Context: an optimization exercise on an open-source flow, tuned for small area, a short achievable clock period and few clock cycles per item. The choices shown serve that exercise and are no tape-out recipe.
Where RTL was checked, it was by simulation tests only, not by an equivalence proof against the original.
The series may have gaps, and a smaller design here may also do less where the tests do not look.
The RTL of runs 2 and 3 was laid out without a check of its function.

Figure 1. Floorplan with the power grid (run 1).
Pins as bars on the die edge. Tap cells in grey.
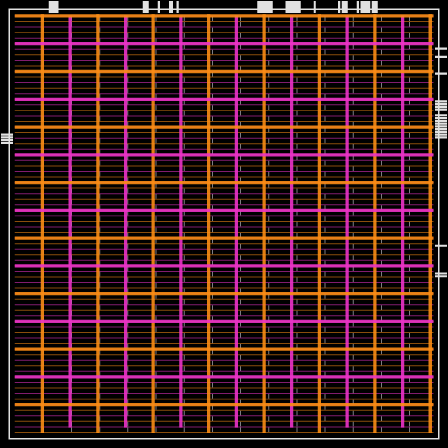
Figure 2. Cells coloured by class (run 1).
Bar = 50 um.
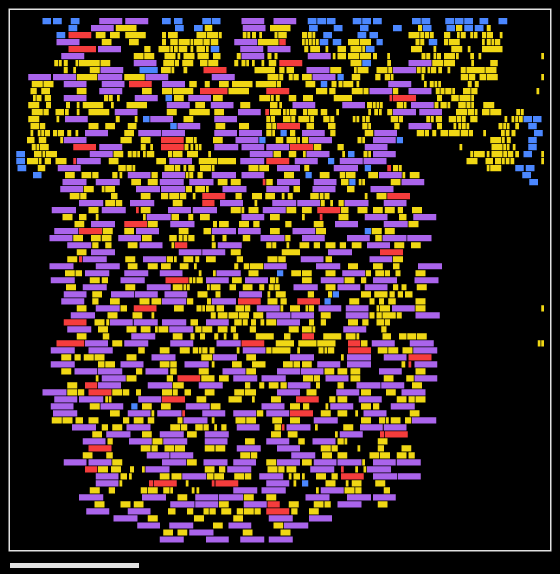
Figure 3. Clock network drawn from the DEF (run 1).
Bar = 50 um.
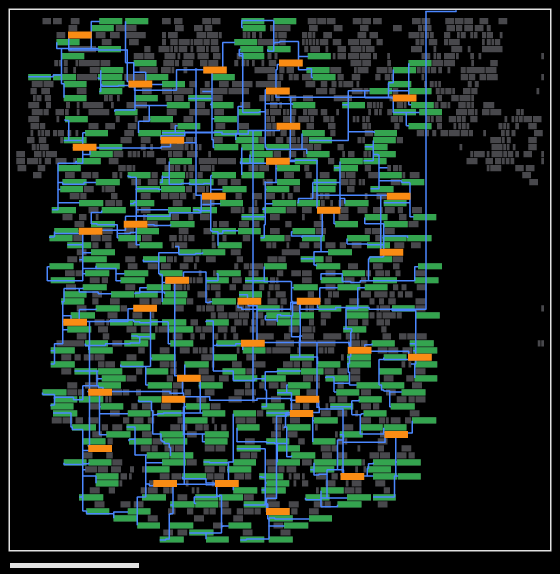
$ cat flow/config.mk
export PLATFORM = sky130hd
export DESIGN_NAME = MIPS
export DESIGN_NICKNAME = MIPS
export VERILOG_FILES = /design/flow/design.v
export SDC_FILE = /design/flow/constraint.sdc
export NUM_CORES = 4
export LEC_CHECK = 0
export CAP_MARGIN = 20
export CORE_MARGIN = 2
export CORE_UTILIZATION = 40
export PLACE_DENSITY = 0.6
export SLEW_MARGIN = 20
$ cat flow/constraint.sdc
create_clock -name core_clock -period 12.0 [get_ports {Clk_O}]
set_input_delay 2.4000 -clock core_clock [delete_from_list [all_inputs] [get_ports {Clk_O}]]
set_output_delay 2.4000 -clock core_clock [all_outputs]
set_load 0.01 [all_outputs]
$ cat flow/design.v
module decoder7seg(Binary, LED);
   input [3:0] Binary;
   output [6:0] LED;
	reg [6:0] LED_L;
	always @(Binary) begin
		case (Binary)
			 8'b0000 : LED_L <= 7'b1000000;    
			 8'b0001 : LED_L <= 7'b1111001;    
			 8'b0010 : LED_L <= 7'b0100100;    
			 8'b0011 : LED_L <= 7'b0110000;    
			 8'b0100 : LED_L <= 7'b0011001;    
			 8'b0101 : LED_L <= 7'b0010010;    
			 8'b0110 : LED_L <= 7'b0000010;    
			 8'b0111 : LED_L <= 7'b1111000;    
			 8'b1000 : LED_L <= 7'b0000000;    
			 8'b1001 : LED_L <= 7'b0010000;    
			 8'b1010 : LED_L <= 7'b0001000;    
			 8'b1011 : LED_L <= 7'b0000011;    
			 8'b1100 : LED_L <= 7'b1000110;    
			 8'b1101 : LED_L <= 7'b0100001;    
			 8'b1110 : LED_L <= 7'b0000110;    
			 8'b1111 : LED_L <= 7'b0001110;    
			 default : 		LED_L <= 7'b1000000;    
		 endcase
	end
	assign LED = ~LED_L;
endmodule
`timescale 1ns / 1ps
module signext(
    input [1:0] in,
    output reg [7:0] out,
    input Clear
    );
	always @(*) begin
		if (Clear) out <= 0;
		else out <= {{6{in[1]}}, in};
	end
endmodule
`timescale 1ns / 1ps
module mux(
    input Control,
    input [7:0] in0,
    input [7:0] in1,
    output reg [7:0] out,
    input Clear
    );
	always @(*) begin
		if (Clear) out <= 0;
		else begin
			if (Control) out <= in1;
			else out <= in0;
		end
	end
endmodule
`timescale 1ns / 1ps
module jump(
    input [7:0] PC_Added,
    input [7:0] Sign_Extended_Instruction,
    output reg [7:0] Jump_Address,
    input Clear
    );
	always @(*) begin
		if (Clear) Jump_Address <= 0;
		else Jump_Address <= PC_Added + Sign_Extended_Instruction;
	end
endmodule
`timescale 1ns / 1ps
module dest(
    input RegDst,
    input [3:0] Instruction30,
    output reg [1:0] Write_Register,
    input Clear
    );
	always @(*) begin
		if (Clear) Write_Register <= 0;
		else begin
			if (RegDst) Write_Register <= Instruction30[1:0];
			else Write_Register <= Instruction30[3:2];
		end
	end
endmodule
`timescale 1ns / 1ps
module control(
    input [1:0] in,
    output reg RegDst,
    output reg RegWrite,
    output reg ALUSrc,
    output reg Branch,
    output reg MemRead,
    output reg MemWrite,
    output reg MemtoReg,
    output reg ALUOp,
    input Clear
    );
	always @(*) begin
		if (Clear) begin RegDst <= 0; RegWrite <= 0; ALUSrc <= 0; Branch <= 0; MemRead <= 0; MemWrite <= 0; MemtoReg <= 0; ALUOp <= 0; end
		else begin
			case (in)
				2'b00: begin RegDst <= 1; RegWrite <= 1; ALUSrc <= 0; Branch <= 0; MemRead <= 0; MemWrite <= 0; MemtoReg <= 0; ALUOp <= 1; end
				2'b01: begin RegDst <= 0; RegWrite <= 1; ALUSrc <= 1; Branch <= 0; MemRead <= 1; MemWrite <= 0; MemtoReg <= 1; ALUOp <= 1 ; end
				2'b10: begin RegDst <= 0; RegWrite <= 0; ALUSrc <= 1; Branch <= 0; MemRead <= 0; MemWrite <= 1; MemtoReg <= 0; ALUOp <= 1 ; end
				2'b11: begin RegDst <= 0; RegWrite <= 0; ALUSrc <= 0; Branch <= 1; MemRead <= 0; MemWrite <= 0; MemtoReg <= 0; ALUOp <= 0; end
				default: begin RegDst <= 0; RegWrite <= 0; ALUSrc <= 0; Branch <= 0; MemRead <= 0; MemWrite <= 0; MemtoReg <= 0; ALUOp <= 0; end
			endcase
		end
	end
endmodule
`timescale 1ns / 1ps
module alu(
    input Clk,
    input [2:0] state,
    input ALUOp,
    input [7:0] Data1,
    input [7:0] Data2,
    output reg [7:0] ALU_Result,
    input Clear
    );
	always @(posedge Clk or posedge Clear) begin
		if (Clear) ALU_Result <= 0;
		else if (state == 3'd2) begin
			if (!ALUOp) ALU_Result <= 0;
			else ALU_Result <= Data1 + Data2;
		end
	end
endmodule
`timescale 1ns / 1ps
module register(
    input [2:0] state,
    input RegWrite,
    input [3:0] Instruction52,
    output reg [7:0] Read_Data1,
    output reg [7:0] Read_Data2,
    input [7:0] Reg_Write_Data,
    input [1:0] Write_Register,
    input Clear,
    input Clk
    );
	reg[7:0] s0;
	reg[7:0] s1;
	reg[7:0] s2;
	reg[7:0] s3;
	always @(posedge Clk or posedge Clear) begin
		if (Clear) begin
			s0 <= 0;
			s1 <= 0;
			s2 <= 0;
			s3 <= 0;
			Read_Data1 <= 0;
			Read_Data2 <= 0;
		end
		else begin
			if (state == 3'd1) begin
				case (Instruction52[3:2])
					2'b00: Read_Data1 <= s0;
					2'b01: Read_Data1 <= s1;
					2'b10: Read_Data1 <= s2;
					2'b11: Read_Data1 <= s3;
					default: Read_Data1 <= 0;
				endcase
				case (Instruction52[1:0])
					2'b00: Read_Data2 <= s0;
					2'b01: Read_Data2 <= s1;
					2'b10: Read_Data2 <= s2;
					2'b11: Read_Data2 <= s3;
					default: Read_Data2 <= 0;
				endcase
			end
			else if (state == 3'd4) begin
				if (RegWrite) begin
					case (Write_Register)
						2'b00: s0 <= Reg_Write_Data;
						2'b01: s1 <= Reg_Write_Data;
						2'b10: s2 <= Reg_Write_Data;
						2'b11: s3 <= Reg_Write_Data;
					endcase
				end
			end
		end
	end
endmodule
`timescale 1ns / 1ps
module programcounter(
    output reg [7:0] PC,
    input [7:0] Next_PC,
    input Clear,
    input Clk,
    input En
    );
	always @(posedge Clk or posedge Clear) begin
		if (Clear) PC <= 0;
		else if (En) PC <= Next_PC;
	end
endmodule
`timescale 1ns / 1ps
module DMEM ( state, Read_Data, Write_Data, Address, MemRead, MemWrite, Clear, Clk );
	input[2:0] state;
	output[7:0]	Read_Data;
	input[7:0]	Write_Data;
	input[7:0]	Address;
	input			MemRead, MemWrite, Clear, Clk;
	reg[7:0] 	MemByte[31:0];
	always @ ( posedge Clk or posedge Clear )
	begin
		if ( Clear )
		begin
			MemByte[0] <= 8'h00;
			MemByte[1] <= 8'h01;
			MemByte[2] <= 8'h02;
			MemByte[3] <= 8'h03;
			MemByte[4] <= 8'h04;
			MemByte[5] <= 8'h05;
			MemByte[6] <= 8'h06;
			MemByte[7] <= 8'h07;
			MemByte[8] <= 8'h08;
			MemByte[9] <= 8'h09;
			MemByte[10] <= 8'h0a;
			MemByte[11] <= 8'h0b;
			MemByte[12] <= 8'h0c;
			MemByte[13] <= 8'h0d;
			MemByte[14] <= 8'h0e;
			MemByte[15] <= 8'h0f;
			MemByte[16] <= 8'h00;
			MemByte[17] <= 8'hff;
			MemByte[18] <= 8'hfe;
			MemByte[19] <= 8'hfd;
			MemByte[20] <= 8'hfc;
			MemByte[21] <= 8'hfb;
			MemByte[22] <= 8'hfa;
			MemByte[23] <= 8'hf9;
			MemByte[24] <= 8'hf8;
			MemByte[25] <= 8'hf7;
			MemByte[26] <= 8'hf6;
			MemByte[27] <= 8'hf5;
			MemByte[28] <= 8'hf4;
			MemByte[29] <= 8'hf3;
			MemByte[30] <= 8'hf2;
			MemByte[31] <= 8'hf1;
		end
		else if ( state == 3'd3 && MemWrite )
		begin
			MemByte[Address[4:0]] <= Write_Data;
		end
	end
	assign Read_Data = ( MemRead ) ? MemByte[Address[4:0]] : 0;
endmodule
`timescale 1ns / 1ps
module MIPS ( Clk_O, Reset, Instruction, PC, Retire, LED, LEDten, LEDPC, LEDPCten, LEDSC, LEDwrr, LEDs);
	input 		Clk_O, Reset;
	output		Retire;
	input [7:0]	Instruction;
	output[7:0] PC;
	output[6:0]	LED, LEDten, LEDPC, LEDPCten, LEDSC, LEDwrr;
	output[3:0] LEDs;
	wire[7:0] 	PC, Next_PC;
	wire[7:0] 	Instruction;
	wire[7:0]	Sign_Extended_Instruction;
	wire[7:0]	Read_Data1, Read_Data2, Reg_Write_Data;
	wire[1:0]	Write_Register;
	wire 			RegWrite, MemtoReg, Branch, MemRead, MemWrite, RegDst, ALUSrc;
	wire			ALUOp;
	wire[7:0]	ALU_SrcB, ALU_Result;
	wire[7:0]	Jump_Address;
	wire[7:0]	Read_Data;
	reg[2:0] current_state;
	reg[2:0] next_state;
	parameter State_None = 3'd0;
	parameter State_Register_Read = 3'd1;
	parameter State_ALU = 3'd2;
	parameter State_Memory = 3'd3;
	parameter State_Register_Write = 3'd4;
	parameter State_Error = 3'd5;
	always @(*) begin
		case (current_state)
			State_None: next_state = State_Register_Read;
			State_Register_Read: next_state = State_ALU;
			State_ALU: next_state = State_Memory;
			State_Memory: next_state = State_Register_Write;
			State_Register_Write: next_state = State_None;
			default: next_state = State_Error;
		endcase
	end
	always @(posedge Clk_O or posedge Reset) begin
		if (Reset) current_state <= State_None;
		else current_state <= next_state;
	end
	assign Retire = (current_state == State_Register_Write);
	mux MUX1(.Control(Branch), .in0(PC + 1'b1), .in1(Jump_Address), .out(Next_PC), .Clear(Reset));
	programcounter Program_Counter(.PC(PC), .Next_PC(Next_PC), .Clear(Reset), .Clk(Clk_O), .En(Retire));
	signext Sign_Extension(.in(Instruction[1:0]), .out(Sign_Extended_Instruction), .Clear(Reset));
	dest Destination(.RegDst(RegDst), .Instruction30(Instruction[3:0]), .Write_Register(Write_Register), .Clear(Reset));
	mux MUX2(.Control(MemtoReg), .in0(ALU_Result), .in1(Read_Data), .out(Reg_Write_Data), .Clear(Reset));
	register Register(.state(current_state), .RegWrite(RegWrite), .Instruction52(Instruction[5:2]), .Read_Data1(Read_Data1), .Read_Data2(Read_Data2), .Reg_Write_Data(Reg_Write_Data), .Write_Register(Write_Register), .Clear(Reset), .Clk(Clk_O));
	control Control(.in(Instruction[7:6]), .RegDst(RegDst), .RegWrite(RegWrite), .ALUSrc(ALUSrc), .Branch(Branch), .MemRead(MemRead), .MemWrite(MemWrite), .MemtoReg(MemtoReg), .ALUOp(ALUOp), .Clear(Reset));
	jump Calc_Jump(.PC_Added(PC + 1'b1), .Sign_Extended_Instruction(Sign_Extended_Instruction), .Jump_Address(Jump_Address), .Clear(Reset));
	mux MUX3(.Control(ALUSrc), .in0(Read_Data2), .in1(Sign_Extended_Instruction), .out(ALU_SrcB), .Clear(Reset));
	alu ALU(.Clk(Clk_O), .state(current_state), .ALUOp(ALUOp), .Data1(Read_Data1), .Data2(ALU_SrcB), .ALU_Result(ALU_Result), .Clear(Reset));
	DMEM Data_Memory (.state(current_state), .Read_Data(Read_Data), .Write_Data(Read_Data2), .Address(ALU_Result), .MemRead(MemRead), .MemWrite(MemWrite), .Clear(Reset), .Clk(Clk_O) );
	decoder7seg LEDoneDecode ( .Binary(Reg_Write_Data[3:0]), .LED(LED) );
	decoder7seg LEDtenDecode ( .Binary(Reg_Write_Data[7:4]), .LED(LEDten) );
	decoder7seg LEDPConeDecode(.Binary(PC[3:0]), .LED(LEDPC));
	decoder7seg LEDPCtenDecode(.Binary(PC[7:4]), .LED(LEDPCten));
	assign LEDSC = 7'b1101101;
	decoder7seg LEDWriteRegister(.Binary({2'b00,Write_Register}), .LED(LEDwrr));
	assign LEDs[0] = ~Instruction[7] & ~Instruction[6];
	assign LEDs[1] = ~Instruction[7] & Instruction[6];
	assign LEDs[2] = Instruction[7] & ~Instruction[6];
	assign LEDs[3] = Instruction[7] & Instruction[6];
endmodule
$ cat flow/run.sh
#!/bin/bash
# synth_recipe.tcl (not shown) runs the flow's synth.tcl, then flattens the netlist and writes it again
# the make line also repeats each setting of config.mk as NAME=value (left out here)
make -C /OpenROAD-flow-scripts/flow DESIGN_CONFIG=/design/flow/config.mk WORK_HOME=/design/flow/orfs CLKGATE_MAP_FILE= SYNTH_SCRIPT=/design/flow/synth_recipe.tcl finish
==> impl_results.rst, run 1 <==
.. list-table::
   :header-rows: 1

   * - Metric
     - Value
   * - Inverter count
     - 32
   * - Worst setup EP type
     - primary output
   * - Clock latency on the worst-skew pair
     - about 0.53 ns
   * - Post-synthesis to final-layout area growth
     - 12.9%
   * - Antenna-violating nets left
     - 0
   * - Number of levels in the clock H-tree
     - 2
   * - Routed met2 length
     - 22.5 mm
   * - Tapcells
     - between 500 and 600
   * - Drt pass-1 iters
     - 5
   * - Main combinational cell family by area after synthesis
     - multiplexers
   * - I/O Pins
     - 65
   * - Fraction of area in multi-input gates
     - between 40% and 50%
   * - CORE AREA
     - roughly 42000 sq um
   * - Number of enable flip-flop cells after synthesis
     - 0
   * - Hold violation total from the final report
     - 0
   * - Commonest cells after routing, fill and taps aside
     - sky130_fd_sc_hd__mux2_2 (289), sky130_fd_sc_hd__dfrtp_1 (197), sky130_fd_sc_hd__dfstp_2 (124)
   * - Post-route non-filler standard cell count
     - between 1500 and 2000
   * - Worst Path Arrival
     - ~6.0 ns
   * - Capture instance of the worst register-to-register path
     - Register.s3[6]$_DFFE_PP0P_
   * - Maximum fanout count along the critical path
     - 10
   * - Sequential standard cell area
     - ~8200 sq um
   * - Number of standard cells after synthesis
     - 1390
   * - Setup repair after global routing missed its margin
     - no
   * - Setup-failing EPs final
     - 0
   * - IO Port Bufs
     - 56
   * - Share of cell area taken by muxes after synthesis
     - between 20% and 30%
   * - Fmax achieved
     - roughly 120 MHz
   * - Number of cells on the worst reg-to-reg path
     - 9
   * - Post-synthesis compound-gate area fraction
     - 10.4%
   * - Final total negative setup slack
     - 0 ns
   * - CTS-repair resized insts
     - 0
   * - Post-synthesis sequential area ratio
     - between 40 and 50%
   * - Max transition margin
     - ~29%
   * - Sum of net half-perimeters after detailed placement
     - roughly 33 mm
   * - Number of vias per cell
     - around 5.8
   * - Number of flip-flops in the largest register
     - between 200 and 300
   * - Cell class with the largest area share
     - flip-flops and latches
   * - Synth warnings
     - 12
   * - Post-synthesis async set-or-reset flop share
     - 100%
   * - Distinct cell type count after synthesis
     - 80
   * - Multi-input comb cells
     - 959
   * - Antenna violations before repair
     - 0
   * - Flop and latch count out of synthesis
     - 323
   * - TritonCTS clock tree
     - yes
   * - Worst slack at placement
     - 3.62 ns
   * - Termination of the worst setup path
     - LED[0]
   * - Number of post-CTS setup repair buffers
     - 0
   * - Buffers outside the clock class
     - between 70 and 80
   * - Worst Setup Start Kind
     - primary input
   * - Starting DRT DRC Count
     - 1146
   * - Leading cell types by count after synthesis
     - sky130_fd_sc_hd__mux2_2 (289), sky130_fd_sc_hd__dfrtp_1 (199), sky130_fd_sc_hd__dfstp_2 (124)
   * - Final worst-path setup slack
     - 3.60 ns
   * - Crit Reg-Reg Startpoint
     - ALU.ALU_Result[2]$_DFFE_PP0P_
   * - Non-clock buffers, area share
     - 3.83%
   * - Number of global-route vias before repair
     - between 10000 and 15000
   * - Starting density of the core
     - about 40%
   * - Post-synthesis share of cell area spent on xor and xnor gates
     - 1.09%
   * - Number of violations of the max-capacitance limit
     - 0
   * - Cell area after layout
     - approximately 19000 sq um
   * - Top post-synthesis cells by area
     - sky130_fd_sc_hd__dfrtp_1 (29%), sky130_fd_sc_hd__dfstp_2 (19%), sky130_fd_sc_hd__mux2_2 (19%)
   * - Total congestion overflow
     - 0
   * - Maximum buffer depth of the clock tree
     - 3
   * - Most flop-heavy register
     - Data_Memory.MemByte
   * - GPL Wtd Cong
     - 0.884
   * - Number of vias in the routed layout
     - ~11000
   * - Adder-cell share of the synthesized area
     - about 3.9%
   * - Cell type of the slowest stage on the worst timing path
     - sky130_fd_sc_hd__clkdlybuf4s50_1
   * - Data required time at the worst endpoint
     - between 9 and 10 ns
   * - Hold Startpoint
     - Data_Memory.MemByte[16][1]$_DFFE_PP0P_
   * - Sequence of cells on the critical path
     - clkdlybuf4s50_1 > inv_1 > ha_1 > nor2b_1 > o211ai_1 > nor3_1 > a211oi_2 > ha_1 > or3b_1 > o211ai_1 > clkdlybuf4s50_1
   * - Total number of nets in the final design
     - around 1500
   * - Relative area of clock buffers and inverters in the final design
     - under 10%
   * - Clock buffer count
     - 54
   * - Largest net degree at the start of global routing
     - approximately 160
   * - Startpoint-to-endpoint class of the critical path
     - primary input to primary output
   * - Result of the run
     - timing/DRC/antenna clean
   * - Simple logic cell fraction of the synthesized area
     - under 10%
   * - Most common cell after layout, fill and taps aside
     - sky130_fd_sc_hd__mux2_2
   * - Crit path buffers/inverters
     - 3
   * - Total of fill cells in the finished design
     - 3856
Testbench counts for the RTL of run 1, summed over its fixed seeds: cycles 96,096, instrs 19,200.
Notes on Figure 1 above:
VSS: marked orange. VDD: marked magenta.
539 tap cells. 15 straps on met5. 76 met1 rails follow the rows. 65 signal pins sit on the boundary. 15 straps on met4.
width of the die: 210 um

Notes on Figure 2 above:
combinational and other logic: marked yellow, cells 991, share of their area 45%. other buffers and delay cells: marked blue, cells 77, share of their area 4.0%. clock drivers and dummy loads: marked red, cells 63, share of their area 6.4%. flops: marked purple, cells 323, share of their area 45%.
sequential cell area share: 43.2%
fraction of the core area covered by cells at the end of the flow: 45.6%
# rows: 75

Notes on Figure 3 above:
flip-flops: marked green, count 323. clock wires: marked blue, length 4270 um. clock drivers: marked orange, count 35.
There are 36 routed clock nets.

==> run 2: a larger rewrite; changed files in full <==
==> flow/design.v <==
module decoder7seg(Binary, LED);
   input [3:0] Binary;
   output [6:0] LED;
	reg [6:0] LED_L;
	always @(Binary) begin
		case (Binary)
			 8'b0000 : LED_L <= 7'b1000000;    
			 8'b0001 : LED_L <= 7'b1111001;    
			 8'b0010 : LED_L <= 7'b0100100;    
			 8'b0011 : LED_L <= 7'b0110000;    
			 8'b0100 : LED_L <= 7'b0011001;    
			 8'b0101 : LED_L <= 7'b0010010;    
			 8'b0110 : LED_L <= 7'b0000010;    
			 8'b0111 : LED_L <= 7'b1111000;    
			 8'b1000 : LED_L <= 7'b0000000;    
			 8'b1001 : LED_L <= 7'b0010000;    
			 8'b1010 : LED_L <= 7'b0001000;    
			 8'b1011 : LED_L <= 7'b0000011;    
			 8'b1100 : LED_L <= 7'b1000110;    
			 8'b1101 : LED_L <= 7'b0100001;    
			 8'b1110 : LED_L <= 7'b0000110;    
			 8'b1111 : LED_L <= 7'b0001110;    
			 default : 		LED_L <= 7'b1000000;    
		 endcase
	end
	assign LED = ~LED_L;
endmodule
`timescale 1ns / 1ps
module signext(
    input [1:0] in,
    output reg [7:0] out,
    input Clear
    );
	always @(*) begin
		if (Clear) out <= 0;
		else out <= {{6{in[1]}}, in};
	end
endmodule
`timescale 1ns / 1ps
module mux(
    input Control,
    input [7:0] in0,
    input [7:0] in1,
    output reg [7:0] out,
    input Clear
    );
	always @(*) begin
		if (Clear) out <= 0;
		else begin
			if (Control) out <= in1;
			else out <= in0;
		end
	end
endmodule
`timescale 1ns / 1ps
module jump(
    input [7:0] PC_Added,
    input [7:0] Sign_Extended_Instruction,
    output reg [7:0] Jump_Address,
    input Clear
    );
	always @(*) begin
		if (Clear) Jump_Address <= 0;
		else Jump_Address <= PC_Added + Sign_Extended_Instruction;
	end
endmodule
`timescale 1ns / 1ps
module dest(
    input RegDst,
    input [3:0] Instruction30,
    output reg [1:0] Write_Register,
    input Clear
    );
	always @(*) begin
		if (Clear) Write_Register <= 0;
		else begin
			if (RegDst) Write_Register <= Instruction30[1:0];
			else Write_Register <= Instruction30[3:2];
		end
	end
endmodule
`timescale 1ns / 1ps
module control(
    input [1:0] in,
    output reg RegDst,
    output reg RegWrite,
    output reg ALUSrc,
    output reg Branch,
    output reg MemRead,
    output reg MemWrite,
    output reg MemtoReg,
    output reg ALUOp,
    input Clear
    );
	always @(*) begin
		if (Clear) begin RegDst <= 0; RegWrite <= 0; ALUSrc <= 0; Branch <= 0; MemRead <= 0; MemWrite <= 0; MemtoReg <= 0; ALUOp <= 0; end
		else begin
			case (in)
				2'b00: begin RegDst <= 1; RegWrite <= 1; ALUSrc <= 0; Branch <= 0; MemRead <= 0; MemWrite <= 0; MemtoReg <= 0; ALUOp <= 1; end
				2'b01: begin RegDst <= 0; RegWrite <= 1; ALUSrc <= 1; Branch <= 0; MemRead <= 1; MemWrite <= 0; MemtoReg <= 1; ALUOp <= 1 ; end
				2'b10: begin RegDst <= 0; RegWrite <= 0; ALUSrc <= 1; Branch <= 0; MemRead <= 0; MemWrite <= 1; MemtoReg <= 0; ALUOp <= 1 ; end
				2'b11: begin RegDst <= 0; RegWrite <= 0; ALUSrc <= 0; Branch <= 1; MemRead <= 0; MemWrite <= 0; MemtoReg <= 0; ALUOp <= 0; end
				default: begin RegDst <= 0; RegWrite <= 0; ALUSrc <= 0; Branch <= 0; MemRead <= 0; MemWrite <= 0; MemtoReg <= 0; ALUOp <= 0; end
			endcase
		end
	end
endmodule
`timescale 1ns / 1ps
module alu(
    input Clk,
    input [2:0] state,
    input ALUOp,
    input [7:0] Data1,
    input [7:0] Data2,
    output reg [7:0] ALU_Result,
    input Clear
    );
	always @(posedge Clk or posedge Clear) begin
		if (Clear) ALU_Result <= 0;
		else if (state == 3'd2) begin
			if (!ALUOp) ALU_Result <= 0;
			else ALU_Result <= Data1 + Data2;
		end
	end
endmodule
`timescale 1ns / 1ps
module register(
    input Clk,
    input Clear,
    input RegWrite,
    input [1:0] Read_Register1,
    input [1:0] Read_Register2,
    output [7:0] Read_Data1,
    output [7:0] Read_Data2,
    input [1:0] Write_Register,
    input [7:0] Reg_Write_Data
    );
	reg [31:0] s;	 
	wire [7:0] wd = Reg_Write_Data & {8{~Clear}};
	genvar k;
	generate
		for (k = 0; k < 4; k = k + 1) begin : regs
			always @(posedge Clk)
				if (Clear | (RegWrite & (Write_Register == k))) s[8*k +: 8] <= wd;
		end
	endgenerate
	assign Read_Data1 = s[8*Read_Register1 +: 8];
	assign Read_Data2 = s[8*Read_Register2 +: 8];
endmodule
`timescale 1ns / 1ps
module programcounter(
    output reg [7:0] PC,
    input [7:0] Next_PC,
    input Clear,
    input Clk,
    input En
    );
	always @(posedge Clk or posedge Clear) begin
		if (Clear) PC <= 0;
		else if (En) PC <= Next_PC;
	end
endmodule
`timescale 1ns / 1ps
module DMEM ( Clk, Clear, MemWrite, Address, Write_Data, Read_Data );
	input			Clk, Clear, MemWrite;
	input[4:0]		Address;
	input[7:0]		Write_Data;
	output[7:0]		Read_Data;
	reg[255:0]	MemByte;	 
	wire[7:0]	wd0 = Write_Data & {8{~Clear}};
	wire[7:0]	wd1 = Write_Data | {8{Clear}};
	genvar i, b;
	generate
		for (i = 0; i < 32; i = i + 1) begin : rows
			localparam [7:0] INIT = (i < 16) ? i : 8'd16 - i;
			wire[7:0] wd;
			for (b = 0; b < 8; b = b + 1) begin : bits
				assign wd[b] = INIT[b] ? wd1[b] : wd0[b];
			end
			always @(posedge Clk)
				if (Clear | (MemWrite & (Address == i))) MemByte[8*i +: 8] <= wd;
		end
	endgenerate
	assign Read_Data = MemByte[8*Address +: 8];
endmodule
`timescale 1ns / 1ps
module MIPS ( Clk_O, Reset, Instruction, PC, Retire, LED, LEDten, LEDPC, LEDPCten, LEDSC, LEDwrr, LEDs);
	input 		Clk_O, Reset;
	output		Retire;
	input [7:0]	Instruction;
	output[7:0] PC;
	output[6:0]	LED, LEDten, LEDPC, LEDPCten, LEDSC, LEDwrr;
	output[3:0] LEDs;
	reg			valid;	 
	reg [7:0]	A;		 
	reg [7:0]	IR;
	wire		is_j = valid & IR[7] & IR[6];
	wire [7:0]	delta = is_j ? {{6{IR[1]}}, IR[1:0]} + 8'd1 : 8'd1;
	assign PC = A + delta;
	always @(posedge Clk_O or posedge Reset) begin
		if (Reset) begin
			valid <= 1'b0;
			A <= 8'hff;
		end else begin
			valid <= 1'b1;
			A <= PC;
		end
	end
	always @(posedge Clk_O) IR <= Instruction;
	wire [7:0]	R1, R2, Mem_Data;
	wire [1:0]	Write_Register = IR[6] ? IR[3:2] : IR[1:0];
	wire [4:0]	Mem_Address = R1[4:0] + {{3{IR[1]}}, IR[1:0]};
	wire [7:0]	Reg_Write_Data = IR[6] ? Mem_Data : R1 + R2;
	register Register(.Clk(Clk_O), .Clear(Reset), .RegWrite(valid & ~IR[7]),
		.Read_Register1(IR[5:4]), .Read_Register2(IR[3:2]), .Read_Data1(R1), .Read_Data2(R2),
		.Write_Register(Write_Register), .Reg_Write_Data(Reg_Write_Data));
	DMEM Data_Memory(.Clk(Clk_O), .Clear(Reset), .MemWrite(valid & IR[7] & ~IR[6]),
		.Address(Mem_Address), .Write_Data(R2), .Read_Data(Mem_Data));
	reg			Retire_Valid;
	reg [7:0]	Retire_Address, Retire_Data;
	reg [1:0]	Retire_Register;
	always @(posedge Clk_O) begin
		Retire_Valid <= valid;
		Retire_Address <= A;
		Retire_Data <= Reg_Write_Data;
		Retire_Register <= Write_Register;
	end
	assign Retire = Retire_Valid;
	decoder7seg LEDoneDecode ( .Binary(Retire_Data[3:0]), .LED(LED) );
	decoder7seg LEDtenDecode ( .Binary(Retire_Data[7:4]), .LED(LEDten) );
	decoder7seg LEDPConeDecode(.Binary(Retire_Address[3:0]), .LED(LEDPC));
	decoder7seg LEDPCtenDecode(.Binary(Retire_Address[7:4]), .LED(LEDPCten));
	decoder7seg LEDWriteRegister(.Binary({2'b00, Retire_Register}), .LED(LEDwrr));
	assign LEDSC = 7'b1101101;
	assign LEDs[0] = ~Instruction[7] & ~Instruction[6];
	assign LEDs[1] = ~Instruction[7] & Instruction[6];
	assign LEDs[2] = Instruction[7] & ~Instruction[6];
	assign LEDs[3] = Instruction[7] & Instruction[6];
endmodule
==> flow/config.mk <==
export PLATFORM = sky130hd
export DESIGN_NAME = MIPS
export DESIGN_NICKNAME = MIPS
export VERILOG_FILES = /design/flow/design.v
export SDC_FILE = /design/flow/constraint.sdc
export NUM_CORES = 4
export LEC_CHECK = 0
export CAP_MARGIN = 20
export CORE_MARGIN = 2
export CORE_UTILIZATION = 40
export CTS_BUF_LIST = sky130_fd_sc_hd__clkbuf_4 sky130_fd_sc_hd__clkbuf_8
export PLACE_DENSITY = 0.6
export SETUP_SLACK_MARGIN = 5
export SLEW_MARGIN = 20
Figure 4. Clock network drawn from the DEF (run 2).
Bar = 50 um.
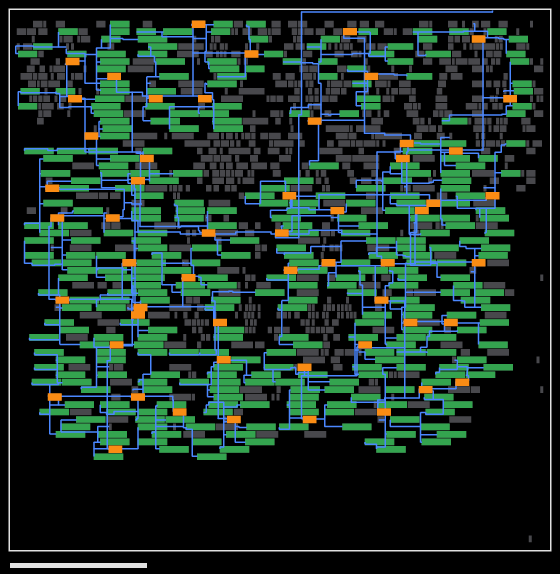
clock wires: marked blue, length 4240 um. flip-flops: marked green, count 339. clock drivers: marked orange, count 54.
Position of the flops: all over the die.
Post-Route Skew: 0.0117 ns

Figure 5. Cells coloured by class (run 2).
Bar = 50 um.
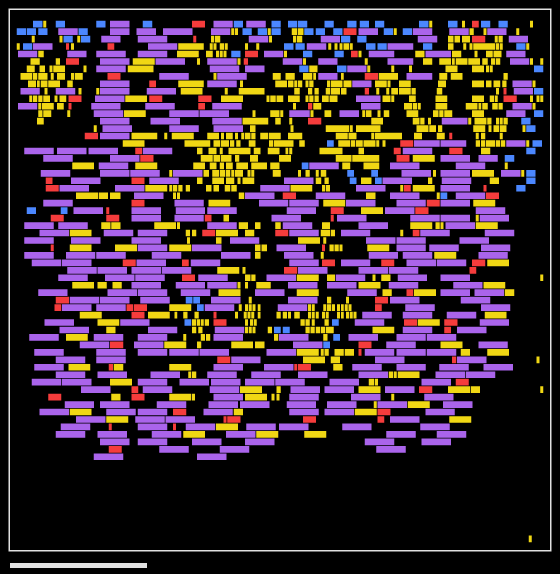
combinational and other logic: marked yellow, cells 557, share of their area 30%. clock drivers and dummy loads: marked red, cells 96, share of their area 6.1%. flops: marked purple, cells 339, share of their area 60%. other buffers and delay cells: marked blue, cells 73, share of their area 4.2%.
# rows: 70
CORE AREA: 36600 sq um
cell area after layout: 16900 sq um

Figure 6. Wiring by layer (run 2).
Bar = 50 um.
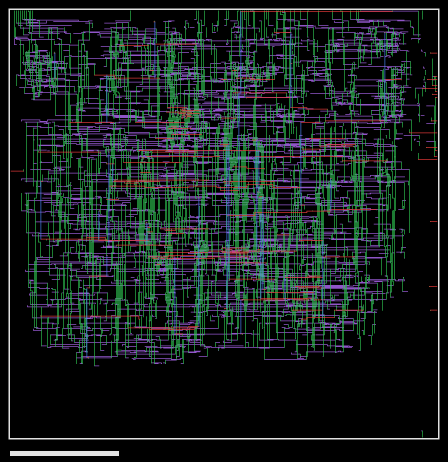
metal 2: marked green, wire length 15700 um. metal 1: marked purple, wire length 14600 um. metal 4: marked blue, wire length 862 um. metal 3: marked red, wire length 1710 um.
aggregate routed wire length: 32.8 mm
total global-route track usage: 17.3%
Wirelength per Cell: 21.4 um
number of vias in the routed layout: 8155

==> impl_results.rst, run 2 <==
.. list-table::
   :header-rows: 1

   * - Metric
     - Value
   * - Drt pass-1 iters
     - 6 (+1)
   * - Top post-synthesis cells by area
     - sky130_fd_sc_hd__edfxtp_1 (58%), sky130_fd_sc_hd__mux4_2 (11%), sky130_fd_sc_hd__dfxtp_1 (5.6%)
   * - Number of standard cells after synthesis
     - 944 (-32%)
   * - Post-synthesis async set-or-reset flop share
     - 2.65% (-97 points)
   * - Total congestion overflow
     - 0 (unchanged)
   * - Most flop-heavy register
     - Data_Memory.MemByte
   * - Tapcells
     - 468 (-13%)
   * - Post-route non-filler standard cell count
     - 1533 (-23%)
   * - Clock buffer count
     - 74 (+37%)
   * - Termination of the worst setup path
     - PC[7]
   * - Result of the run
     - timing/DRC/antenna clean
   * - Number of post-CTS setup repair buffers
     - 0 (unchanged)
   * - Crit Reg-Reg Startpoint
     - IR[4]$_DFF_P_
   * - Hold violation total from the final report
     - 0 (unchanged)
   * - Sequential cell area share
     - 57.6% (+14 points)
   * - Post-synthesis compound-gate area fraction
     - 4.55% (-5.9 points)
   * - Synth warnings
     - 4 (-8)
   * - Clock latency on the worst-skew pair
     - 0.59 ns (+0.06 ns)
   * - Routed met2 length
     - 15.7 mm (-30%)
   * - Non-clock buffers, area share
     - 4.07% (+0.25 points)
   * - Hold Startpoint
     - valid$_DFF_PP0_
   * - Width of the die
     - 197 um (-6.1%)
   * - I/O Pins
     - 65 (unchanged)
   * - Post-synthesis to final-layout area growth
     - 13.5%
   * - Number of enable flip-flop cells after synthesis
     - 288 (+288)
   * - Final worst-path setup slack
     - 5.61 ns (+2.01 ns)
   * - Adder-cell share of the synthesized area
     - 3.51% (-0.35 points)
   * - Sequential standard cell area
     - 9730 sq um (+18%)
   * - Crit path buffers/inverters
     - 3 (unchanged)
   * - Distinct cell type count after synthesis
     - 76 (-5.0%)
   * - Number of flip-flops in the largest register
     - 256 (unchanged)
   * - Worst Path Arrival
     - 3.99 ns (-2.01 ns)
   * - Number of vias per cell
     - 5.32 (-7.6%)
   * - Data required time at the worst endpoint
     - 9.60 ns (about the same)
   * - Starting DRT DRC Count
     - 671 (-41%)
   * - Leading cell types by count after synthesis
     - sky130_fd_sc_hd__edfxtp_1 (288), sky130_fd_sc_hd__nand2_1 (94), sky130_fd_sc_hd__mux4_2 (74)
   * - Number of cells on the worst reg-to-reg path
     - 12 (+3)
   * - Largest net degree at the start of global routing
     - 65 (-60%)
   * - Starting density of the core
     - 40.7% (+0.25 points)
   * - Final total negative setup slack
     - 0 ns (unchanged)
   * - Worst Setup Start Kind
     - flip-flop
   * - Buffers outside the clock class
     - 73 (-5.2%)
   * - Cell type of the slowest stage on the worst timing path
     - sky130_fd_sc_hd__clkdlybuf4s50_1
   * - Multi-input comb cells
     - 494 (-48%)
   * - Simple logic cell fraction of the synthesized area
     - 6.60% (-3.4 points)
   * - Relative area of clock buffers and inverters in the final design
     - 5.87% (-0.31 points)
   * - CTS-repair resized insts
     - 0 (unchanged)
   * - TritonCTS clock tree
     - yes
   * - Most common cell after layout, fill and taps aside
     - sky130_fd_sc_hd__edfxtp_1
## Run 3: what changed since run 2
--- a/flow/config.mk
+++ b/flow/config.mk
@@ -9,6 +9,4 @@
 export CORE_MARGIN = 2
 export CORE_UTILIZATION = 40
-export CTS_BUF_LIST = sky130_fd_sc_hd__clkbuf_4 sky130_fd_sc_hd__clkbuf_8
 export PLACE_DENSITY = 0.6
-export SETUP_SLACK_MARGIN = 5
 export SLEW_MARGIN = 20
Figure 7. Cells coloured by class (run 3).
Bar = 50 um.
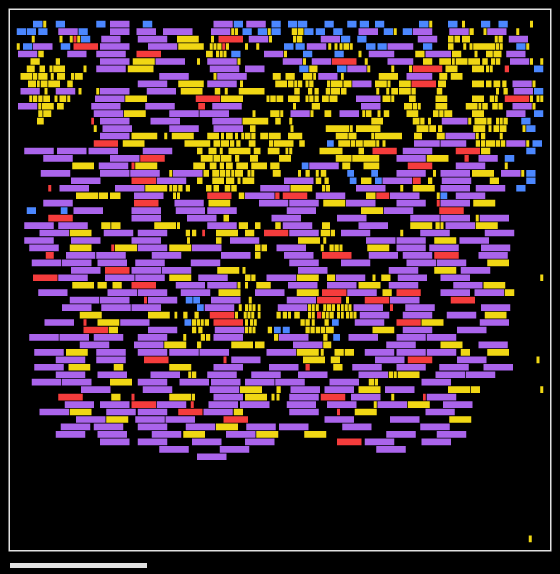
other buffers and delay cells: marked blue, cells 72, share of their area 4.1%. combinational and other logic: marked yellow, cells 557, share of their area 30%. flops: marked purple, cells 339, share of their area 59%. clock drivers and dummy loads: marked red, cells 67, share of their area 7.2%.
cell area after layout: 17100 sq um
fraction of the core area covered by cells at the end of the flow: 46.7%
sequential cell area share: 56.9%

Figure 8. Clock network drawn from the DEF (run 3).
Bar = 50 um.
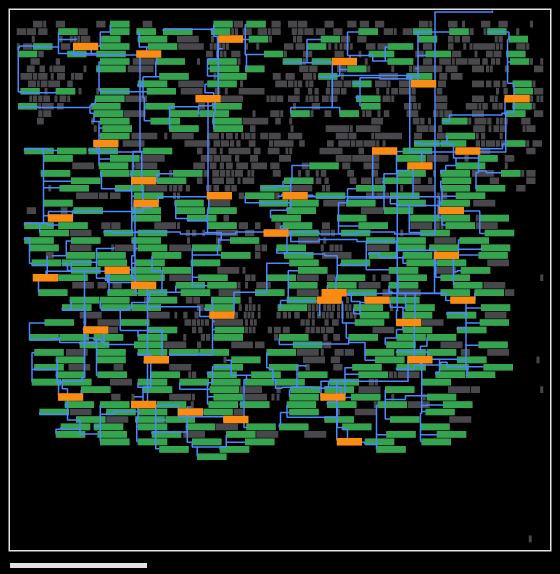
clock drivers: marked orange, count 37. clock wires: marked blue, length 3950 um. flip-flops: marked green, count 339.
There are 38 routed clock nets. Position of the flops: all over the die.
clock latency on the worst-skew pair: 0.52 ns
Post-Route Skew: 0.0147 ns

Figure 9. Congestion heat map (run 3).
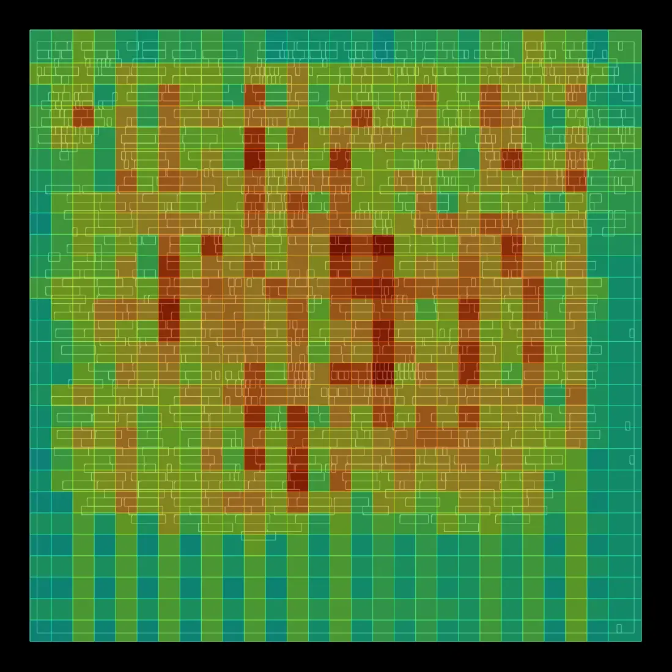
GR met3 Demand/Resource: 3.15%
GR Util met2: 27.6%
most utilized layer in the global route result: met2
GRT met1 Usage: 24.2%
total global-route track usage: 17.3%

==> impl_results.rst, run 3 <==
.. list-table::
   :header-rows: 1

   * - Metric
     - Value
   * - Non-clock buffers, area share
     - 3.98% (-0.090 points)
   * - Aggregate routed wire length
     - 32.6 mm (-0.67%)
   * - Worst Setup Start Kind
     - flip-flop
   * - # rows
     - 70 (unchanged)
   * - Post-synthesis sequential area ratio
     - 65.3%
   * - Distinct cell type count after synthesis
     - 76 (unchanged)
   * - Post-Route M1 WL
     - about 14 mm
   * - Hold_ws
     - ~0.42 ns
   * - Result of the run
     - timing/DRC/antenna clean
   * - Hold Startpoint
     - valid$_DFF_PP0_
   * - Most flop-heavy register
     - Data_Memory.MemByte
   * - Sum of net half-perimeters after detailed placement
     - between 20 and 25 mm
   * - Number of levels in the clock H-tree
     - 2
   * - Most common cell after layout, fill and taps aside
     - sky130_fd_sc_hd__edfxtp_1
   * - Cell type of the slowest stage on the worst timing path
     - sky130_fd_sc_hd__dfxtp_1
   * - Hold violation total from the final report
     - 0 (unchanged)
   * - Largest net degree at the start of global routing
     - 65 (unchanged)
   * - Wirelength per Cell
     - 21.7 um (+1.3%)
   * - TritonCTS sink count
     - between 300 and 400
   * - Worst Path Arrival
     - 4.24 ns (+0.25 ns)
   * - Drt pass-1 iters
     - 4 (-2)
   * - Leading cell types by count after synthesis
     - sky130_fd_sc_hd__edfxtp_1 (288), sky130_fd_sc_hd__nand2_1 (94), sky130_fd_sc_hd__mux4_2 (74)
   * - Number of flip-flops in the largest register
     - 256 (unchanged)
   * - Width of the die
     - 197 um (unchanged)
   * - Synth warnings
     - 4 (unchanged)
   * - Clock buffer count
     - 49 (-34%)
   * - Top post-synthesis cells by area
     - sky130_fd_sc_hd__edfxtp_1 (58%), sky130_fd_sc_hd__mux4_2 (11%), sky130_fd_sc_hd__dfxtp_1 (5.6%)
   * - Starting density of the core
     - 40.7% (unchanged)
   * - Number of enable flip-flop cells after synthesis
     - 288 (unchanged)
   * - Placed insts
     - between 1000 and 1500
   * - Buffers outside the clock class
     - 72 (-1.4%)
   * - Number of vias per cell
     - 5.41 (+1.6%)
   * - Cell class with the largest area share
     - flip-flops and latches
   * - Number of standard cells after synthesis
     - 944 (unchanged)
   * - Number of post-CTS setup repair buffers
     - 0 (unchanged)
   * - Multi-input comb cells
     - 494 (unchanged)
   * - CTS-repair resized insts
     - 0 (unchanged)
   * - Worst setup EP type
     - primary output
   * - Number of vias in the routed layout
     - 8124 (-0.38%)
   * - Flop and latch count out of synthesis
     - between 300 and 400
   * - Post-synthesis compound-gate area fraction
     - 4.55% (unchanged)
   * - Post-route non-filler standard cell count
     - 1503 (-2.0%)
   * - Tapcells
     - 468 (unchanged)
   * - Number of cells on the worst reg-to-reg path
     - 12 (unchanged)
   * - TritonCTS clock tree
     - yes
   * - Data required time at the worst endpoint
     - 9.60 ns (about the same)
   * - I/O Pins
     - 65 (unchanged)
   * - Sequential standard cell area
     - 9720 sq um (about the same)
   * - Crit path buffers/inverters
     - 3 (unchanged)
   * - Post-synthesis to final-layout area growth
     - 14.8%
   * - Final worst-path setup slack
     - 5.36 ns (-0.249 ns)
   * - Post-synthesis async set-or-reset flop share
     - 2.65% (unchanged)
   * - Starting DRT DRC Count
     - 713 (+6.3%)
   * - Adder-cell share of the synthesized area
     - 3.51% (unchanged)
   * - Routed met2 length
     - 15.5 mm (-1.2%)
   * - Largest registers in the final layout
     - Data_Memory.MemByte x256, Register.s x32
   * - Proportion of netlist area held by the largest area contributor
     - between 50 and 60%
   * - Final total negative setup slack
     - 0 ns (unchanged)
   * - Relative area of clock buffers and inverters in the final design
     - 6.96% (+1.1 points)
   * - Total congestion overflow
     - 0 (unchanged)
   * - Min-Delay Path Class
     - flip-flop to flip-flop
   * - Termination of the worst setup path
     - PC[7]
   * - Simple logic cell fraction of the synthesized area
     - 6.60% (unchanged)
   * - CORE AREA
     - 36600 sq um (unchanged)
   * - Category of cells accounting for the largest share of critical-path delay
     - buffers and inverters
   * - Crit Reg-Reg Startpoint
     - IR[4]$_DFF_P_
   * - Fmax achieved
     - between 150 and 200 MHz
## Run 4: what changed since run 3
--- a/flow/design.v
+++ b/flow/design.v
@@ -208,4 +208,5 @@
 	end
 	always @(posedge Clk_O) IR <= Instruction;
+	assign Retire = valid;
 	wire [7:0]	R1, R2, Mem_Data;
 	wire [1:0]	Write_Register = IR[6] ? IR[3:2] : IR[1:0];
@@ -217,19 +218,9 @@
 	DMEM Data_Memory(.Clk(Clk_O), .Clear(Reset), .MemWrite(valid & IR[7] & ~IR[6]),
 		.Address(Mem_Address), .Write_Data(R2), .Read_Data(Mem_Data));
-	reg			Retire_Valid;
-	reg [7:0]	Retire_Address, Retire_Data;
-	reg [1:0]	Retire_Register;
-	always @(posedge Clk_O) begin
-		Retire_Valid <= valid;
-		Retire_Address <= A;
-		Retire_Data <= Reg_Write_Data;
-		Retire_Register <= Write_Register;
-	end
-	assign Retire = Retire_Valid;
-	decoder7seg LEDoneDecode ( .Binary(Retire_Data[3:0]), .LED(LED) );
-	decoder7seg LEDtenDecode ( .Binary(Retire_Data[7:4]), .LED(LEDten) );
-	decoder7seg LEDPConeDecode(.Binary(Retire_Address[3:0]), .LED(LEDPC));
-	decoder7seg LEDPCtenDecode(.Binary(Retire_Address[7:4]), .LED(LEDPCten));
-	decoder7seg LEDWriteRegister(.Binary({2'b00, Retire_Register}), .LED(LEDwrr));
+	decoder7seg LEDoneDecode ( .Binary(Reg_Write_Data[3:0]), .LED(LED) );
+	decoder7seg LEDtenDecode ( .Binary(Reg_Write_Data[7:4]), .LED(LEDten) );
+	decoder7seg LEDPConeDecode(.Binary(A[3:0]), .LED(LEDPC));
+	decoder7seg LEDPCtenDecode(.Binary(A[7:4]), .LED(LEDPCten));
+	decoder7seg LEDWriteRegister(.Binary({2'b00, Write_Register}), .LED(LEDwrr));
 	assign LEDSC = 7'b1101101;
 	assign LEDs[0] = ~Instruction[7] & ~Instruction[6];
Figure 10. Clock network drawn from the DEF (run 4).
Bar = 50 um.
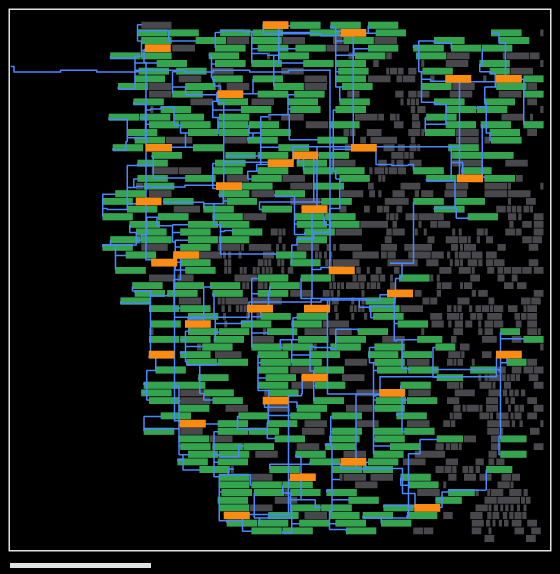
clock drivers: marked orange, count 31. flip-flops: marked green, count 305. clock wires: marked blue, length 3560 um.
There are 32 routed clock nets.
Post-Route Skew: 0.0193 ns
clock latency on the worst-skew pair: 0.56 ns

Figure 11. Wiring by layer (run 4).
Bar = 50 um.
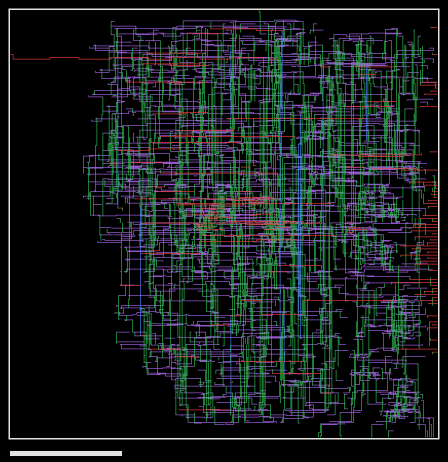
metal 2: marked green, wire length 14000 um. metal 3: marked red, wire length 1930 um. metal 4: marked blue, wire length 1080 um. metal 1: marked purple, wire length 13200 um.
total global-route track usage: 16.7%
number of vias in the routed layout: 7371
Wirelength per Cell: 22.3 um
aggregate routed wire length: 30.1 mm

Figure 12. Cells coloured by class (run 4).
Bar = 50 um.
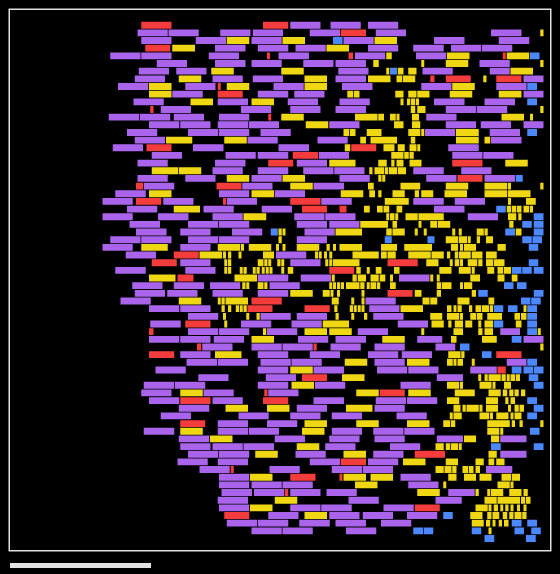
combinational and other logic: marked yellow, cells 473, share of their area 31%. other buffers and delay cells: marked blue, cells 61, share of their area 3.9%. flops: marked purple, cells 305, share of their area 58%. clock drivers and dummy loads: marked red, cells 57, share of their area 7.0%.
CORE AREA: 34600 sq um
# rows: 68
cell area after layout: 16100 sq um
sequential cell area share: 56.2%

==> impl_results.rst, run 4 <==
.. list-table::
   :header-rows: 1

   * - Metric
     - Value
   * - Flop and latch count out of synthesis
     - 305 (-10%)
   * - Crit path buffers/inverters
     - 3 (unchanged)
   * - TritonCTS clock tree
     - yes
   * - Hold Startpoint
     - IR[0]$_DFF_P_
   * - Starting DRT DRC Count
     - 638 (-11%)
   * - Buffers outside the clock class
     - 61 (-15%)
   * - Total congestion overflow
     - 0 (unchanged)
   * - Cell type of the slowest stage on the worst timing path
     - sky130_fd_sc_hd__buf_4
   * - Distinct cell type count after synthesis
     - 66 (-13%)
   * - Proportion of netlist area held by the largest area contributor
     - 61.4% (+3.3 points)
   * - GRT met1 Usage
     - 23.2% (-0.94 points)
   * - Number of flip-flops in the largest register
     - 256 (unchanged)
   * - Number of cells on the worst reg-to-reg path
     - 7 (-5)
   * - Post-synthesis to final-layout area growth
     - 14.2%
   * - Top post-synthesis cells by area
     - sky130_fd_sc_hd__edfxtp_1 (61%), sky130_fd_sc_hd__mux4_2 (14%), sky130_fd_sc_hd__ha_1 (3.8%)
   * - Post-synthesis sequential area ratio
     - 64.2% (-1.2 points)
   * - Clock buffer count
     - 34 (-31%)
   * - Largest net degree at the start of global routing
     - 70 (+7.7%)
   * - Final total negative setup slack
     - 0 ns (unchanged)
   * - Most common cell after layout, fill and taps aside
     - sky130_fd_sc_hd__edfxtp_1
   * - Largest registers in the final layout
     - Data_Memory.MemByte x256, Register.s x32
   * - Hold violation total from the final report
     - 0 (unchanged)
   * - Leading cell types by count after synthesis
     - sky130_fd_sc_hd__edfxtp_1 (288), sky130_fd_sc_hd__mux4_2 (88), sky130_fd_sc_hd__nand2_1 (82)
   * - Drt pass-1 iters
     - 5 (+1)
   * - Number of post-CTS setup repair buffers
     - 0 (unchanged)
   * - Non-clock buffers, area share
     - 3.72% (-0.27 points)
   * - Worst Setup Start Kind
     - flip-flop
   * - Sum of net half-perimeters after detailed placement
     - 19.8 mm (-6.3%)
   * - Relative area of clock buffers and inverters in the final design
     - 6.76% (-0.21 points)
   * - Post-Route M1 WL
     - 13.2 mm (-8.8%)
   * - Most utilized layer in the global route result
     - met2
   * - Final worst-path setup slack
     - 3.25 ns (-2.11 ns)
   * - Category of cells accounting for the largest share of critical-path delay
     - multiplexers
   * - Cell class with the largest area share
     - flip-flops and latches
   * - I/O Pins
     - 65 (unchanged)
   * - Width of the die
     - 192 um (-2.6%)
   * - GR Util met2
     - 26.4% (-1.2 points)
   * - Number of enable flip-flop cells after synthesis
     - 288 (unchanged)
   * - Result of the run
     - timing/DRC/antenna clean
   * - Simple logic cell fraction of the synthesized area
     - 6.04% (-0.56 points)
   * - Number of vias per cell
     - 5.46 (+0.94%)
Testbench counts for the RTL of run 4, summed over its fixed seeds: cycles 19,344, instrs 19,200.
## Run 5: what changed since run 4
--- a/flow/design.v
+++ b/flow/design.v
@@ -2,27 +2,11 @@
    input [3:0] Binary;
    output [6:0] LED;
-	reg [6:0] LED_L;
-	always @(Binary) begin
-		case (Binary)
-			 8'b0000 : LED_L <= 7'b1000000;    
-			 8'b0001 : LED_L <= 7'b1111001;    
-			 8'b0010 : LED_L <= 7'b0100100;    
-			 8'b0011 : LED_L <= 7'b0110000;    
-			 8'b0100 : LED_L <= 7'b0011001;    
-			 8'b0101 : LED_L <= 7'b0010010;    
-			 8'b0110 : LED_L <= 7'b0000010;    
-			 8'b0111 : LED_L <= 7'b1111000;    
-			 8'b1000 : LED_L <= 7'b0000000;    
-			 8'b1001 : LED_L <= 7'b0010000;    
-			 8'b1010 : LED_L <= 7'b0001000;    
-			 8'b1011 : LED_L <= 7'b0000011;    
-			 8'b1100 : LED_L <= 7'b1000110;    
-			 8'b1101 : LED_L <= 7'b0100001;    
-			 8'b1110 : LED_L <= 7'b0000110;    
-			 8'b1111 : LED_L <= 7'b0001110;    
-			 default : 		LED_L <= 7'b1000000;    
-		 endcase
-	end
-	assign LED = ~LED_L;
+	localparam [127:0] SEG = {
+		8'b01110001, 8'b01111001, 8'b01011110, 8'b00111001,	 
+		8'b01111100, 8'b01110111, 8'b01101111, 8'b01111111,	 
+		8'b00000111, 8'b01111101, 8'b01101101, 8'b01100110,	 
+		8'b01001111, 8'b01011011, 8'b00000110, 8'b00111111	 
+	};
+	assign LED = SEG[8*Binary +: 7];
 endmodule
 `timescale 1ns / 1ps
@@ -196,6 +180,18 @@
 	reg [7:0]	IR;
 	wire		is_j = valid & IR[7] & IR[6];
-	wire [7:0]	delta = is_j ? {{6{IR[1]}}, IR[1:0]} + 8'd1 : 8'd1;
-	assign PC = A + delta;
+	wire [7:0]	A_plus1 = A + 8'd1;
+	wire [7:0]	A_plus2 = A + 8'd2;
+	wire [7:0]	A_minus1 = A - 8'd1;
+	reg [7:0]	Next_PC;
+	always @(*) begin
+		if (!is_j) Next_PC = A_plus1;
+		else case (IR[1:0])
+			2'b00: Next_PC = A_plus1;
+			2'b01: Next_PC = A_plus2;
+			2'b10: Next_PC = A_minus1;
+			2'b11: Next_PC = A;
+		endcase
+	end
+	assign PC = Next_PC;
 	always @(posedge Clk_O or posedge Reset) begin
 		if (Reset) begin
@@ -208,5 +204,4 @@
 	end
 	always @(posedge Clk_O) IR <= Instruction;
-	assign Retire = valid;
 	wire [7:0]	R1, R2, Mem_Data;
 	wire [1:0]	Write_Register = IR[6] ? IR[3:2] : IR[1:0];
@@ -218,9 +213,19 @@
 	DMEM Data_Memory(.Clk(Clk_O), .Clear(Reset), .MemWrite(valid & IR[7] & ~IR[6]),
 		.Address(Mem_Address), .Write_Data(R2), .Read_Data(Mem_Data));
-	decoder7seg LEDoneDecode ( .Binary(Reg_Write_Data[3:0]), .LED(LED) );
-	decoder7seg LEDtenDecode ( .Binary(Reg_Write_Data[7:4]), .LED(LEDten) );
-	decoder7seg LEDPConeDecode(.Binary(A[3:0]), .LED(LEDPC));
-	decoder7seg LEDPCtenDecode(.Binary(A[7:4]), .LED(LEDPCten));
-	decoder7seg LEDWriteRegister(.Binary({2'b00, Write_Register}), .LED(LEDwrr));
+	reg			Retire_Valid;
+	reg [7:0]	Retire_Address, Retire_Data;
+	reg [1:0]	Retire_Register;
+	always @(posedge Clk_O) begin
+		Retire_Valid <= valid;
+		Retire_Address <= A;
+		Retire_Data <= Reg_Write_Data;
+		Retire_Register <= Write_Register;
+	end
+	assign Retire = Retire_Valid;
+	decoder7seg LEDoneDecode ( .Binary(Retire_Data[3:0]), .LED(LED) );
+	decoder7seg LEDtenDecode ( .Binary(Retire_Data[7:4]), .LED(LEDten) );
+	decoder7seg LEDPConeDecode(.Binary(Retire_Address[3:0]), .LED(LEDPC));
+	decoder7seg LEDPCtenDecode(.Binary(Retire_Address[7:4]), .LED(LEDPCten));
+	decoder7seg LEDWriteRegister(.Binary({2'b00, Retire_Register}), .LED(LEDwrr));
 	assign LEDSC = 7'b1101101;
 	assign LEDs[0] = ~Instruction[7] & ~Instruction[6];
==> flow/flow/run.sh (new file) <==
#!/bin/bash
# The standard layout with small port buffers (buf_2 instead of the slow
# clkdlybuf4s50_1) and larger clock-tree sink clusters.
set -o pipefail
bash standard.sh \
  BUFFER_PORTS_ARGS="-buffer_cell sky130_fd_sc_hd__buf_2" \
  CTS_ARGS="-sink_clustering_enable -repair_clock_nets -sink_clustering_size 25 -sink_clustering_max_diameter 120" \
  finish > standard.log 2>&1
==> flow/standard.sh (new file) <==
#!/bin/bash
# synth_recipe.tcl (not shown) runs the flow's synth.tcl, then flattens the netlist and writes it again
# the make line also repeats each setting of config.mk as NAME=value (left out here)
make -C /OpenROAD-flow-scripts/flow DESIGN_CONFIG=/design/flow/config.mk WORK_HOME=/design/flow/orfs CLKGATE_MAP_FILE= SYNTH_SCRIPT=/design/flow/synth_recipe.tcl "${@:-finish}"
removed: flow/run.sh
Figure 13. Wiring by layer (run 5).
Bar = 50 um.
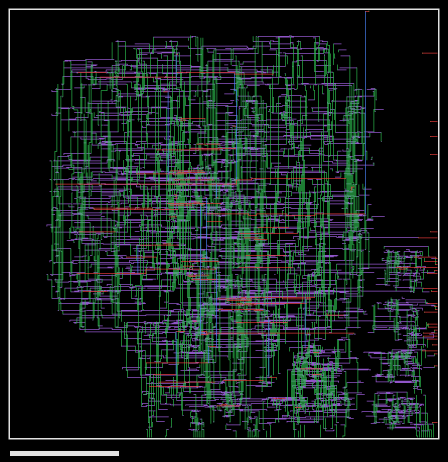
metal 1: marked purple, wire length 14200 um. metal 2: marked green, wire length 15600 um. metal 4: marked blue, wire length 412 um. metal 3: marked red, wire length 1380 um.
Wirelength per Cell: 21.9 um
aggregate routed wire length: 31.6 mm

Figure 14. Cells coloured by class (run 5).
Bar = 50 um.
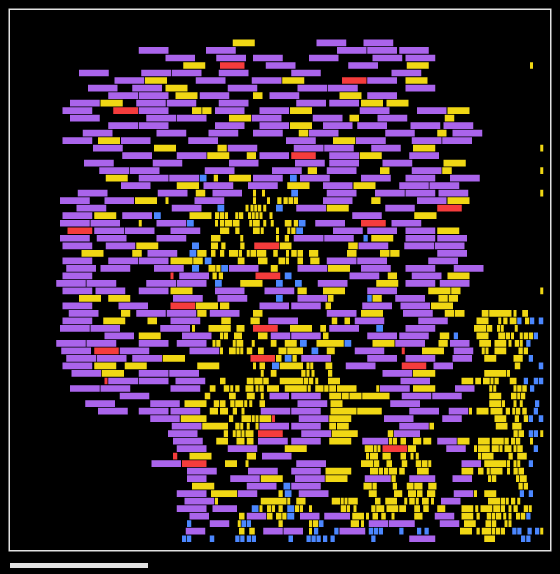
flops: marked purple, cells 324, share of their area 61%. combinational and other logic: marked yellow, cells 542, share of their area 33%. clock drivers and dummy loads: marked red, cells 22, share of their area 2.9%. other buffers and delay cells: marked blue, cells 87, share of their area 3.3%.
fraction of the core area covered by cells at the end of the flow: 44.0%
# rows: 70
cell area after layout: 16000 sq um

Figure 15. Clock network drawn from the DEF (run 5).
Bar = 50 um.
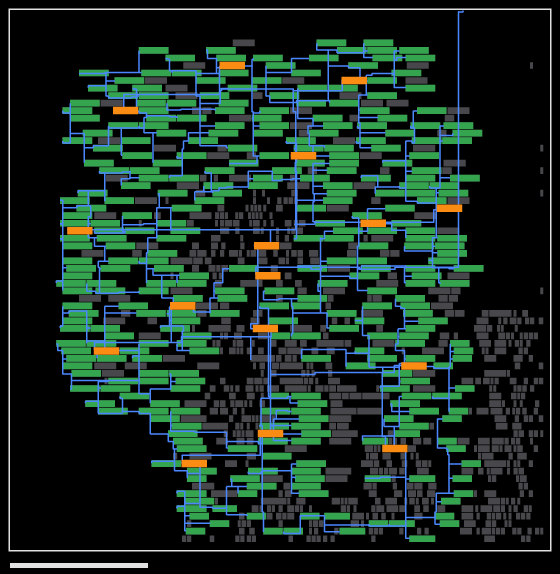
flip-flops: marked green, count 324. clock drivers: marked orange, count 16. clock wires: marked blue, length 3410 um.
There are 17 routed clock nets.
clock latency on the worst-skew pair: 0.51 ns

==> impl_results.rst, run 5 <==
.. list-table::
   :header-rows: 1

   * - Metric
     - Value
   * - Cell type of the slowest stage on the worst timing path
     - sky130_fd_sc_hd__and2_1
   * - Most utilized layer in the global route result
     - met2
   * - Total placed instance area
     - ~16000 sq um
   * - Worst Setup Start Kind
     - primary input
   * - Crit path buffers/inverters
     - 2 (-1)
   * - Post-synthesis async set-or-reset flop share
     - 2.78%
   * - Distinct cell type count after synthesis
     - 53 (-20%)
   * - Number of flip-flops and latches
     - ~320
   * - Ratio of cells with drive above 1 in the final layout
     - between 20% and 30%
   * - Post-Synthesis Cell Area
     - 14700 sq um
   * - Number of standard cells after synthesis
     - roughly 900
   * - Post-synthesis sequential area ratio
     - 64.2% (about the same)
   * - Largest net degree at the start of global routing
     - 53 (-24%)
   * - Post-Route M1 WL
     - 14.2 mm (+8.0%)
   * - Sum of net half-perimeters after detailed placement
     - 20.8 mm (+4.9%)
   * - Maximum buffer depth of the clock tree
     - 3
   * - Largest stage delay, worst path
     - ~0.15 ns
   * - Category of cells accounting for the largest share of critical-path delay
     - buffers and inverters
   * - Simple logic cell fraction of the synthesized area
     - 5.08% (-0.95 points)
   * - Post-synthesis to final-layout area growth
     - 8.95%
   * - Inverter count
     - 40
   * - Setup repair after global routing missed its margin
     - no
   * - Largest registers in the final layout
     - Data_Memory.MemByte x256, Register.s x32
   * - Result of the run
     - timing/DRC/antenna clean
   * - Cell class with the largest area share
     - flip-flops and latches
   * - Leading cell types by count after synthesis
     - sky130_fd_sc_hd__edfxtp_1 (288), sky130_fd_sc_hd__mux4_2 (76), sky130_fd_sc_hd__nand2_1 (59)
   * - Worst min-delay path endpoint
     - Retire_Valid$_DFF_P_
   * - Proportion of netlist area held by the largest area contributor
     - 58.9% (-2.4 points)
   * - Post-synthesis average cell area
     - between 15 and 20 sq um
   * - Hold Startpoint
     - valid$_DFF_PP0_
   * - Maximum fanout count along the critical path
     - 5
   * - Max transition margin
     - 41.2%
   * - Number of cells on the worst reg-to-reg path
     - 9 (+2)
   * - Relative area of clock buffers and inverters in the final design
     - 2.79% (-4.0 points)
   * - Top cell by count, worst path
     - sky130_fd_sc_hd__buf_2
   * - Routed met2 length
     - 15.6 mm
   * - I/O Pins
     - 65 (unchanged)
   * - Worst Path Arrival
     - 2.80 ns
   * - Synth warnings
     - 3
   * - Post-synthesis compound-gate area fraction
     - under 10%
   * - Flop and latch count out of synthesis
     - 324 (+6.2%)
   * - Slew Limit Fails
     - 0
   * - GRT met1 Usage
     - 23.7% (+0.45 points)
   * - Post-Route Skew
     - 0.0143 ns (-0.00502 ns)
   * - Hold violation total from the final report
     - 0 (unchanged)
   * - Most common cell after layout, fill and taps aside
     - sky130_fd_sc_hd__edfxtp_1
   * - TritonCTS clock tree
     - yes
   * - Width of the die
     - 196 um (+2.0%)
   * - Number of buffers added by the clock tree synthesis step
     - 16
   * - Final total negative setup slack
     - 0 ns (unchanged)
   * - Top post-synthesis cells by area
     - sky130_fd_sc_hd__edfxtp_1 (59%), sky130_fd_sc_hd__mux4_2 (12%), sky130_fd_sc_hd__ha_1 (3.8%)
   * - Number of flip-flops in the largest register
     - 256 (unchanged)
   * - Crit path time final
     - 5.20 ns
   * - Min-Delay Path Class
     - flip-flop to flip-flop
   * - Sequential cell area share
     - 58.9% (+2.8 points)
   * - Termination of the worst setup path
     - LEDs[3]
   * - Non-clock buffers, area share
     - 3.19% (-0.52 points)
   * - Buffers outside the clock class
     - 87 (+43%)
   * - Number of vias per cell
     - 5.48 (+0.41%)
   * - Number of vias in the routed layout
     - 7905 (+7.2%)
   * - Drt pass-1 iters
     - 5 (unchanged)
   * - Uppermost layer routed
     - met4
   * - Capture instance of the worst register-to-register path
     - Register.s[3]$_DFFE_PP_
   * - Number of enable flip-flop cells after synthesis
     - 288 (unchanged)
   * - GR Util met2
     - 28.0% (+1.6 points)
   * - Final worst-path setup slack
     - 6.80 ns (+3.55 ns)
   * - Clock buffer count
     - 22 (-35%)
   * - Number of post-CTS setup repair buffers
     - 0 (unchanged)
   * - Starting DRT DRC Count
     - 747 (+17%)
   * - Data required time at the worst endpoint
     - between 9 and 10 ns
   * - CORE AREA
     - 36300 sq um (+5.0%)
   * - Total global-route track usage
     - 16.6% (-0.11 points)
   * - Total congestion overflow
     - 0 (unchanged)
Testbench counts for the RTL of run 5, summed over its fixed seeds: cycles 19,392, instrs 19,200.
## Run 6: what changed since run 5
==> flow/flow/run.sh (replaced) <==
#!/bin/bash
# The standard layout with small port buffers (buf_2 instead of the slow
# clkdlybuf4s50_1), larger clock-tree sink clusters without dummy loads, and
# timing repair aimed at a 5.5 ns period.
set -o pipefail
bash standard.sh \
  BUFFER_PORTS_ARGS="-buffer_cell sky130_fd_sc_hd__buf_2" \
  CTS_ARGS="-sink_clustering_enable -repair_clock_nets -sink_clustering_size 30 -sink_clustering_max_diameter 120 -dont_use_dummy_load" \
  SETUP_SLACK_MARGIN=6.5 \
  finish > standard.log 2>&1
Figure 16. Clock network drawn from the DEF (run 6).
Bar = 50 um.
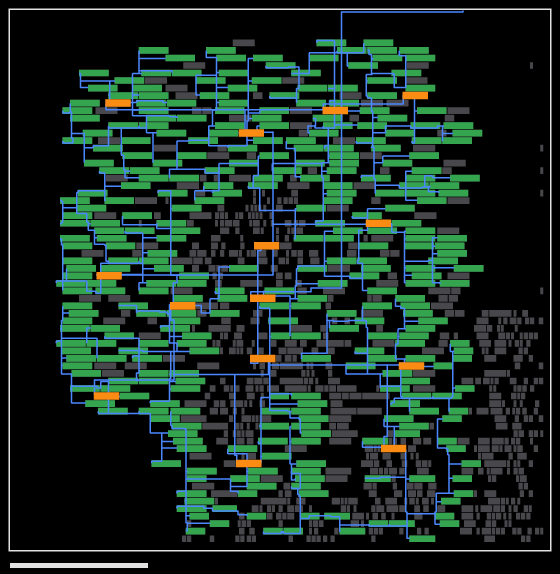
clock drivers: marked orange, count 14. clock wires: marked blue, length 3320 um. flip-flops: marked green, count 324.
There are 15 routed clock nets.
Post-Route Skew: 0.0434 ns

Figure 17. Congestion heat map (run 6).
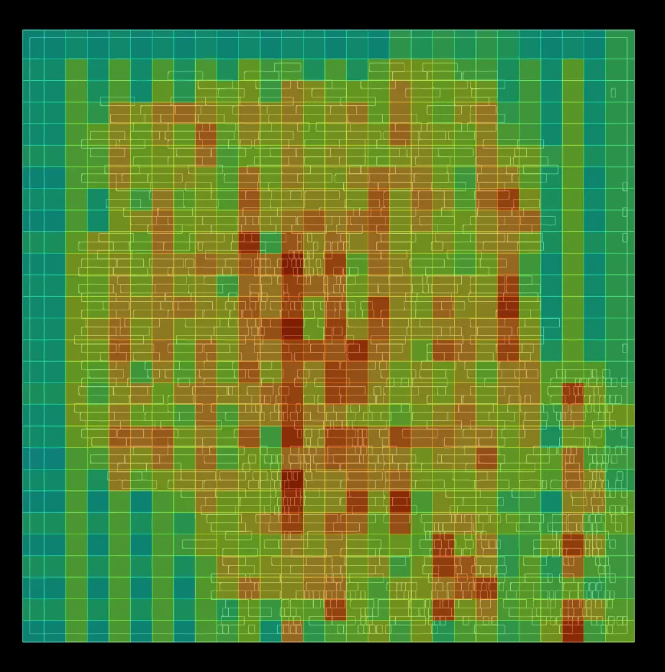
fraction of the core area covered by cells at the end of the flow: 43.7%
GR Util met2: 28.0%
GR met3 Demand/Resource: 1.52%

Figure 18. Wiring by layer (run 6).
Bar = 50 um.
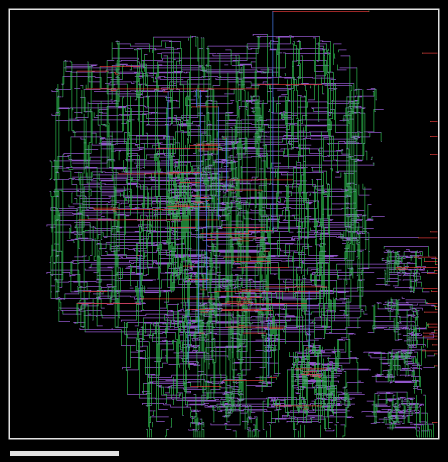
metal 1: marked purple, wire length 14300 um. metal 3: marked red, wire length 1250 um. metal 4: marked blue, wire length 477 um. metal 2: marked green, wire length 15400 um.
aggregate routed wire length: 31.5 mm
Wirelength per Cell: 21.9 um

==> impl_results.rst, run 6 <==
.. list-table::
   :header-rows: 1

   * - Metric
     - Value
   * - Total placed instance area
     - 15500 sq um (unchanged)
   * - Post-Synthesis Cell Area
     - 14700 sq um (unchanged)
   * - Cell class with the largest area share
     - flip-flops and latches
   * - Final worst-path setup slack
     - 6.80 ns (-0.0000400 ns)
   * - Flop and latch count out of synthesis
     - 324 (unchanged)
   * - Fraction of area in multi-input gates
     - between 30 and 40%
   * - Clock buffer count
     - 14 (-36%)
   * - CORE AREA
     - 36300 sq um (unchanged)
   * - Ratio of cells with drive above 1 in the final layout
     - 21.0% (-0.24 points)
   * - Crit path buffers/inverters
     - 2 (unchanged)
   * - # rows
     - 70 (unchanged)
   * - Data required time at the worst endpoint
     - 9.60 ns (about the same)
   * - Number of cells on the worst reg-to-reg path
     - 9 (unchanged)
   * - Most common cell after layout, fill and taps aside
     - sky130_fd_sc_hd__edfxtp_1
   * - Uppermost layer routed
     - met4
   * - Die Outline Area
     - about 38000 sq um
   * - Starting DRT DRC Count
     - 797 (+6.7%)
   * - Post-Route M1 WL
     - 14.3 mm (+0.58%)
   * - Slew at the pin with the worst max-slew slack
     - 0.927 ns
   * - I/O Pins
     - 65 (unchanged)
   * - Synth warnings
     - 3 (unchanged)
   * - Largest registers in the final layout
     - Data_Memory.MemByte x256, Register.s x32
   * - Distinct cell type count after synthesis
     - 53 (unchanged)
   * - Category of cells accounting for the largest share of critical-path delay
     - buffers and inverters
   * - Number of buffers added by the clock tree synthesis step
     - 14 (-2)
   * - Timing startpoint of the critical path
     - Instruction[6]
   * - Post-synthesis compound-gate area fraction
     - 5.44% (unchanged)
   * - Final total negative setup slack
     - 0 ns (unchanged)
   * - Drt pass-1 iters
     - 5 (unchanged)
   * - Number of remaining DRC errors
     - 0
   * - Capture instance of the worst register-to-register path
     - Register.s[19]$_DFFE_PP_
   * - Number of post-CTS setup repair buffers
     - 0 (unchanged)
   * - Hold depth
     - 0
   * - IO Port Bufs
     - 56
   * - Worst Path Arrival
     - 2.80 ns (about the same)
   * - Inverter count
     - 40 (unchanged)
   * - Post-synthesis average cell area
     - 16.0 sq um (unchanged)
   * - Cell area after layout
     - 15900 sq um (-0.59%)
   * - Worst min-delay path endpoint
     - Retire_Valid$_DFF_P_
   * - Number of standard cells after synthesis
     - 916 (unchanged)
   * - Number of vias per cell
     - 5.51 (+0.49%)
   * - Routed met2 length
     - 15.4 mm (-0.80%)
   * - Share of cell area taken by muxes after synthesis
     - between 10% and 20%
   * - Largest net degree at the start of global routing
     - 53 (unchanged)
   * - Setup repair after global routing missed its margin
     - no
   * - Buffers outside the clock class
     - 87 (unchanged)
   * - Largest stage delay, worst path
     - 0.15 ns (about the same)
   * - Termination of the worst setup path
     - LEDs[3]
   * - Sequence of cells on the critical path
     - buf_2 > and2_1 > buf_2
   * - Clock latency on the worst-skew pair
     - 0.51 ns (about the same)
   * - Hold violation total from the final report
     - 0 (unchanged)
   * - Leading cell types by count after synthesis
     - sky130_fd_sc_hd__edfxtp_1 (288), sky130_fd_sc_hd__mux4_2 (76), sky130_fd_sc_hd__nand2_1 (59)
   * - Wire length of the first global-routing pass
     - between 40 and 50 mm
   * - Cell type of the slowest stage on the worst timing path
     - sky130_fd_sc_hd__and2_1
   * - Simple logic cell fraction of the synthesized area
     - 5.08% (unchanged)
   * - Top post-synthesis cells by area
     - sky130_fd_sc_hd__edfxtp_1 (59%), sky130_fd_sc_hd__mux4_2 (12%), sky130_fd_sc_hd__ha_1 (3.8%)
   * - Hold Startpoint
     - valid$_DFF_PP0_
   * - Maximum buffer depth of the clock tree
     - 3 (unchanged)
   * - Sequential cell area share
     - 59.3% (+0.35 points)
   * - Total global-route track usage
     - 16.6% (about the same)
   * - TritonCTS clock tree
     - yes
   * - Post-synthesis sequential area ratio
     - 64.2% (unchanged)
   * - Number of global-route vias before repair
     - 7819
   * - Proportion of netlist area held by the largest area contributor
     - 58.9% (unchanged)
   * - Max transition margin
     - 37.8% (-3.4 points)
   * - Startpoint-to-endpoint class of the critical path
     - primary input to primary output
   * - Non-clock buffers, area share
     - 3.21% (+0.019 points)
   * - Width of the die
     - 196 um (unchanged)
   * - Top cell by count, worst path
     - sky130_fd_sc_hd__buf_2
   * - Most utilized layer in the global route result
     - met2
   * - Min-Delay Path Class
     - flip-flop to flip-flop
   * - Post-synthesis to final-layout area growth
     - 8.30%
   * - Relative area of clock buffers and inverters in the final design
     - 2.20% (-0.58 points)
   * - Hold-fix buffer count after cts
     - 0
   * - Number of flip-flops and latches
     - 324 (unchanged)
   * - Number of violations of the max-capacitance limit
     - 0
   * - Maximum fanout count along the critical path
     - 5 (unchanged)
   * - Crit path time final
     - 5.20 ns (+0.0000400 ns)
   * - Commonest cells after routing, fill and taps aside
     - sky130_fd_sc_hd__edfxtp_1 (288), sky130_fd_sc_hd__mux4_2 (76), sky130_fd_sc_hd__nand2_1 (59)
   * - Number of levels in the clock H-tree
     - 1
   * - Sum of net half-perimeters after detailed placement
     - 20.8 mm (unchanged)
   * - Slew Limit Fails
     - 0 (unchanged)
   * - Post-route non-filler standard cell count
     - roughly 1400
   * - Result of the run
     - timing/DRC/antenna clean
   * - Total congestion overflow
     - 0 (unchanged)
   * - Post-synthesis async set-or-reset flop share
     - 2.78% (unchanged)
   * - Number of vias in the routed layout
     - 7900 (-0.063%)
   * - Worst Setup Start Kind
     - primary input
   * - Setup-failing EPs final
     - 0
   * - Number of enable flip-flop cells after synthesis
     - 288 (unchanged)
   * - GRT met1 Usage
     - 23.7% (about the same)
   * - Number of flip-flops in the largest register
     - 256 (unchanged)
   * - Starting density of the core
     - roughly two fifths
## Run 7: what changed since run 6
==> flow/flow/run.sh (replaced) <==
#!/bin/bash
# The standard layout, changed in how it is made:
#  - synthesis: abc maps with flow/abc.script (area-oriented, with deepsyn)
#    and Yosys does not pre-extract half/full adders; registers are mapped
#    exactly as in the standard synthesis (same dfflibmap step);
#  - port buffers are buf_2 instead of the slow clkdlybuf4s50_1;
#  - clock-tree sinks are clustered in larger groups, without dummy loads.
set -o pipefail
HERE=$(pwd)
rm -rf "$HERE/scripts"
cp -r "$FLOW_HOME/scripts" "$HERE/scripts"
cp "$HERE/flow/abc.script" "$HERE/scripts/abc_speed.script"
bash standard.sh \
  SCRIPTS_DIR="$HERE/scripts" \
  ADDER_MAP_FILE= \
  BUFFER_PORTS_ARGS="-buffer_cell sky130_fd_sc_hd__buf_2" \
  CTS_ARGS="-sink_clustering_enable -repair_clock_nets -sink_clustering_size 30 -sink_clustering_max_diameter 120 -dont_use_dummy_load" \
  finish > standard.log 2>&1
==> flow/flow/abc.script (new file) <==
strash
&get -n
&fraig -x
&put
scorr
dc2
strash
&get -n
&deepsyn -T 20
&put
strash
&get -n
&dch -f
&nf
&put
Figure 19. Congestion heat map (run 7).
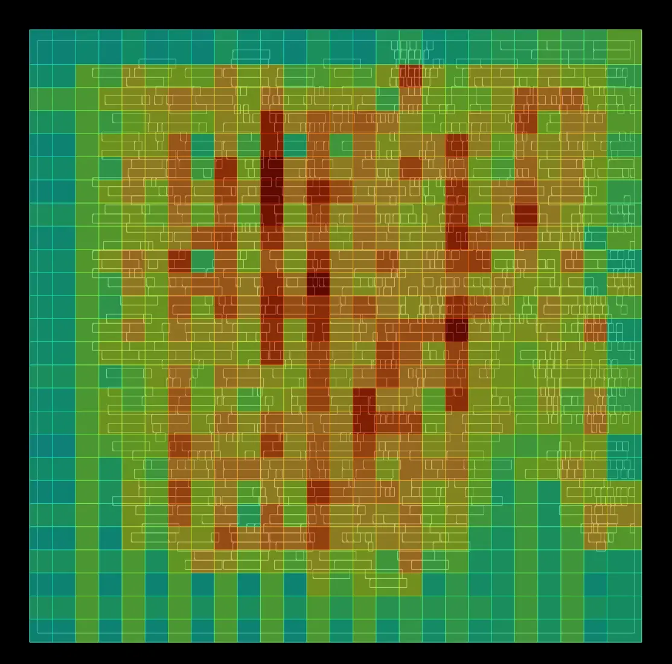
GR met3 Demand/Resource: 2.54%
GRT met1 Usage: 28.0%
total global-route track usage: 18.8%
Wirelength per Cell: 22.5 um
GR Util met2: 29.8%

Figure 20. Clock network drawn from the DEF (run 7).
Bar = 50 um.
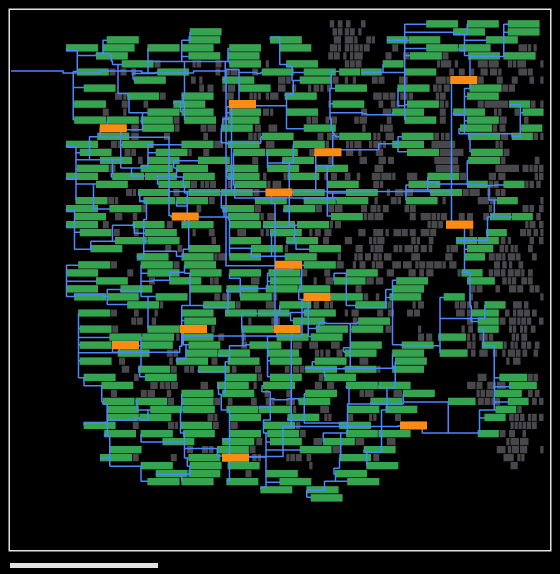
clock wires: marked blue, length 3220 um. flip-flops: marked green, count 324. clock drivers: marked orange, count 14.
Position of the flops: all over the die.
Post-Route Skew: 0.0391 ns
clock latency on the worst-skew pair: 0.50 ns

Figure 21. Floorplan with the power grid (run 7).
Pins as bars on the die edge. Tap cells in grey.
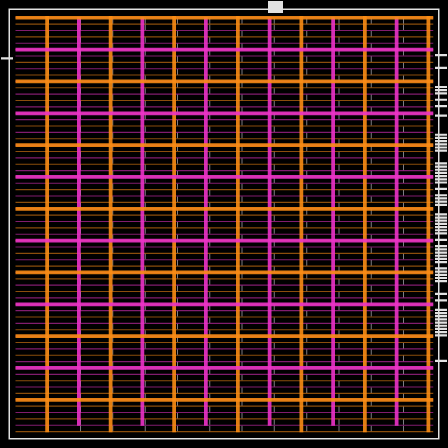
VSS: marked orange. VDD: marked magenta.
65 signal pins sit on the boundary. 13 straps on met4. 66 met1 rails follow the rows.
Vert. Die Dim: 183 um
CORE AREA: 31600 sq um
width of the die: 183 um

==> impl_results.rst, run 7 <==
.. list-table::
   :header-rows: 1

   * - Metric
     - Value
   * - Fraction of area in multi-input gates
     - 23.2% (-7.5 points)
   * - Total congestion overflow
     - 0 (unchanged)
   * - Relative area of clock buffers and inverters in the final design
     - 2.48% (+0.28 points)
   * - Worst Setup Start Kind
     - flip-flop
   * - TritonCTS clock tree
     - yes
   * - Die Outline Area
     - 33400 sq um (-13%)
   * - Number of remaining DRC errors
     - 0 (unchanged)
   * - Clock buffer count
     - 14 (unchanged)
   * - Most common cell after layout, fill and taps aside
     - sky130_fd_sc_hd__edfxtp_1
   * - Most utilized layer in the global route result
     - met2
   * - Largest registers in the final layout
     - Data_Memory.MemByte x256, Register.s x32
   * - Capture instance of the worst register-to-register path
     - Register.s[8]$_DFFE_PP_
   * - Clock-pin slew of the registers on the worst-case setup and hold paths
     - between 0.1 and 0.15 ns
   * - TritonCTS sink count
     - 324
   * - Result of the run
     - timing/DRC/antenna clean
   * - Placed insts
     - 1387
   * - Fmax achieved
     - around 180 MHz
   * - Number of buffers added by the clock tree synthesis step
     - 14 (unchanged)
   * - Hold violation total from the final report
     - 0 (unchanged)
   * - Largest net degree at the start of global routing
     - 62 (+17%)
   * - Post-synthesis to final-layout area growth
     - 10.4%
   * - Buffers outside the clock class
     - 88 (+1.1%)
   * - Number of flip-flops in the largest register
     - 256 (unchanged)
   * - Termination of the worst setup path
     - PC[7]
   * - Flop and latch count out of synthesis
     - 324 (unchanged)
   * - Starting density of the core
     - 40.5% (+0.17 points)
   * - Cell class with the largest area share
     - flip-flops and latches
   * - Setup repair after global routing missed its margin
     - no
   * - Worst Path Arrival
     - 3.02 ns (+0.22 ns)
   * - # rows
     - 65 (-7.1%)
   * - Non-clock buffers, area share
     - 3.67% (+0.46 points)
   * - Proportion of netlist area held by the largest area contributor
     - 67.6% (+8.7 points)
   * - Simple logic cell fraction of the synthesized area
     - 11.1% (+6.0 points)
   * - Number of vias per cell
     - 5.80 (+5.3%)
   * - Data required time at the worst endpoint
     - 9.60 ns (about the same)
   * - Worst min-delay path endpoint
     - Retire_Valid$_DFF_P_
   * - Number of violations of the max-capacitance limit
     - 0 (unchanged)
   * - Wire length of the first global-routing pass
     - 47.7 mm (-0.82%)
   * - Top cell by count, worst path
     - sky130_fd_sc_hd__a21oi_1
   * - Number of vias in the routed layout
     - 8120 (+2.8%)
   * - Maximum buffer depth of the clock tree
     - 3 (unchanged)
   * - Final total negative setup slack
     - 0 ns (unchanged)
   * - Number of standard cells after synthesis
     - 900 (-1.7%)
   * - Starting DRT DRC Count
     - 890 (+12%)
   * - Post-Synthesis Cell Area
     - 12800 sq um (-13%)
   * - Maximum fanout count along the critical path
     - 11 (+6)
   * - Aggregate routed wire length
     - 31.5 mm (+0.25%)
   * - Startpoint-to-endpoint class of the critical path
     - flip-flop to primary output
   * - Number of cells on the critical path
     - 10
   * - Largest stage delay, worst path
     - 0.61 ns (+0.46 ns)
   * - Sequence of cells on the critical path
     - and3_1 > a21oi_1 > a21oi_1 > nand3_1 > nand2_1 > o21ai_0 > or2_0 > a211oi_1 > xor2_1 > buf_2
   * - Drt pass-1 iters
     - 5 (unchanged)
   * - Sequential cell area share
     - 66.7% (+7.4 points)
   * - Ratio of cells with drive above 1 in the final layout
     - 11.8% (-9.2 points)
   * - Post-Route M1 WL
     - 14.5 mm (+1.5%)
   * - Uppermost layer routed
     - met4
   * - Routed met2 length
     - 14.5 mm (-6.2%)
   * - Number of enable flip-flop cells after synthesis
     - 288 (unchanged)
   * - Number of levels in the clock H-tree
     - 1 (unchanged)
   * - Category of cells accounting for the largest share of critical-path delay
     - simple AND/OR/NAND/NOR gates
   * - Distinct cell type count after synthesis
     - 54 (+1.9%)
   * - Synth area leader
     - sky130_fd_sc_hd__edfxtp_1
   * - Leading cell types by count after synthesis
     - sky130_fd_sc_hd__edfxtp_1 (288), sky130_fd_sc_hd__nor2_1 (101), sky130_fd_sc_hd__o22ai_1 (90)
   * - Hold depth
     - 0 (unchanged)
   * - Cell type of the slowest stage on the worst timing path
     - sky130_fd_sc_hd__dfxtp_1
   * - Slew Limit Fails
     - 0 (unchanged)
   * - Cell area after layout
     - 14100 sq um (-11%)
   * - Inverter count
     - 13 (-68%)
   * - Total placed instance area
     - 13800 sq um (-11%)
   * - Setup-failing EPs final
     - 0 (unchanged)
   * - Synth warnings
     - 3 (unchanged)
   * - Post-synthesis average cell area
     - 14.2 sq um (-11%)
   * - Hold-fix buffer count after cts
     - 0 (unchanged)
   * - I/O Pins
     - 65 (unchanged)
   * - Number of post-CTS setup repair buffers
     - 0 (unchanged)
   * - Fraction of the core area covered by cells at the end of the flow
     - 44.7% (+1.0 points)
   * - IO Port Bufs
     - 56 (unchanged)
   * - Post-synthesis async set-or-reset flop share
     - 2.78% (unchanged)
   * - Sum of net half-perimeters after detailed placement
     - 20.9 mm (+0.45%)
   * - Final worst-path setup slack
     - 6.58 ns (-0.224 ns)
   * - Timing startpoint of the critical path
     - IR[6]$_DFF_P_
   * - Commonest cells after routing, fill and taps aside
     - sky130_fd_sc_hd__edfxtp_1 (288), sky130_fd_sc_hd__nor2_1 (99), sky130_fd_sc_hd__o22ai_1 (90)
   * - Number of flip-flops and latches
     - 324 (unchanged)
   * - Post-synthesis sequential area ratio
     - 73.7% (+9.4 points)
   * - Crit path time final
     - 5.42 ns (+0.224 ns)
   * - Max transition margin
     - 26.2% (-12 points)
   * - Number of cells on the worst reg-to-reg path
     - 10 (+1)
   * - Slew at the pin with the worst max-slew slack
     - 1.10 ns (+0.176 ns)
   * - Hold Startpoint
     - valid$_DFF_PP0_
   * - Post-route non-filler standard cell count
     - 1401 (-2.4%)
   * - Share of cell area taken by muxes after synthesis
     - 1.30% (-15 points)
   * - Crit path buffers/inverters
     - 1 (-1)
## Run 8: what changed since run 7
--- a/flow/flow/run.sh
+++ b/flow/flow/run.sh
@@ -6,4 +6,5 @@
 #  - port buffers are buf_2 instead of the slow clkdlybuf4s50_1;
 #  - clock-tree sinks are clustered in larger groups, without dummy loads.
+#  - timing repair aims at a 5.1 ns period (setup margin 6.9 ns at 12 ns).
 set -o pipefail
 HERE=$(pwd)
@@ -16,3 +17,4 @@
   BUFFER_PORTS_ARGS="-buffer_cell sky130_fd_sc_hd__buf_2" \
   CTS_ARGS="-sink_clustering_enable -repair_clock_nets -sink_clustering_size 30 -sink_clustering_max_diameter 120 -dont_use_dummy_load" \
+  SETUP_SLACK_MARGIN=6.9 \
   finish > standard.log 2>&1
Figure 22. Wiring by layer (run 8).
Bar = 50 um.
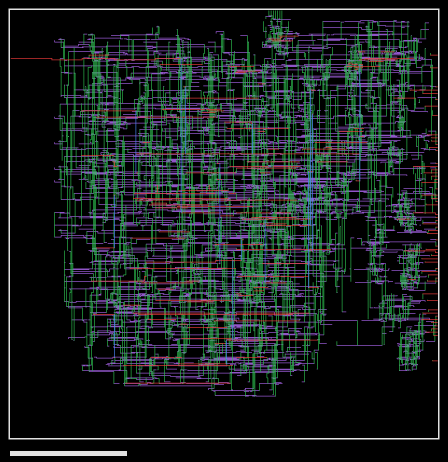
metal 1: marked purple, wire length 14400 um. metal 2: marked green, wire length 14700 um. metal 3: marked red, wire length 2110 um. metal 4: marked blue, wire length 513 um.
total global-route track usage: 18.9%
number of vias in the routed layout: 8129

Figure 23. Clock network drawn from the DEF (run 8).
Bar = 50 um.
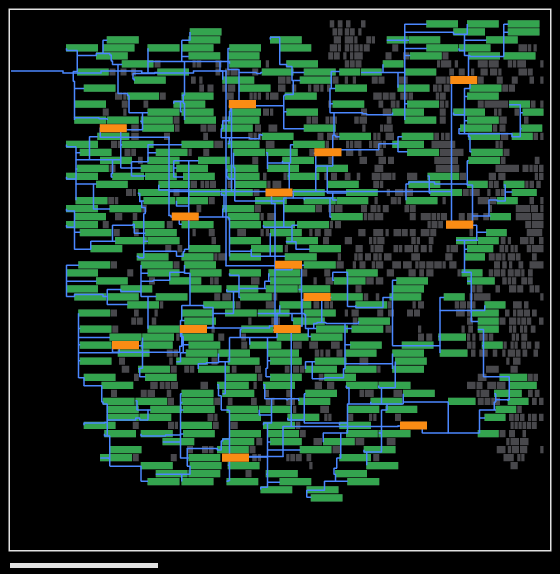
clock wires: marked blue, length 3240 um. flip-flops: marked green, count 324. clock drivers: marked orange, count 14.
Position of the flops: all over the die.
Post-Route Skew: 0.0399 ns

Figure 24. Cells coloured by class (run 8).
Bar = 50 um.
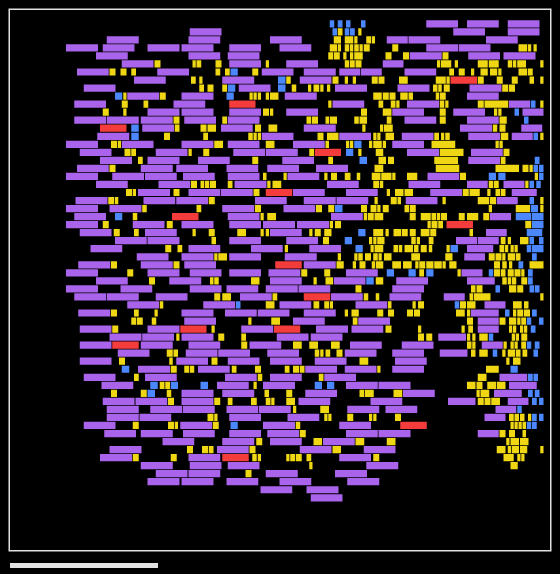
flops: marked purple, cells 324, share of their area 69%. clock drivers: marked red, cells 14, share of their area 2.6%. combinational and other logic: marked yellow, cells 573, share of their area 25%. other buffers and delay cells: marked blue, cells 90, share of their area 4.2%.
cell area after layout: 14200 sq um
fraction of the core area covered by cells at the end of the flow: 45.1%
# rows: 65
sequential cell area share: 66.3%

==> impl_results.rst, run 8 <==
.. list-table::
   :header-rows: 1

   * - Metric
     - Value
   * - Number of levels in the clock H-tree
     - 1 (unchanged)
   * - Number of flip-flops and latches
     - 324 (unchanged)
   * - Number of cells on the critical path
     - 3 (-7)
   * - Number of post-CTS setup repair buffers
     - 0 (unchanged)
   * - GRT met1 Usage
     - 28.1% (about the same)
   * - Timing startpoint of the critical path
     - Instruction[6]
   * - Number of vias per cell
     - 5.79 (about the same)
   * - I/O Pins
     - 65 (unchanged)
   * - Buffers outside the clock class
     - 90 (+2.3%)
   * - Cell class with the largest area share
     - flip-flops and latches
   * - Worst min-delay path endpoint
     - Retire_Address[7]$_DFF_P_
   * - Synth area leader
     - sky130_fd_sc_hd__edfxtp_1
   * - Result of the run
     - timing/DRC/antenna clean
   * - Maximum fanout count along the critical path
     - 5 (-6)
   * - Uppermost layer routed
     - met4
   * - Post-synthesis sequential area ratio
     - 73.7% (unchanged)
   * - Post-synthesis to final-layout area growth
     - 11.2%
   * - Most common cell after layout, fill and taps aside
     - sky130_fd_sc_hd__edfxtp_1
   * - Worst Path Arrival
     - 2.77 ns (-0.25 ns)
   * - Total congestion overflow
     - 0 (unchanged)
   * - Worst Setup Start Kind
     - primary input
   * - Starting density of the core
     - 40.5% (unchanged)
   * - Cell type of the slowest stage on the worst timing path
     - sky130_fd_sc_hd__and2_4
   * - Slew Limit Fails
     - 0 (unchanged)
   * - Final worst-path setup slack
     - 6.83 ns (+0.255 ns)
   * - Distinct cell type count after synthesis
     - 54 (unchanged)
   * - Max transition margin
     - 30.2% (+3.9 points)
   * - Hold Startpoint
     - A[7]$_DFF_PP1_
   * - Proportion of netlist area held by the largest area contributor
     - 67.6% (unchanged)
   * - Flop and latch count out of synthesis
     - 324 (unchanged)
   * - Clock buffer count
     - 14 (unchanged)
   * - Number of buffers added by the clock tree synthesis step
     - 14 (unchanged)
   * - Clock-pin slew of the registers on the worst-case setup and hold paths
     - 0.11 ns (about the same)
   * - Hold-fix buffer count after cts
     - 0 (unchanged)
   * - Slew at the pin with the worst max-slew slack
     - 1.04 ns (-0.0590 ns)
   * - Ratio of cells with drive above 1 in the final layout
     - 13.0% (+1.2 points)
   * - Post-route non-filler standard cell count
     - 1403 (+0.14%)
   * - Clock latency on the worst-skew pair
     - 0.50 ns (about the same)
   * - Post-synthesis average cell area
     - 14.2 sq um (unchanged)
   * - Leading cell types by count after synthesis
     - sky130_fd_sc_hd__edfxtp_1 (288), sky130_fd_sc_hd__nor2_1 (101), sky130_fd_sc_hd__o22ai_1 (90)
   * - Inverter count
     - 13 (unchanged)
   * - Termination of the worst setup path
     - LEDs[3]
   * - Crit path buffers/inverters
     - 2 (+1)
   * - Crit path time final
     - 5.17 ns (-0.255 ns)
   * - Synth warnings
     - 3 (unchanged)
   * - Placed insts
     - 1387 (unchanged)
   * - Data required time at the worst endpoint
     - 9.60 ns (about the same)
   * - Largest net degree at the start of global routing
     - 62 (unchanged)
   * - Non-clock buffers, area share
     - 4.02% (+0.35 points)
   * - Hold violation total from the final report
     - 0 (unchanged)
   * - Aggregate routed wire length
     - 31.7 mm (+0.61%)
   * - Hold_ws
     - between 0.4 and 0.5 ns
   * - Sequence of cells on the critical path
     - buf_8 > and2_4 > buf_6
   * - Drt pass-1 iters
     - 5 (unchanged)
   * - CORE AREA
     - 31600 sq um (unchanged)
   * - Category of cells accounting for the largest share of critical-path delay
     - buffers and inverters
   * - Largest stage delay, worst path
     - 0.15 ns (-0.46 ns)
   * - Number of standard cells after synthesis
     - 900 (unchanged)
   * - Post-Route M1 WL
     - 14.4 mm (-0.52%)
   * - IO Port Bufs
     - 56 (unchanged)
   * - Capture instance of the worst register-to-register path
     - Register.s[8]$_DFFE_PP_
   * - Commonest cells after routing, fill and taps aside
     - sky130_fd_sc_hd__edfxtp_1 (288), sky130_fd_sc_hd__nor2_1 (98), sky130_fd_sc_hd__o22ai_1 (90)
   * - Number of enable flip-flop cells after synthesis
     - 288 (unchanged)
   * - Most utilized layer in the global route result
     - met2
   * - Largest registers in the final layout
     - Data_Memory.MemByte x256, Register.s x32
   * - GR Util met2
     - 30.0% (+0.17 points)
   * - TritonCTS sink count
     - 324 (unchanged)
   * - Startpoint-to-endpoint class of the critical path
     - primary input to primary output
   * - Routed met2 length
     - 14.7 mm (+1.4%)
   * - Final total negative setup slack
     - 0 ns (unchanged)
   * - Maximum buffer depth of the clock tree
     - 3 (unchanged)
   * - Hold depth
     - 0 (unchanged)
   * - Fraction of area in multi-input gates
     - 23.4% (+0.17 points)
   * - GR met3 Demand/Resource
     - 2.54% (unchanged)
   * - Simple logic cell fraction of the synthesized area
     - 11.1% (unchanged)
   * - Width of the die
     - 183 um (unchanged)
## Run 9: what changed since run 8
--- a/flow/flow/run.sh
+++ b/flow/flow/run.sh
@@ -17,4 +17,4 @@
   BUFFER_PORTS_ARGS="-buffer_cell sky130_fd_sc_hd__buf_2" \
   CTS_ARGS="-sink_clustering_enable -repair_clock_nets -sink_clustering_size 30 -sink_clustering_max_diameter 120 -dont_use_dummy_load" \
-  SETUP_SLACK_MARGIN=6.9 \
+  SETUP_SLACK_MARGIN=6.9 CORE_UTILIZATION=60 PLACE_DENSITY=0.75 CAP_MARGIN=0 SLEW_MARGIN=0 \
   finish > standard.log 2>&1
Figure 25. Congestion heat map (run 9).
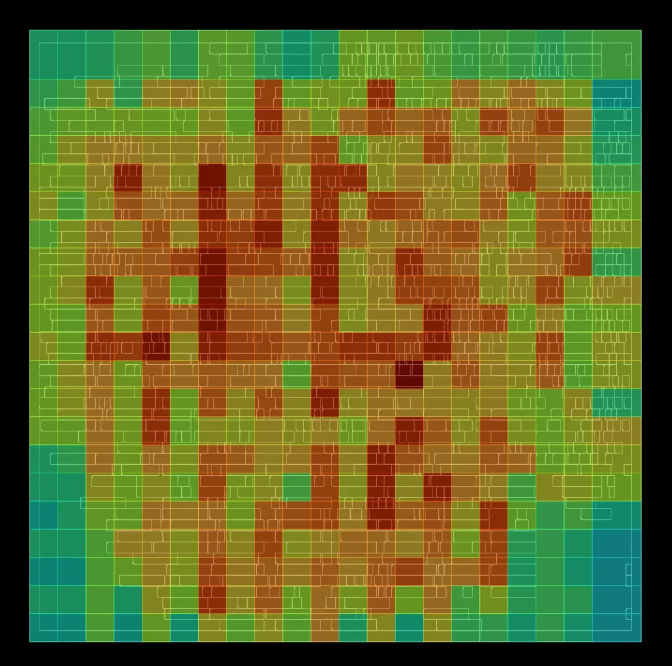
GR met3 Demand/Resource: 4.63%
fraction of the core area covered by cells at the end of the flow: 66.6%
GR Util met2: 44.5%

Figure 26. Floorplan with the power grid (run 9).
Pins as bars on the die edge. Tap cells in grey.
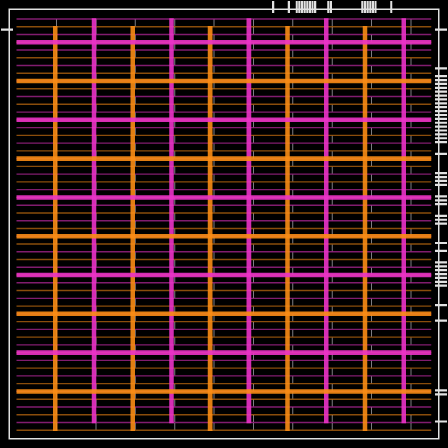
VSS: marked orange. VDD: marked magenta.
54 met1 rails follow the rows. 10 straps on met4. 10 straps on met5. 65 signal pins sit on the boundary. The core has 53 rows.
CORE AREA: 21000 sq um
width of the die: 150 um
Vert. Die Dim: 150 um

Figure 27. Clock network drawn from the DEF (run 9).
Bar = 50 um.
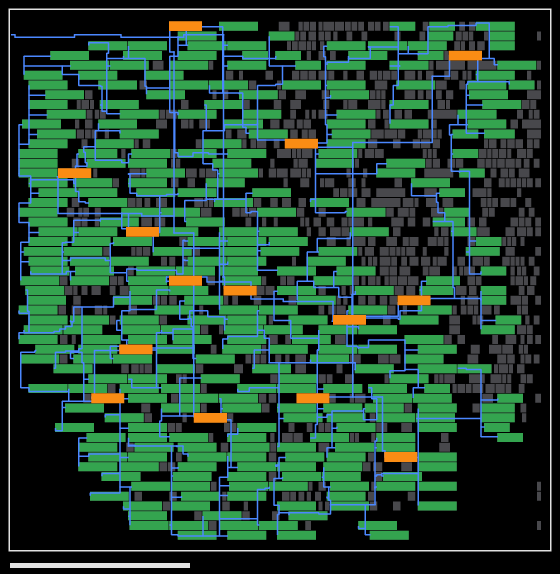
flip-flops: marked green, count 324. clock drivers: marked orange, count 14. clock wires: marked blue, length 2980 um.
Position of the flops: all over the die.
Post-Route Skew: 0.0167 ns

==> impl_results.rst, run 9 <==
.. list-table::
   :header-rows: 1

   * - Metric
     - Value
   * - Worst Path Arrival
     - 2.76 ns (about the same)
   * - Uppermost layer routed
     - met4
   * - Number of standard cells after synthesis
     - 900 (unchanged)
   * - Clock buffer count
     - 14 (unchanged)
   * - Number of post-CTS setup repair buffers
     - 0 (unchanged)
   * - Post-synthesis compound-gate area fraction
     - 11.3%
   * - Buffers outside the clock class
     - 82 (-8.9%)
   * - Max transition margin
     - 11.2% (-19 points)
   * - Inverter count
     - 13 (unchanged)
   * - TritonCTS sink count
     - 324 (unchanged)
   * - Number of flip-flops and latches
     - 324 (unchanged)
   * - Hold depth
     - 0 (unchanged)
   * - Number of cells on the worst reg-to-reg path
     - 9
   * - Ratio of cells with drive above 1 in the final layout
     - 11.9% (-1.1 points)
   * - Startpoint-to-endpoint class of the critical path
     - primary input to primary output
   * - Placed insts
     - 1250 (-9.9%)
   * - Ratio of final minimum period to clock period
     - between 40% and 50%
   * - Most utilized layer in the global route result
     - met2
   * - Clock latency on the worst-skew pair
     - 0.50 ns (about the same)
   * - Cell area after layout
     - 14000 sq um (-1.9%)
   * - GRT met1 Usage
     - 41.1% (+13 points)
   * - Post-synthesis to final-layout area growth
     - 9.13%
   * - Setup-failing EPs final
     - 0
   * - TritonCTS clock tree
     - yes
   * - Clock-pin slew of the registers on the worst-case setup and hold paths
     - 0.11 ns (about the same)
   * - Synth warnings
     - 3 (unchanged)
   * - Largest stage delay, worst path
     - 0.15 ns (about the same)
   * - Category of cells accounting for the largest share of critical-path delay
     - buffers and inverters
   * - Total placed instance area
     - 13500 sq um
   * - Slew at the pin with the worst max-slew slack
     - 1.32 ns (+0.273 ns)
   * - Result of the run
     - timing/DRC/antenna clean
   * - Synth area leader
     - sky130_fd_sc_hd__edfxtp_1
   * - Timing startpoint of the critical path
     - Instruction[7]
   * - Largest registers in the final layout
     - Data_Memory.MemByte x256, Register.s x32
   * - Post-route non-filler standard cell count
     - 1268 (-9.6%)
   * - Crit path time final
     - 5.16 ns (-0.00687 ns)
   * - Hold-fix buffer count after cts
     - 0 (unchanged)
   * - Number of vias in the routed layout
     - 8376 (+3.0%)
   * - Post-Route M1 WL
     - 12.5 mm (-13%)
   * - Data required time at the worst endpoint
     - 9.60 ns (about the same)
   * - Post-synthesis average cell area
     - 14.2 sq um (unchanged)
   * - Aggregate routed wire length
     - 31.4 mm (-1.0%)
   * - Number of vias per cell
     - 6.61 (+14%)
   * - Number of enable flip-flop cells after synthesis
     - 288 (unchanged)
   * - Distinct cell type count after synthesis
     - 54 (unchanged)
   * - Routed met2 length
     - 14.8 mm (+1.1%)
   * - Maximum fanout count along the critical path
     - 5 (unchanged)
   * - Number of levels in the clock H-tree
     - 1 (unchanged)
   * - Fraction of area in multi-input gates
     - 23.6% (+0.22 points)
   * - Crit path buffers/inverters
     - 2 (unchanged)
   * - Cell class with the largest area share
     - flip-flops and latches
   * - Termination of the worst setup path
     - LEDs[3]
   * - Proportion of netlist area held by the largest area contributor
     - 67.6% (unchanged)
   * - Slew Limit Fails
     - 0 (unchanged)
   * - Final total negative setup slack
     - 0 ns (unchanged)
   * - Sequential standard cell area
     - 9430 sq um
   * - Hold violation total from the final report
     - 0 (unchanged)
   * - Number of buffers added by the clock tree synthesis step
     - 14 (unchanged)
   * - Most common cell after layout, fill and taps aside
     - sky130_fd_sc_hd__edfxtp_1
   * - Hold_ws
     - 0.416 ns (-0.00784 ns)
   * - Total global-route track usage
     - 28.3% (+9.4 points)
   * - Largest net degree at the start of global routing
     - 46 (-26%)
   * - Post-synthesis sequential area ratio
     - 73.7% (unchanged)
   * - Number of cells on the critical path
     - 3 (unchanged)
   * - Non-clock buffers, area share
     - 3.55% (-0.47 points)
   * - IO Port Bufs
     - 56 (unchanged)
   * - Maximum buffer depth of the clock tree
     - 3 (unchanged)
   * - Capture instance of the worst register-to-register path
     - Data_Memory.MemByte[93]$_DFFE_PP_
   * - Multi-input comb cells
     - 560
   * - Worst Setup Start Kind
     - primary input
   * - Worst min-delay path endpoint
     - Retire_Valid$_DFF_P_
   * - # rows
     - 53 (-18%)
   * - Commonest cells after routing, fill and taps aside
     - sky130_fd_sc_hd__edfxtp_1 (288), sky130_fd_sc_hd__nor2_1 (98), sky130_fd_sc_hd__o22ai_1 (90)
   * - Leading cell types by count after synthesis
     - sky130_fd_sc_hd__edfxtp_1 (288), sky130_fd_sc_hd__nor2_1 (101), sky130_fd_sc_hd__o22ai_1 (90)
   * - Sequential cell area share
     - 67.5% (+1.3 points)
   * - Simple logic cell fraction of the synthesized area
     - 11.1% (unchanged)
   * - Antenna violations before repair
     - 0
   * - Cell type of the slowest stage on the worst timing path
     - sky130_fd_sc_hd__and2_4
   * - Hold Startpoint
     - valid$_DFF_PP0_
   * - Final worst-path setup slack
     - 6.84 ns (+0.00687 ns)
   * - Starting density of the core
     - 61.0% (+21 points)
   * - Sequence of cells on the critical path
     - buf_8 > and2_4 > buf_6
   * - Antenna-violating nets left
     - 0
   * - Total congestion overflow
     - 0 (unchanged)
   * - Flop and latch count out of synthesis
     - 324 (unchanged)
   * - I/O Pins
     - 65 (unchanged)
   * - Drt pass-1 iters
     - 7 (+2)
## Run 10: what changed since run 9
--- a/flow/flow/run.sh
+++ b/flow/flow/run.sh
@@ -17,4 +17,4 @@
   BUFFER_PORTS_ARGS="-buffer_cell sky130_fd_sc_hd__buf_2" \
   CTS_ARGS="-sink_clustering_enable -repair_clock_nets -sink_clustering_size 30 -sink_clustering_max_diameter 120 -dont_use_dummy_load" \
-  SETUP_SLACK_MARGIN=6.9 CORE_UTILIZATION=60 PLACE_DENSITY=0.75 CAP_MARGIN=0 SLEW_MARGIN=0 \
+  SETUP_SLACK_MARGIN=6.9 CORE_UTILIZATION=60 PLACE_DENSITY=0.75 \
   finish > standard.log 2>&1
Figure 28. Cells coloured by class (run 10).
Bar = 50 um.
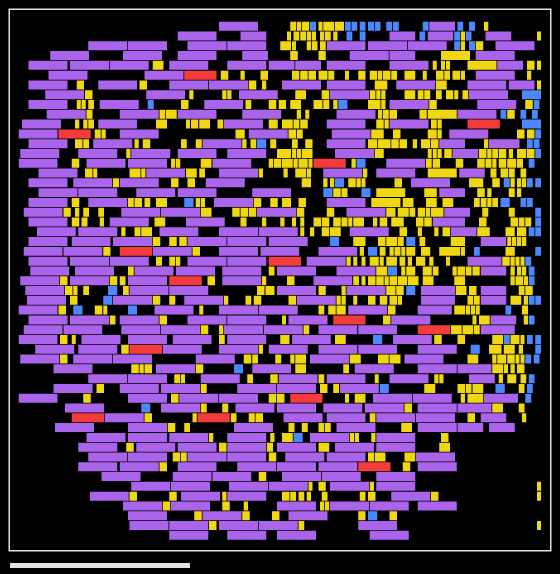
other buffers and delay cells: marked blue, cells 82, share of their area 3.6%. combinational and other logic: marked yellow, cells 573, share of their area 25%. flops: marked purple, cells 324, share of their area 69%. clock drivers: marked red, cells 14, share of their area 2.6%.
cell area after layout: 14000 sq um
# rows: 53
fraction of the core area covered by cells at the end of the flow: 66.7%

Figure 29. Congestion heat map (run 10).
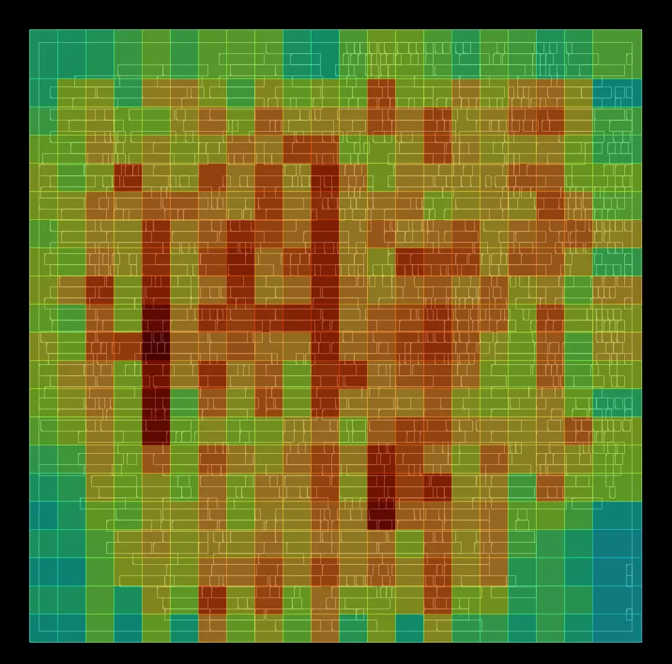
GR Util met2: 45.0%
Wirelength per Cell: 24.5 um
GR met3 Demand/Resource: 4.24%
total global-route track usage: 28.2%

Figure 30. Wiring by layer (run 10).
Bar = 50 um.
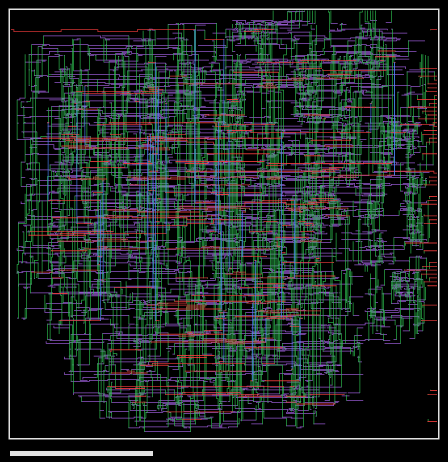
metal 3: marked red, wire length 2860 um. metal 4: marked blue, wire length 994 um. metal 1: marked purple, wire length 12400 um. metal 2: marked green, wire length 14700 um.
aggregate routed wire length: 31.0 mm
number of vias in the routed layout: 8354

==> impl_results.rst, run 10 <==
.. list-table::
   :header-rows: 1

   * - Metric
     - Value
   * - Hold_ws
     - 0.434 ns (+0.0172 ns)
   * - Cell class with the largest area share
     - flip-flops and latches
   * - Number of levels in the clock H-tree
     - 1 (unchanged)
   * - Largest stage delay, worst path
     - 0.13 ns (-0.02 ns)
   * - Hold violation total from the final report
     - 0 (unchanged)
   * - Final worst-path setup slack
     - 6.83 ns (-0.00817 ns)
   * - Synth area leader
     - sky130_fd_sc_hd__edfxtp_1
   * - Uppermost layer routed
     - met4
   * - Setup repair after global routing missed its margin
     - yes
   * - Antenna Diode Count
     - 0
   * - Ratio of cells with drive above 1 in the final layout
     - 12.0% (+0.10 points)
   * - Capture instance of the worst register-to-register path
     - Data_Memory.MemByte[50]$_DFFE_PP_
   * - Multi-input comb cells
     - 560 (unchanged)
   * - Total placed instance area
     - 13500 sq um (about the same)
   * - Max transition margin
     - 27.3% (+16 points)
   * - Distinct cell type count after synthesis
     - 54 (unchanged)
   * - Commonest cells after routing, fill and taps aside
     - sky130_fd_sc_hd__edfxtp_1 (288), sky130_fd_sc_hd__nor2_1 (97), sky130_fd_sc_hd__o22ai_1 (90)
   * - Crit path buffers/inverters
     - 2 (unchanged)
   * - TritonCTS clock tree
     - yes
   * - Total congestion overflow
     - 0 (unchanged)
   * - Final total negative setup slack
     - 0 ns (unchanged)
   * - Post-synthesis compound-gate area fraction
     - 11.3% (unchanged)
   * - Termination of the worst setup path
     - LEDs[3]
   * - TritonCTS sink count
     - 324 (unchanged)
   * - Fraction of area in multi-input gates
     - 23.7% (+0.073 points)
   * - Post-synthesis to final-layout area growth
     - 9.20% (about the same)
   * - Data required time at the worst endpoint
     - 9.60 ns (about the same)
   * - Number of cells on the worst reg-to-reg path
     - 10 (+1)
   * - Proportion of netlist area held by the largest area contributor
     - 67.6% (unchanged)
   * - Number of enable flip-flop cells after synthesis
     - 288 (unchanged)
   * - Largest net degree at the start of global routing
     - 46 (unchanged)
   * - Clock buffer count
     - 14 (unchanged)
   * - Category of cells accounting for the largest share of critical-path delay
     - buffers and inverters
   * - Routed met2 length
     - 14.7 mm (-0.66%)
   * - Flop2flop setup slack
     - 7.20 ns
   * - Starting DRT DRC Count
     - between 1000 and 1500
   * - Maximum fanout count along the critical path
     - 5 (unchanged)
   * - Simple logic cell fraction of the synthesized area
     - 11.1% (unchanged)
   * - Most utilized layer in the global route result
     - met2
   * - Number of cells on the critical path
     - 3 (unchanged)
   * - GRT met1 Usage
     - 40.6% (-0.48 points)
   * - Hold depth
     - 0 (unchanged)
   * - Post-synthesis share of cell area spent on xor and xnor gates
     - 1.44%
   * - Post-route non-filler standard cell count
     - 1268 (unchanged)
   * - Result of the run
     - timing/DRC/antenna clean
   * - Width of the die
     - 150 um (unchanged)
   * - Worst Setup Start Kind
     - primary input
   * - Tapcells
     - ~280
   * - Vert. Die Dim
     - 150 um (unchanged)
   * - Sequential cell area share
     - 67.5% (about the same)
   * - Non-clock buffers, area share
     - 3.53% (-0.020 points)
   * - Buffers outside the clock class
     - 82 (unchanged)
   * - Hold-fix buffer count after cts
     - 0 (unchanged)
   * - Post-synthesis sequential area ratio
     - 73.7% (unchanged)
   * - Antenna violations before repair
     - 0 (unchanged)
   * - Timing startpoint of the critical path
     - Instruction[6]
   * - Number of remaining DRC errors
     - 0
   * - Number of buffers added by the clock tree synthesis step
     - 14 (unchanged)
   * - Number of violations of the max-capacitance limit
     - 0
   * - Cell type of the slowest stage on the worst timing path
     - sky130_fd_sc_hd__and2_0
   * - Number of post-CTS setup repair buffers
     - 0 (unchanged)
   * - Post-synthesis average cell area
     - 14.2 sq um (unchanged)
   * - Relative area of clock buffers and inverters in the final design
     - 2.51%
   * - Number of vias per cell
     - 6.59 (-0.26%)
   * - Inverter count
     - 13 (unchanged)
   * - Number of global-route vias before repair
     - 7934
   * - Root Driver
     - sky130_fd_sc_hd__clkbuf_16
   * - Setup-failing EPs final
     - 0 (unchanged)
   * - Drt pass-1 iters
     - 7 (unchanged)
   * - Number of standard cells after synthesis
     - 900 (unchanged)
   * - Crit path time final
     - 5.17 ns (+0.00817 ns)
   * - Post-Synthesis Cell Area
     - ~13000 sq um
   * - Number of flip-flops and latches
     - 324 (unchanged)
   * - Main combinational cell family by area after synthesis
     - compound AO/OA/AOI/OAI gates
   * - Flop and latch count out of synthesis
     - 324 (unchanged)
   * - Clock-pin slew of the registers on the worst-case setup and hold paths
     - 0.11 ns (about the same)
   * - Worst Path Arrival
     - 2.77 ns (about the same)
   * - Slew at the pin with the worst max-slew slack
     - 1.08 ns (-0.238 ns)
   * - Slew Limit Fails
     - 0 (unchanged)
   * - Share of cell area taken by muxes after synthesis
     - 1.30%
   * - Hold Startpoint
     - A[7]$_DFF_PP1_
   * - Worst min-delay path endpoint
     - Retire_Address[7]$_DFF_P_
   * - Post-Route Skew
     - 0.0258 ns (+0.00909 ns)
   * - Ratio of final minimum period to clock period
     - 43.1% (+0.068 points)
   * - CORE AREA
     - 21000 sq um (unchanged)
   * - Synth warnings
     - 3 (unchanged)
   * - Most common cell after layout, fill and taps aside
     - sky130_fd_sc_hd__edfxtp_1
   * - I/O Pins
     - 65 (unchanged)
   * - Worst slack at placement
     - just under 7 ns
   * - Clock latency on the worst-skew pair
     - 0.51 ns (about the same)
   * - Antenna-violating nets left
     - 0 (unchanged)
   * - Largest registers in the final layout
     - Data_Memory.MemByte x256, Register.s x32
   * - IO Port Bufs
     - 56 (unchanged)
   * - Placed insts
     - 1251 (+0.080%)
   * - Startpoint-to-endpoint class of the critical path
     - primary input to primary output
   * - Post-Route M1 WL
     - 12.4 mm (-0.58%)
   * - Sequence of cells on the critical path
     - buf_8 > and2_0 > buf_2
   * - Starting density of the core
     - 61.0% (unchanged)
   * - Leading cell types by count after synthesis
     - sky130_fd_sc_hd__edfxtp_1 (288), sky130_fd_sc_hd__nor2_1 (101), sky130_fd_sc_hd__o22ai_1 (90)
   * - Maximum buffer depth of the clock tree
     - 3 (unchanged)
   * - Sequential standard cell area
     - 9430 sq um (unchanged)
## Run 11: what changed since run 10
--- a/flow/flow/run.sh
+++ b/flow/flow/run.sh
@@ -4,5 +4,5 @@
 #    and Yosys does not pre-extract half/full adders; registers are mapped
 #    exactly as in the standard synthesis (same dfflibmap step);
-#  - port buffers are buf_2 instead of the slow clkdlybuf4s50_1;
+#  - port buffers are buf_1 instead of the slow clkdlybuf4s50_1;
 #  - clock-tree sinks are clustered in larger groups, without dummy loads.
 #  - timing repair aims at a 5.1 ns period (setup margin 6.9 ns at 12 ns).
@@ -15,6 +15,6 @@
   SCRIPTS_DIR="$HERE/scripts" \
   ADDER_MAP_FILE= \
-  BUFFER_PORTS_ARGS="-buffer_cell sky130_fd_sc_hd__buf_2" \
+  BUFFER_PORTS_ARGS="-buffer_cell sky130_fd_sc_hd__buf_1" \
   CTS_ARGS="-sink_clustering_enable -repair_clock_nets -sink_clustering_size 30 -sink_clustering_max_diameter 120 -dont_use_dummy_load" \
-  SETUP_SLACK_MARGIN=6.9 CORE_UTILIZATION=60 PLACE_DENSITY=0.75 \
+  SETUP_SLACK_MARGIN=6.9 CORE_UTILIZATION=75 PLACE_DENSITY=0.85 CAP_MARGIN=0 SLEW_MARGIN=0 \
   finish > standard.log 2>&1
--- a/flow/flow/abc.script
+++ b/flow/flow/abc.script
@@ -12,4 +12,4 @@
 &get -n
 &dch -f
-&nf
+&nf -R 1000
 &put
Figure 31. Cells coloured by class (run 11).
Bar = 50 um.
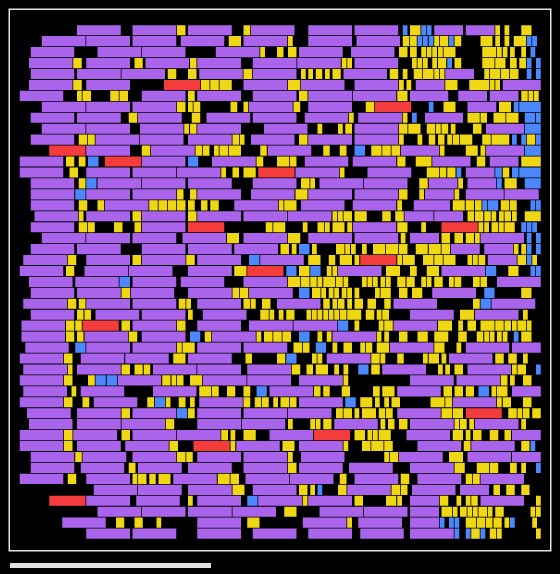
clock drivers: marked red, cells 14, share of their area 2.6%. flops: marked purple, cells 324, share of their area 69%. combinational and other logic: marked yellow, cells 591, share of their area 24%. other buffers and delay cells: marked blue, cells 87, share of their area 3.6%.
CORE AREA: 16600 sq um
cell area after layout: 13800 sq um
fraction of the core area covered by cells at the end of the flow: 83.5%

Figure 32. Floorplan with the power grid (run 11).
Pins as bars on the die edge. Tap cells in grey.
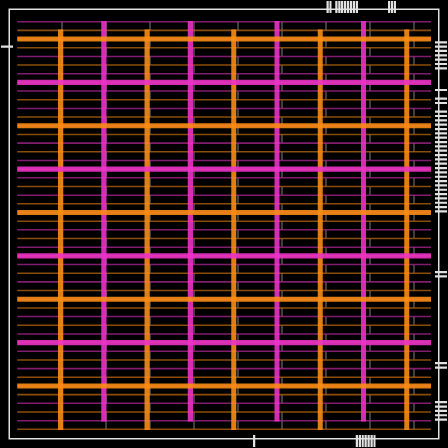
VSS: marked orange. VDD: marked magenta.
The core has 47 rows. 65 signal pins sit on the boundary. 9 straps on met5. 48 met1 rails follow the rows.
Vert. Die Dim: 134 um
width of the die: 134 um

Figure 33. Clock network drawn from the DEF (run 11).
Bar = 50 um.
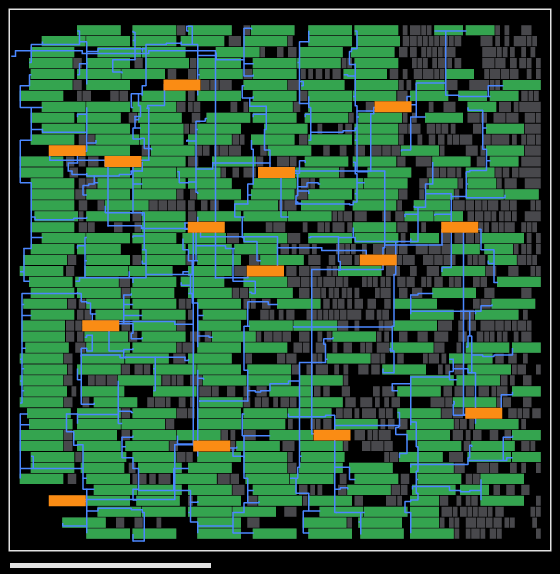
clock drivers: marked orange, count 14. flip-flops: marked green, count 324. clock wires: marked blue, length 2730 um.
Position of the flops: all over the die. There are 15 routed clock nets.
Post-Route Skew: 0.0188 ns

==> impl_results.rst, run 11 <==
.. list-table::
   :header-rows: 1

   * - Metric
     - Value
   * - Post-synthesis share of cell area spent on xor and xnor gates
     - 1.45% (+0.0082 points)
   * - # rows
     - 47 (-11%)
   * - Buffers outside the clock class
     - 87 (+6.1%)
   * - Setup-failing EPs final
     - 0 (unchanged)
   * - Antenna violations before repair
     - 0 (unchanged)
   * - Post-synthesis to final-layout area growth
     - 8.81%
   * - Number of standard cells after synthesis
     - 918 (+2.0%)
   * - Sequence of cells on the critical path
     - buf_8 > nor2b_1 > buf_2
   * - Leading cell types by count after synthesis
     - sky130_fd_sc_hd__edfxtp_1 (288), sky130_fd_sc_hd__nor2_1 (111), sky130_fd_sc_hd__o22ai_1 (92)
   * - Clock latency on the worst-skew pair
     - 0.50 ns (about the same)
   * - Number of levels in the clock H-tree
     - 1 (unchanged)
   * - Largest stage delay, worst path
     - 0.14 ns (about the same)
   * - Number of remaining DRC errors
     - 0 (unchanged)
   * - Starting density of the core
     - 76.7% (+16 points)
   * - TritonCTS sink count
     - 324 (unchanged)
   * - Number of violations of the max-capacitance limit
     - 0 (unchanged)
   * - Worst slack at placement
     - 6.71 ns (-0.0980 ns)
   * - Antenna Diode Count
     - 0 (unchanged)
   * - Termination of the worst setup path
     - LEDs[2]
   * - Ratio of final minimum period to clock period
     - 43.1% (+0.087 points)
   * - Placed insts
     - 1220 (-2.5%)
   * - Sequential standard cell area
     - 9430 sq um (unchanged)
   * - Startpoint-to-endpoint class of the critical path
     - primary input to primary output
   * - Ratio of cells with drive above 1 in the final layout
     - 7.19% (-4.8 points)
   * - Largest net degree at the start of global routing
     - 42 (-8.7%)
   * - Slew Limit Fails
     - 0 (unchanged)
   * - Number of post-CTS setup repair buffers
     - 0 (unchanged)
   * - Total global-route track usage
     - 34.4% (+6.2 points)
   * - Tapcells
     - 220 (-20%)
   * - Number of buffers added by the clock tree synthesis step
     - 14 (unchanged)
   * - Final total negative setup slack
     - 0 ns (unchanged)
   * - Post-synthesis compound-gate area fraction
     - 12.1% (+0.83 points)
   * - Capture instance of the worst register-to-register path
     - Data_Memory.MemByte[231]$_DFFE_PP_
   * - Crit path time final
     - 5.18 ns (+0.0105 ns)
   * - Clock buffer count
     - 14 (unchanged)
   * - Uppermost layer routed
     - met4
   * - Maximum buffer depth of the clock tree
     - 3 (unchanged)
   * - Crit path buffers/inverters
     - 2 (unchanged)
   * - Relative area of clock buffers and inverters in the final design
     - 2.53% (+0.023 points)
   * - Flop and latch count out of synthesis
     - 324 (unchanged)
   * - Fraction of area in multi-input gates
     - 23.5% (-0.14 points)
   * - Max transition margin
     - 10.7% (-17 points)
   * - Data required time at the worst endpoint
     - 9.60 ns (about the same)
   * - Cell type of the slowest stage on the worst timing path
     - sky130_fd_sc_hd__nor2b_1
   * - Main combinational cell family by area after synthesis
     - compound AO/OA/AOI/OAI gates
   * - Total congestion overflow
     - 0 (unchanged)
   * - Final worst-path setup slack
     - 6.82 ns (-0.0105 ns)
   * - Maximum fanout count along the critical path
     - 5 (unchanged)
   * - Share of cell area taken by muxes after synthesis
     - 0.157% (-1.1 points)
   * - GR Util met2
     - 54.6% (+9.6 points)
   * - Result of the run
     - timing/DRC/antenna clean
   * - GR met3 Demand/Resource
     - 6.12% (+1.9 points)
   * - Number of cells on the critical path
     - 3 (unchanged)
   * - Post-Synthesis Cell Area
     - 12700 sq um (-0.57%)
   * - GRT met1 Usage
     - 47.9% (+7.3 points)
   * - Flop2flop setup slack
     - 6.96 ns (-0.24 ns)
   * - Category of cells accounting for the largest share of critical-path delay
     - buffers and inverters
   * - TritonCTS clock tree
     - yes
   * - Inverter count
     - 11 (-2)
   * - Aggregate routed wire length
     - 30.8 mm (-0.71%)
   * - Antenna-violating nets left
     - 0 (unchanged)
   * - Routed met2 length
     - 14.7 mm (-0.47%)
   * - Hold_ws
     - 0.425 ns (-0.00900 ns)
   * - Post-synthesis average cell area
     - 13.9 sq um (-2.5%)
   * - Worst min-delay path endpoint
     - Retire_Address[7]$_DFF_P_
   * - I/O Pins
     - 65 (unchanged)
   * - Drt pass-1 iters
     - 6 (-1)
   * - Synth warnings
     - 3 (unchanged)
   * - Hold depth
     - 0 (unchanged)
   * - Number of vias per cell
     - 7.03 (+6.7%)
   * - Wirelength per Cell
     - 24.9 um (+1.9%)
   * - Root Driver
     - sky130_fd_sc_hd__clkbuf_16

-- static timing again, ports no longer ideal --
In the flow no input, the clock included, has a driving cell. The finished layouts below were timed again as built, in two steps. Step 1 assumes that a clkbuf_16 drives the clock port and a buf_2 every other input. Step 2 adds t to the input delays and takes it off the output delays; t is the mean of the earliest and latest rising clock arrival at the registers after step 1. Input paths then give back, and output paths get back, about the clock's delay inside the block. Slacks: ideal ports / drivers / drivers and shift; pairs: ideal ports / drivers.
| run | shift t [ns] | slack for setup (ns) | worst register clock-pin slew, ns | worst slew at a driven data input, ns | pins driven straight from the clock port |
|---|---|---|---|---|---|
| run 1 | 0.574 | 3.602 / 3.574 / 3.574 | 0.06 / 0.06 | 0.04 | 1 |
| run 2 | 0.625 | 5.611 / 5.565 / 5.951 | 0.06 / 0.06 | 0.04 | 1 |
| run 3 | 0.568 | 5.361 / 5.310 / 5.877 | 0.06 / 0.06 | 0.04 | 1 |
| run 4 | 0.604 | 3.253 / 3.198 / 3.802 | 0.07 / 0.07 | 0.04 | 1 |
| run 5 | 0.548 | 6.803 / 6.783 / 6.783 | 0.10 / 0.10 | 0.07 | 1 |
| run 6 | 0.537 | 6.803 / 6.783 / 6.783 | 0.11 / 0.11 | 0.07 | 1 |
| run 7 | 0.537 | 6.579 / 6.528 / 6.787 | 0.12 / 0.12 | 0.04 | 1 |
| run 8 | 0.535 | 6.834 / 6.792 / 6.792 | 0.11 / 0.11 | 0.05 | 1 |
| run 9 | 0.534 | 6.841 / 6.799 / 6.799 | 0.11 / 0.11 | 0.05 | 1 |
| run 10 | 0.540 | 6.833 / 6.794 / 6.794 | 0.11 / 0.11 | 0.05 | 1 |
| run 11 | 0.536 | 6.823 / 6.769 / 6.769 | 0.11 / 0.11 | 0.06 | 1 |
After both steps every run listed still meets setup and hold. The setup slack of run 11, which loses most, moves by -0.054 ns with the drivers and by -0.054 ns with both steps.
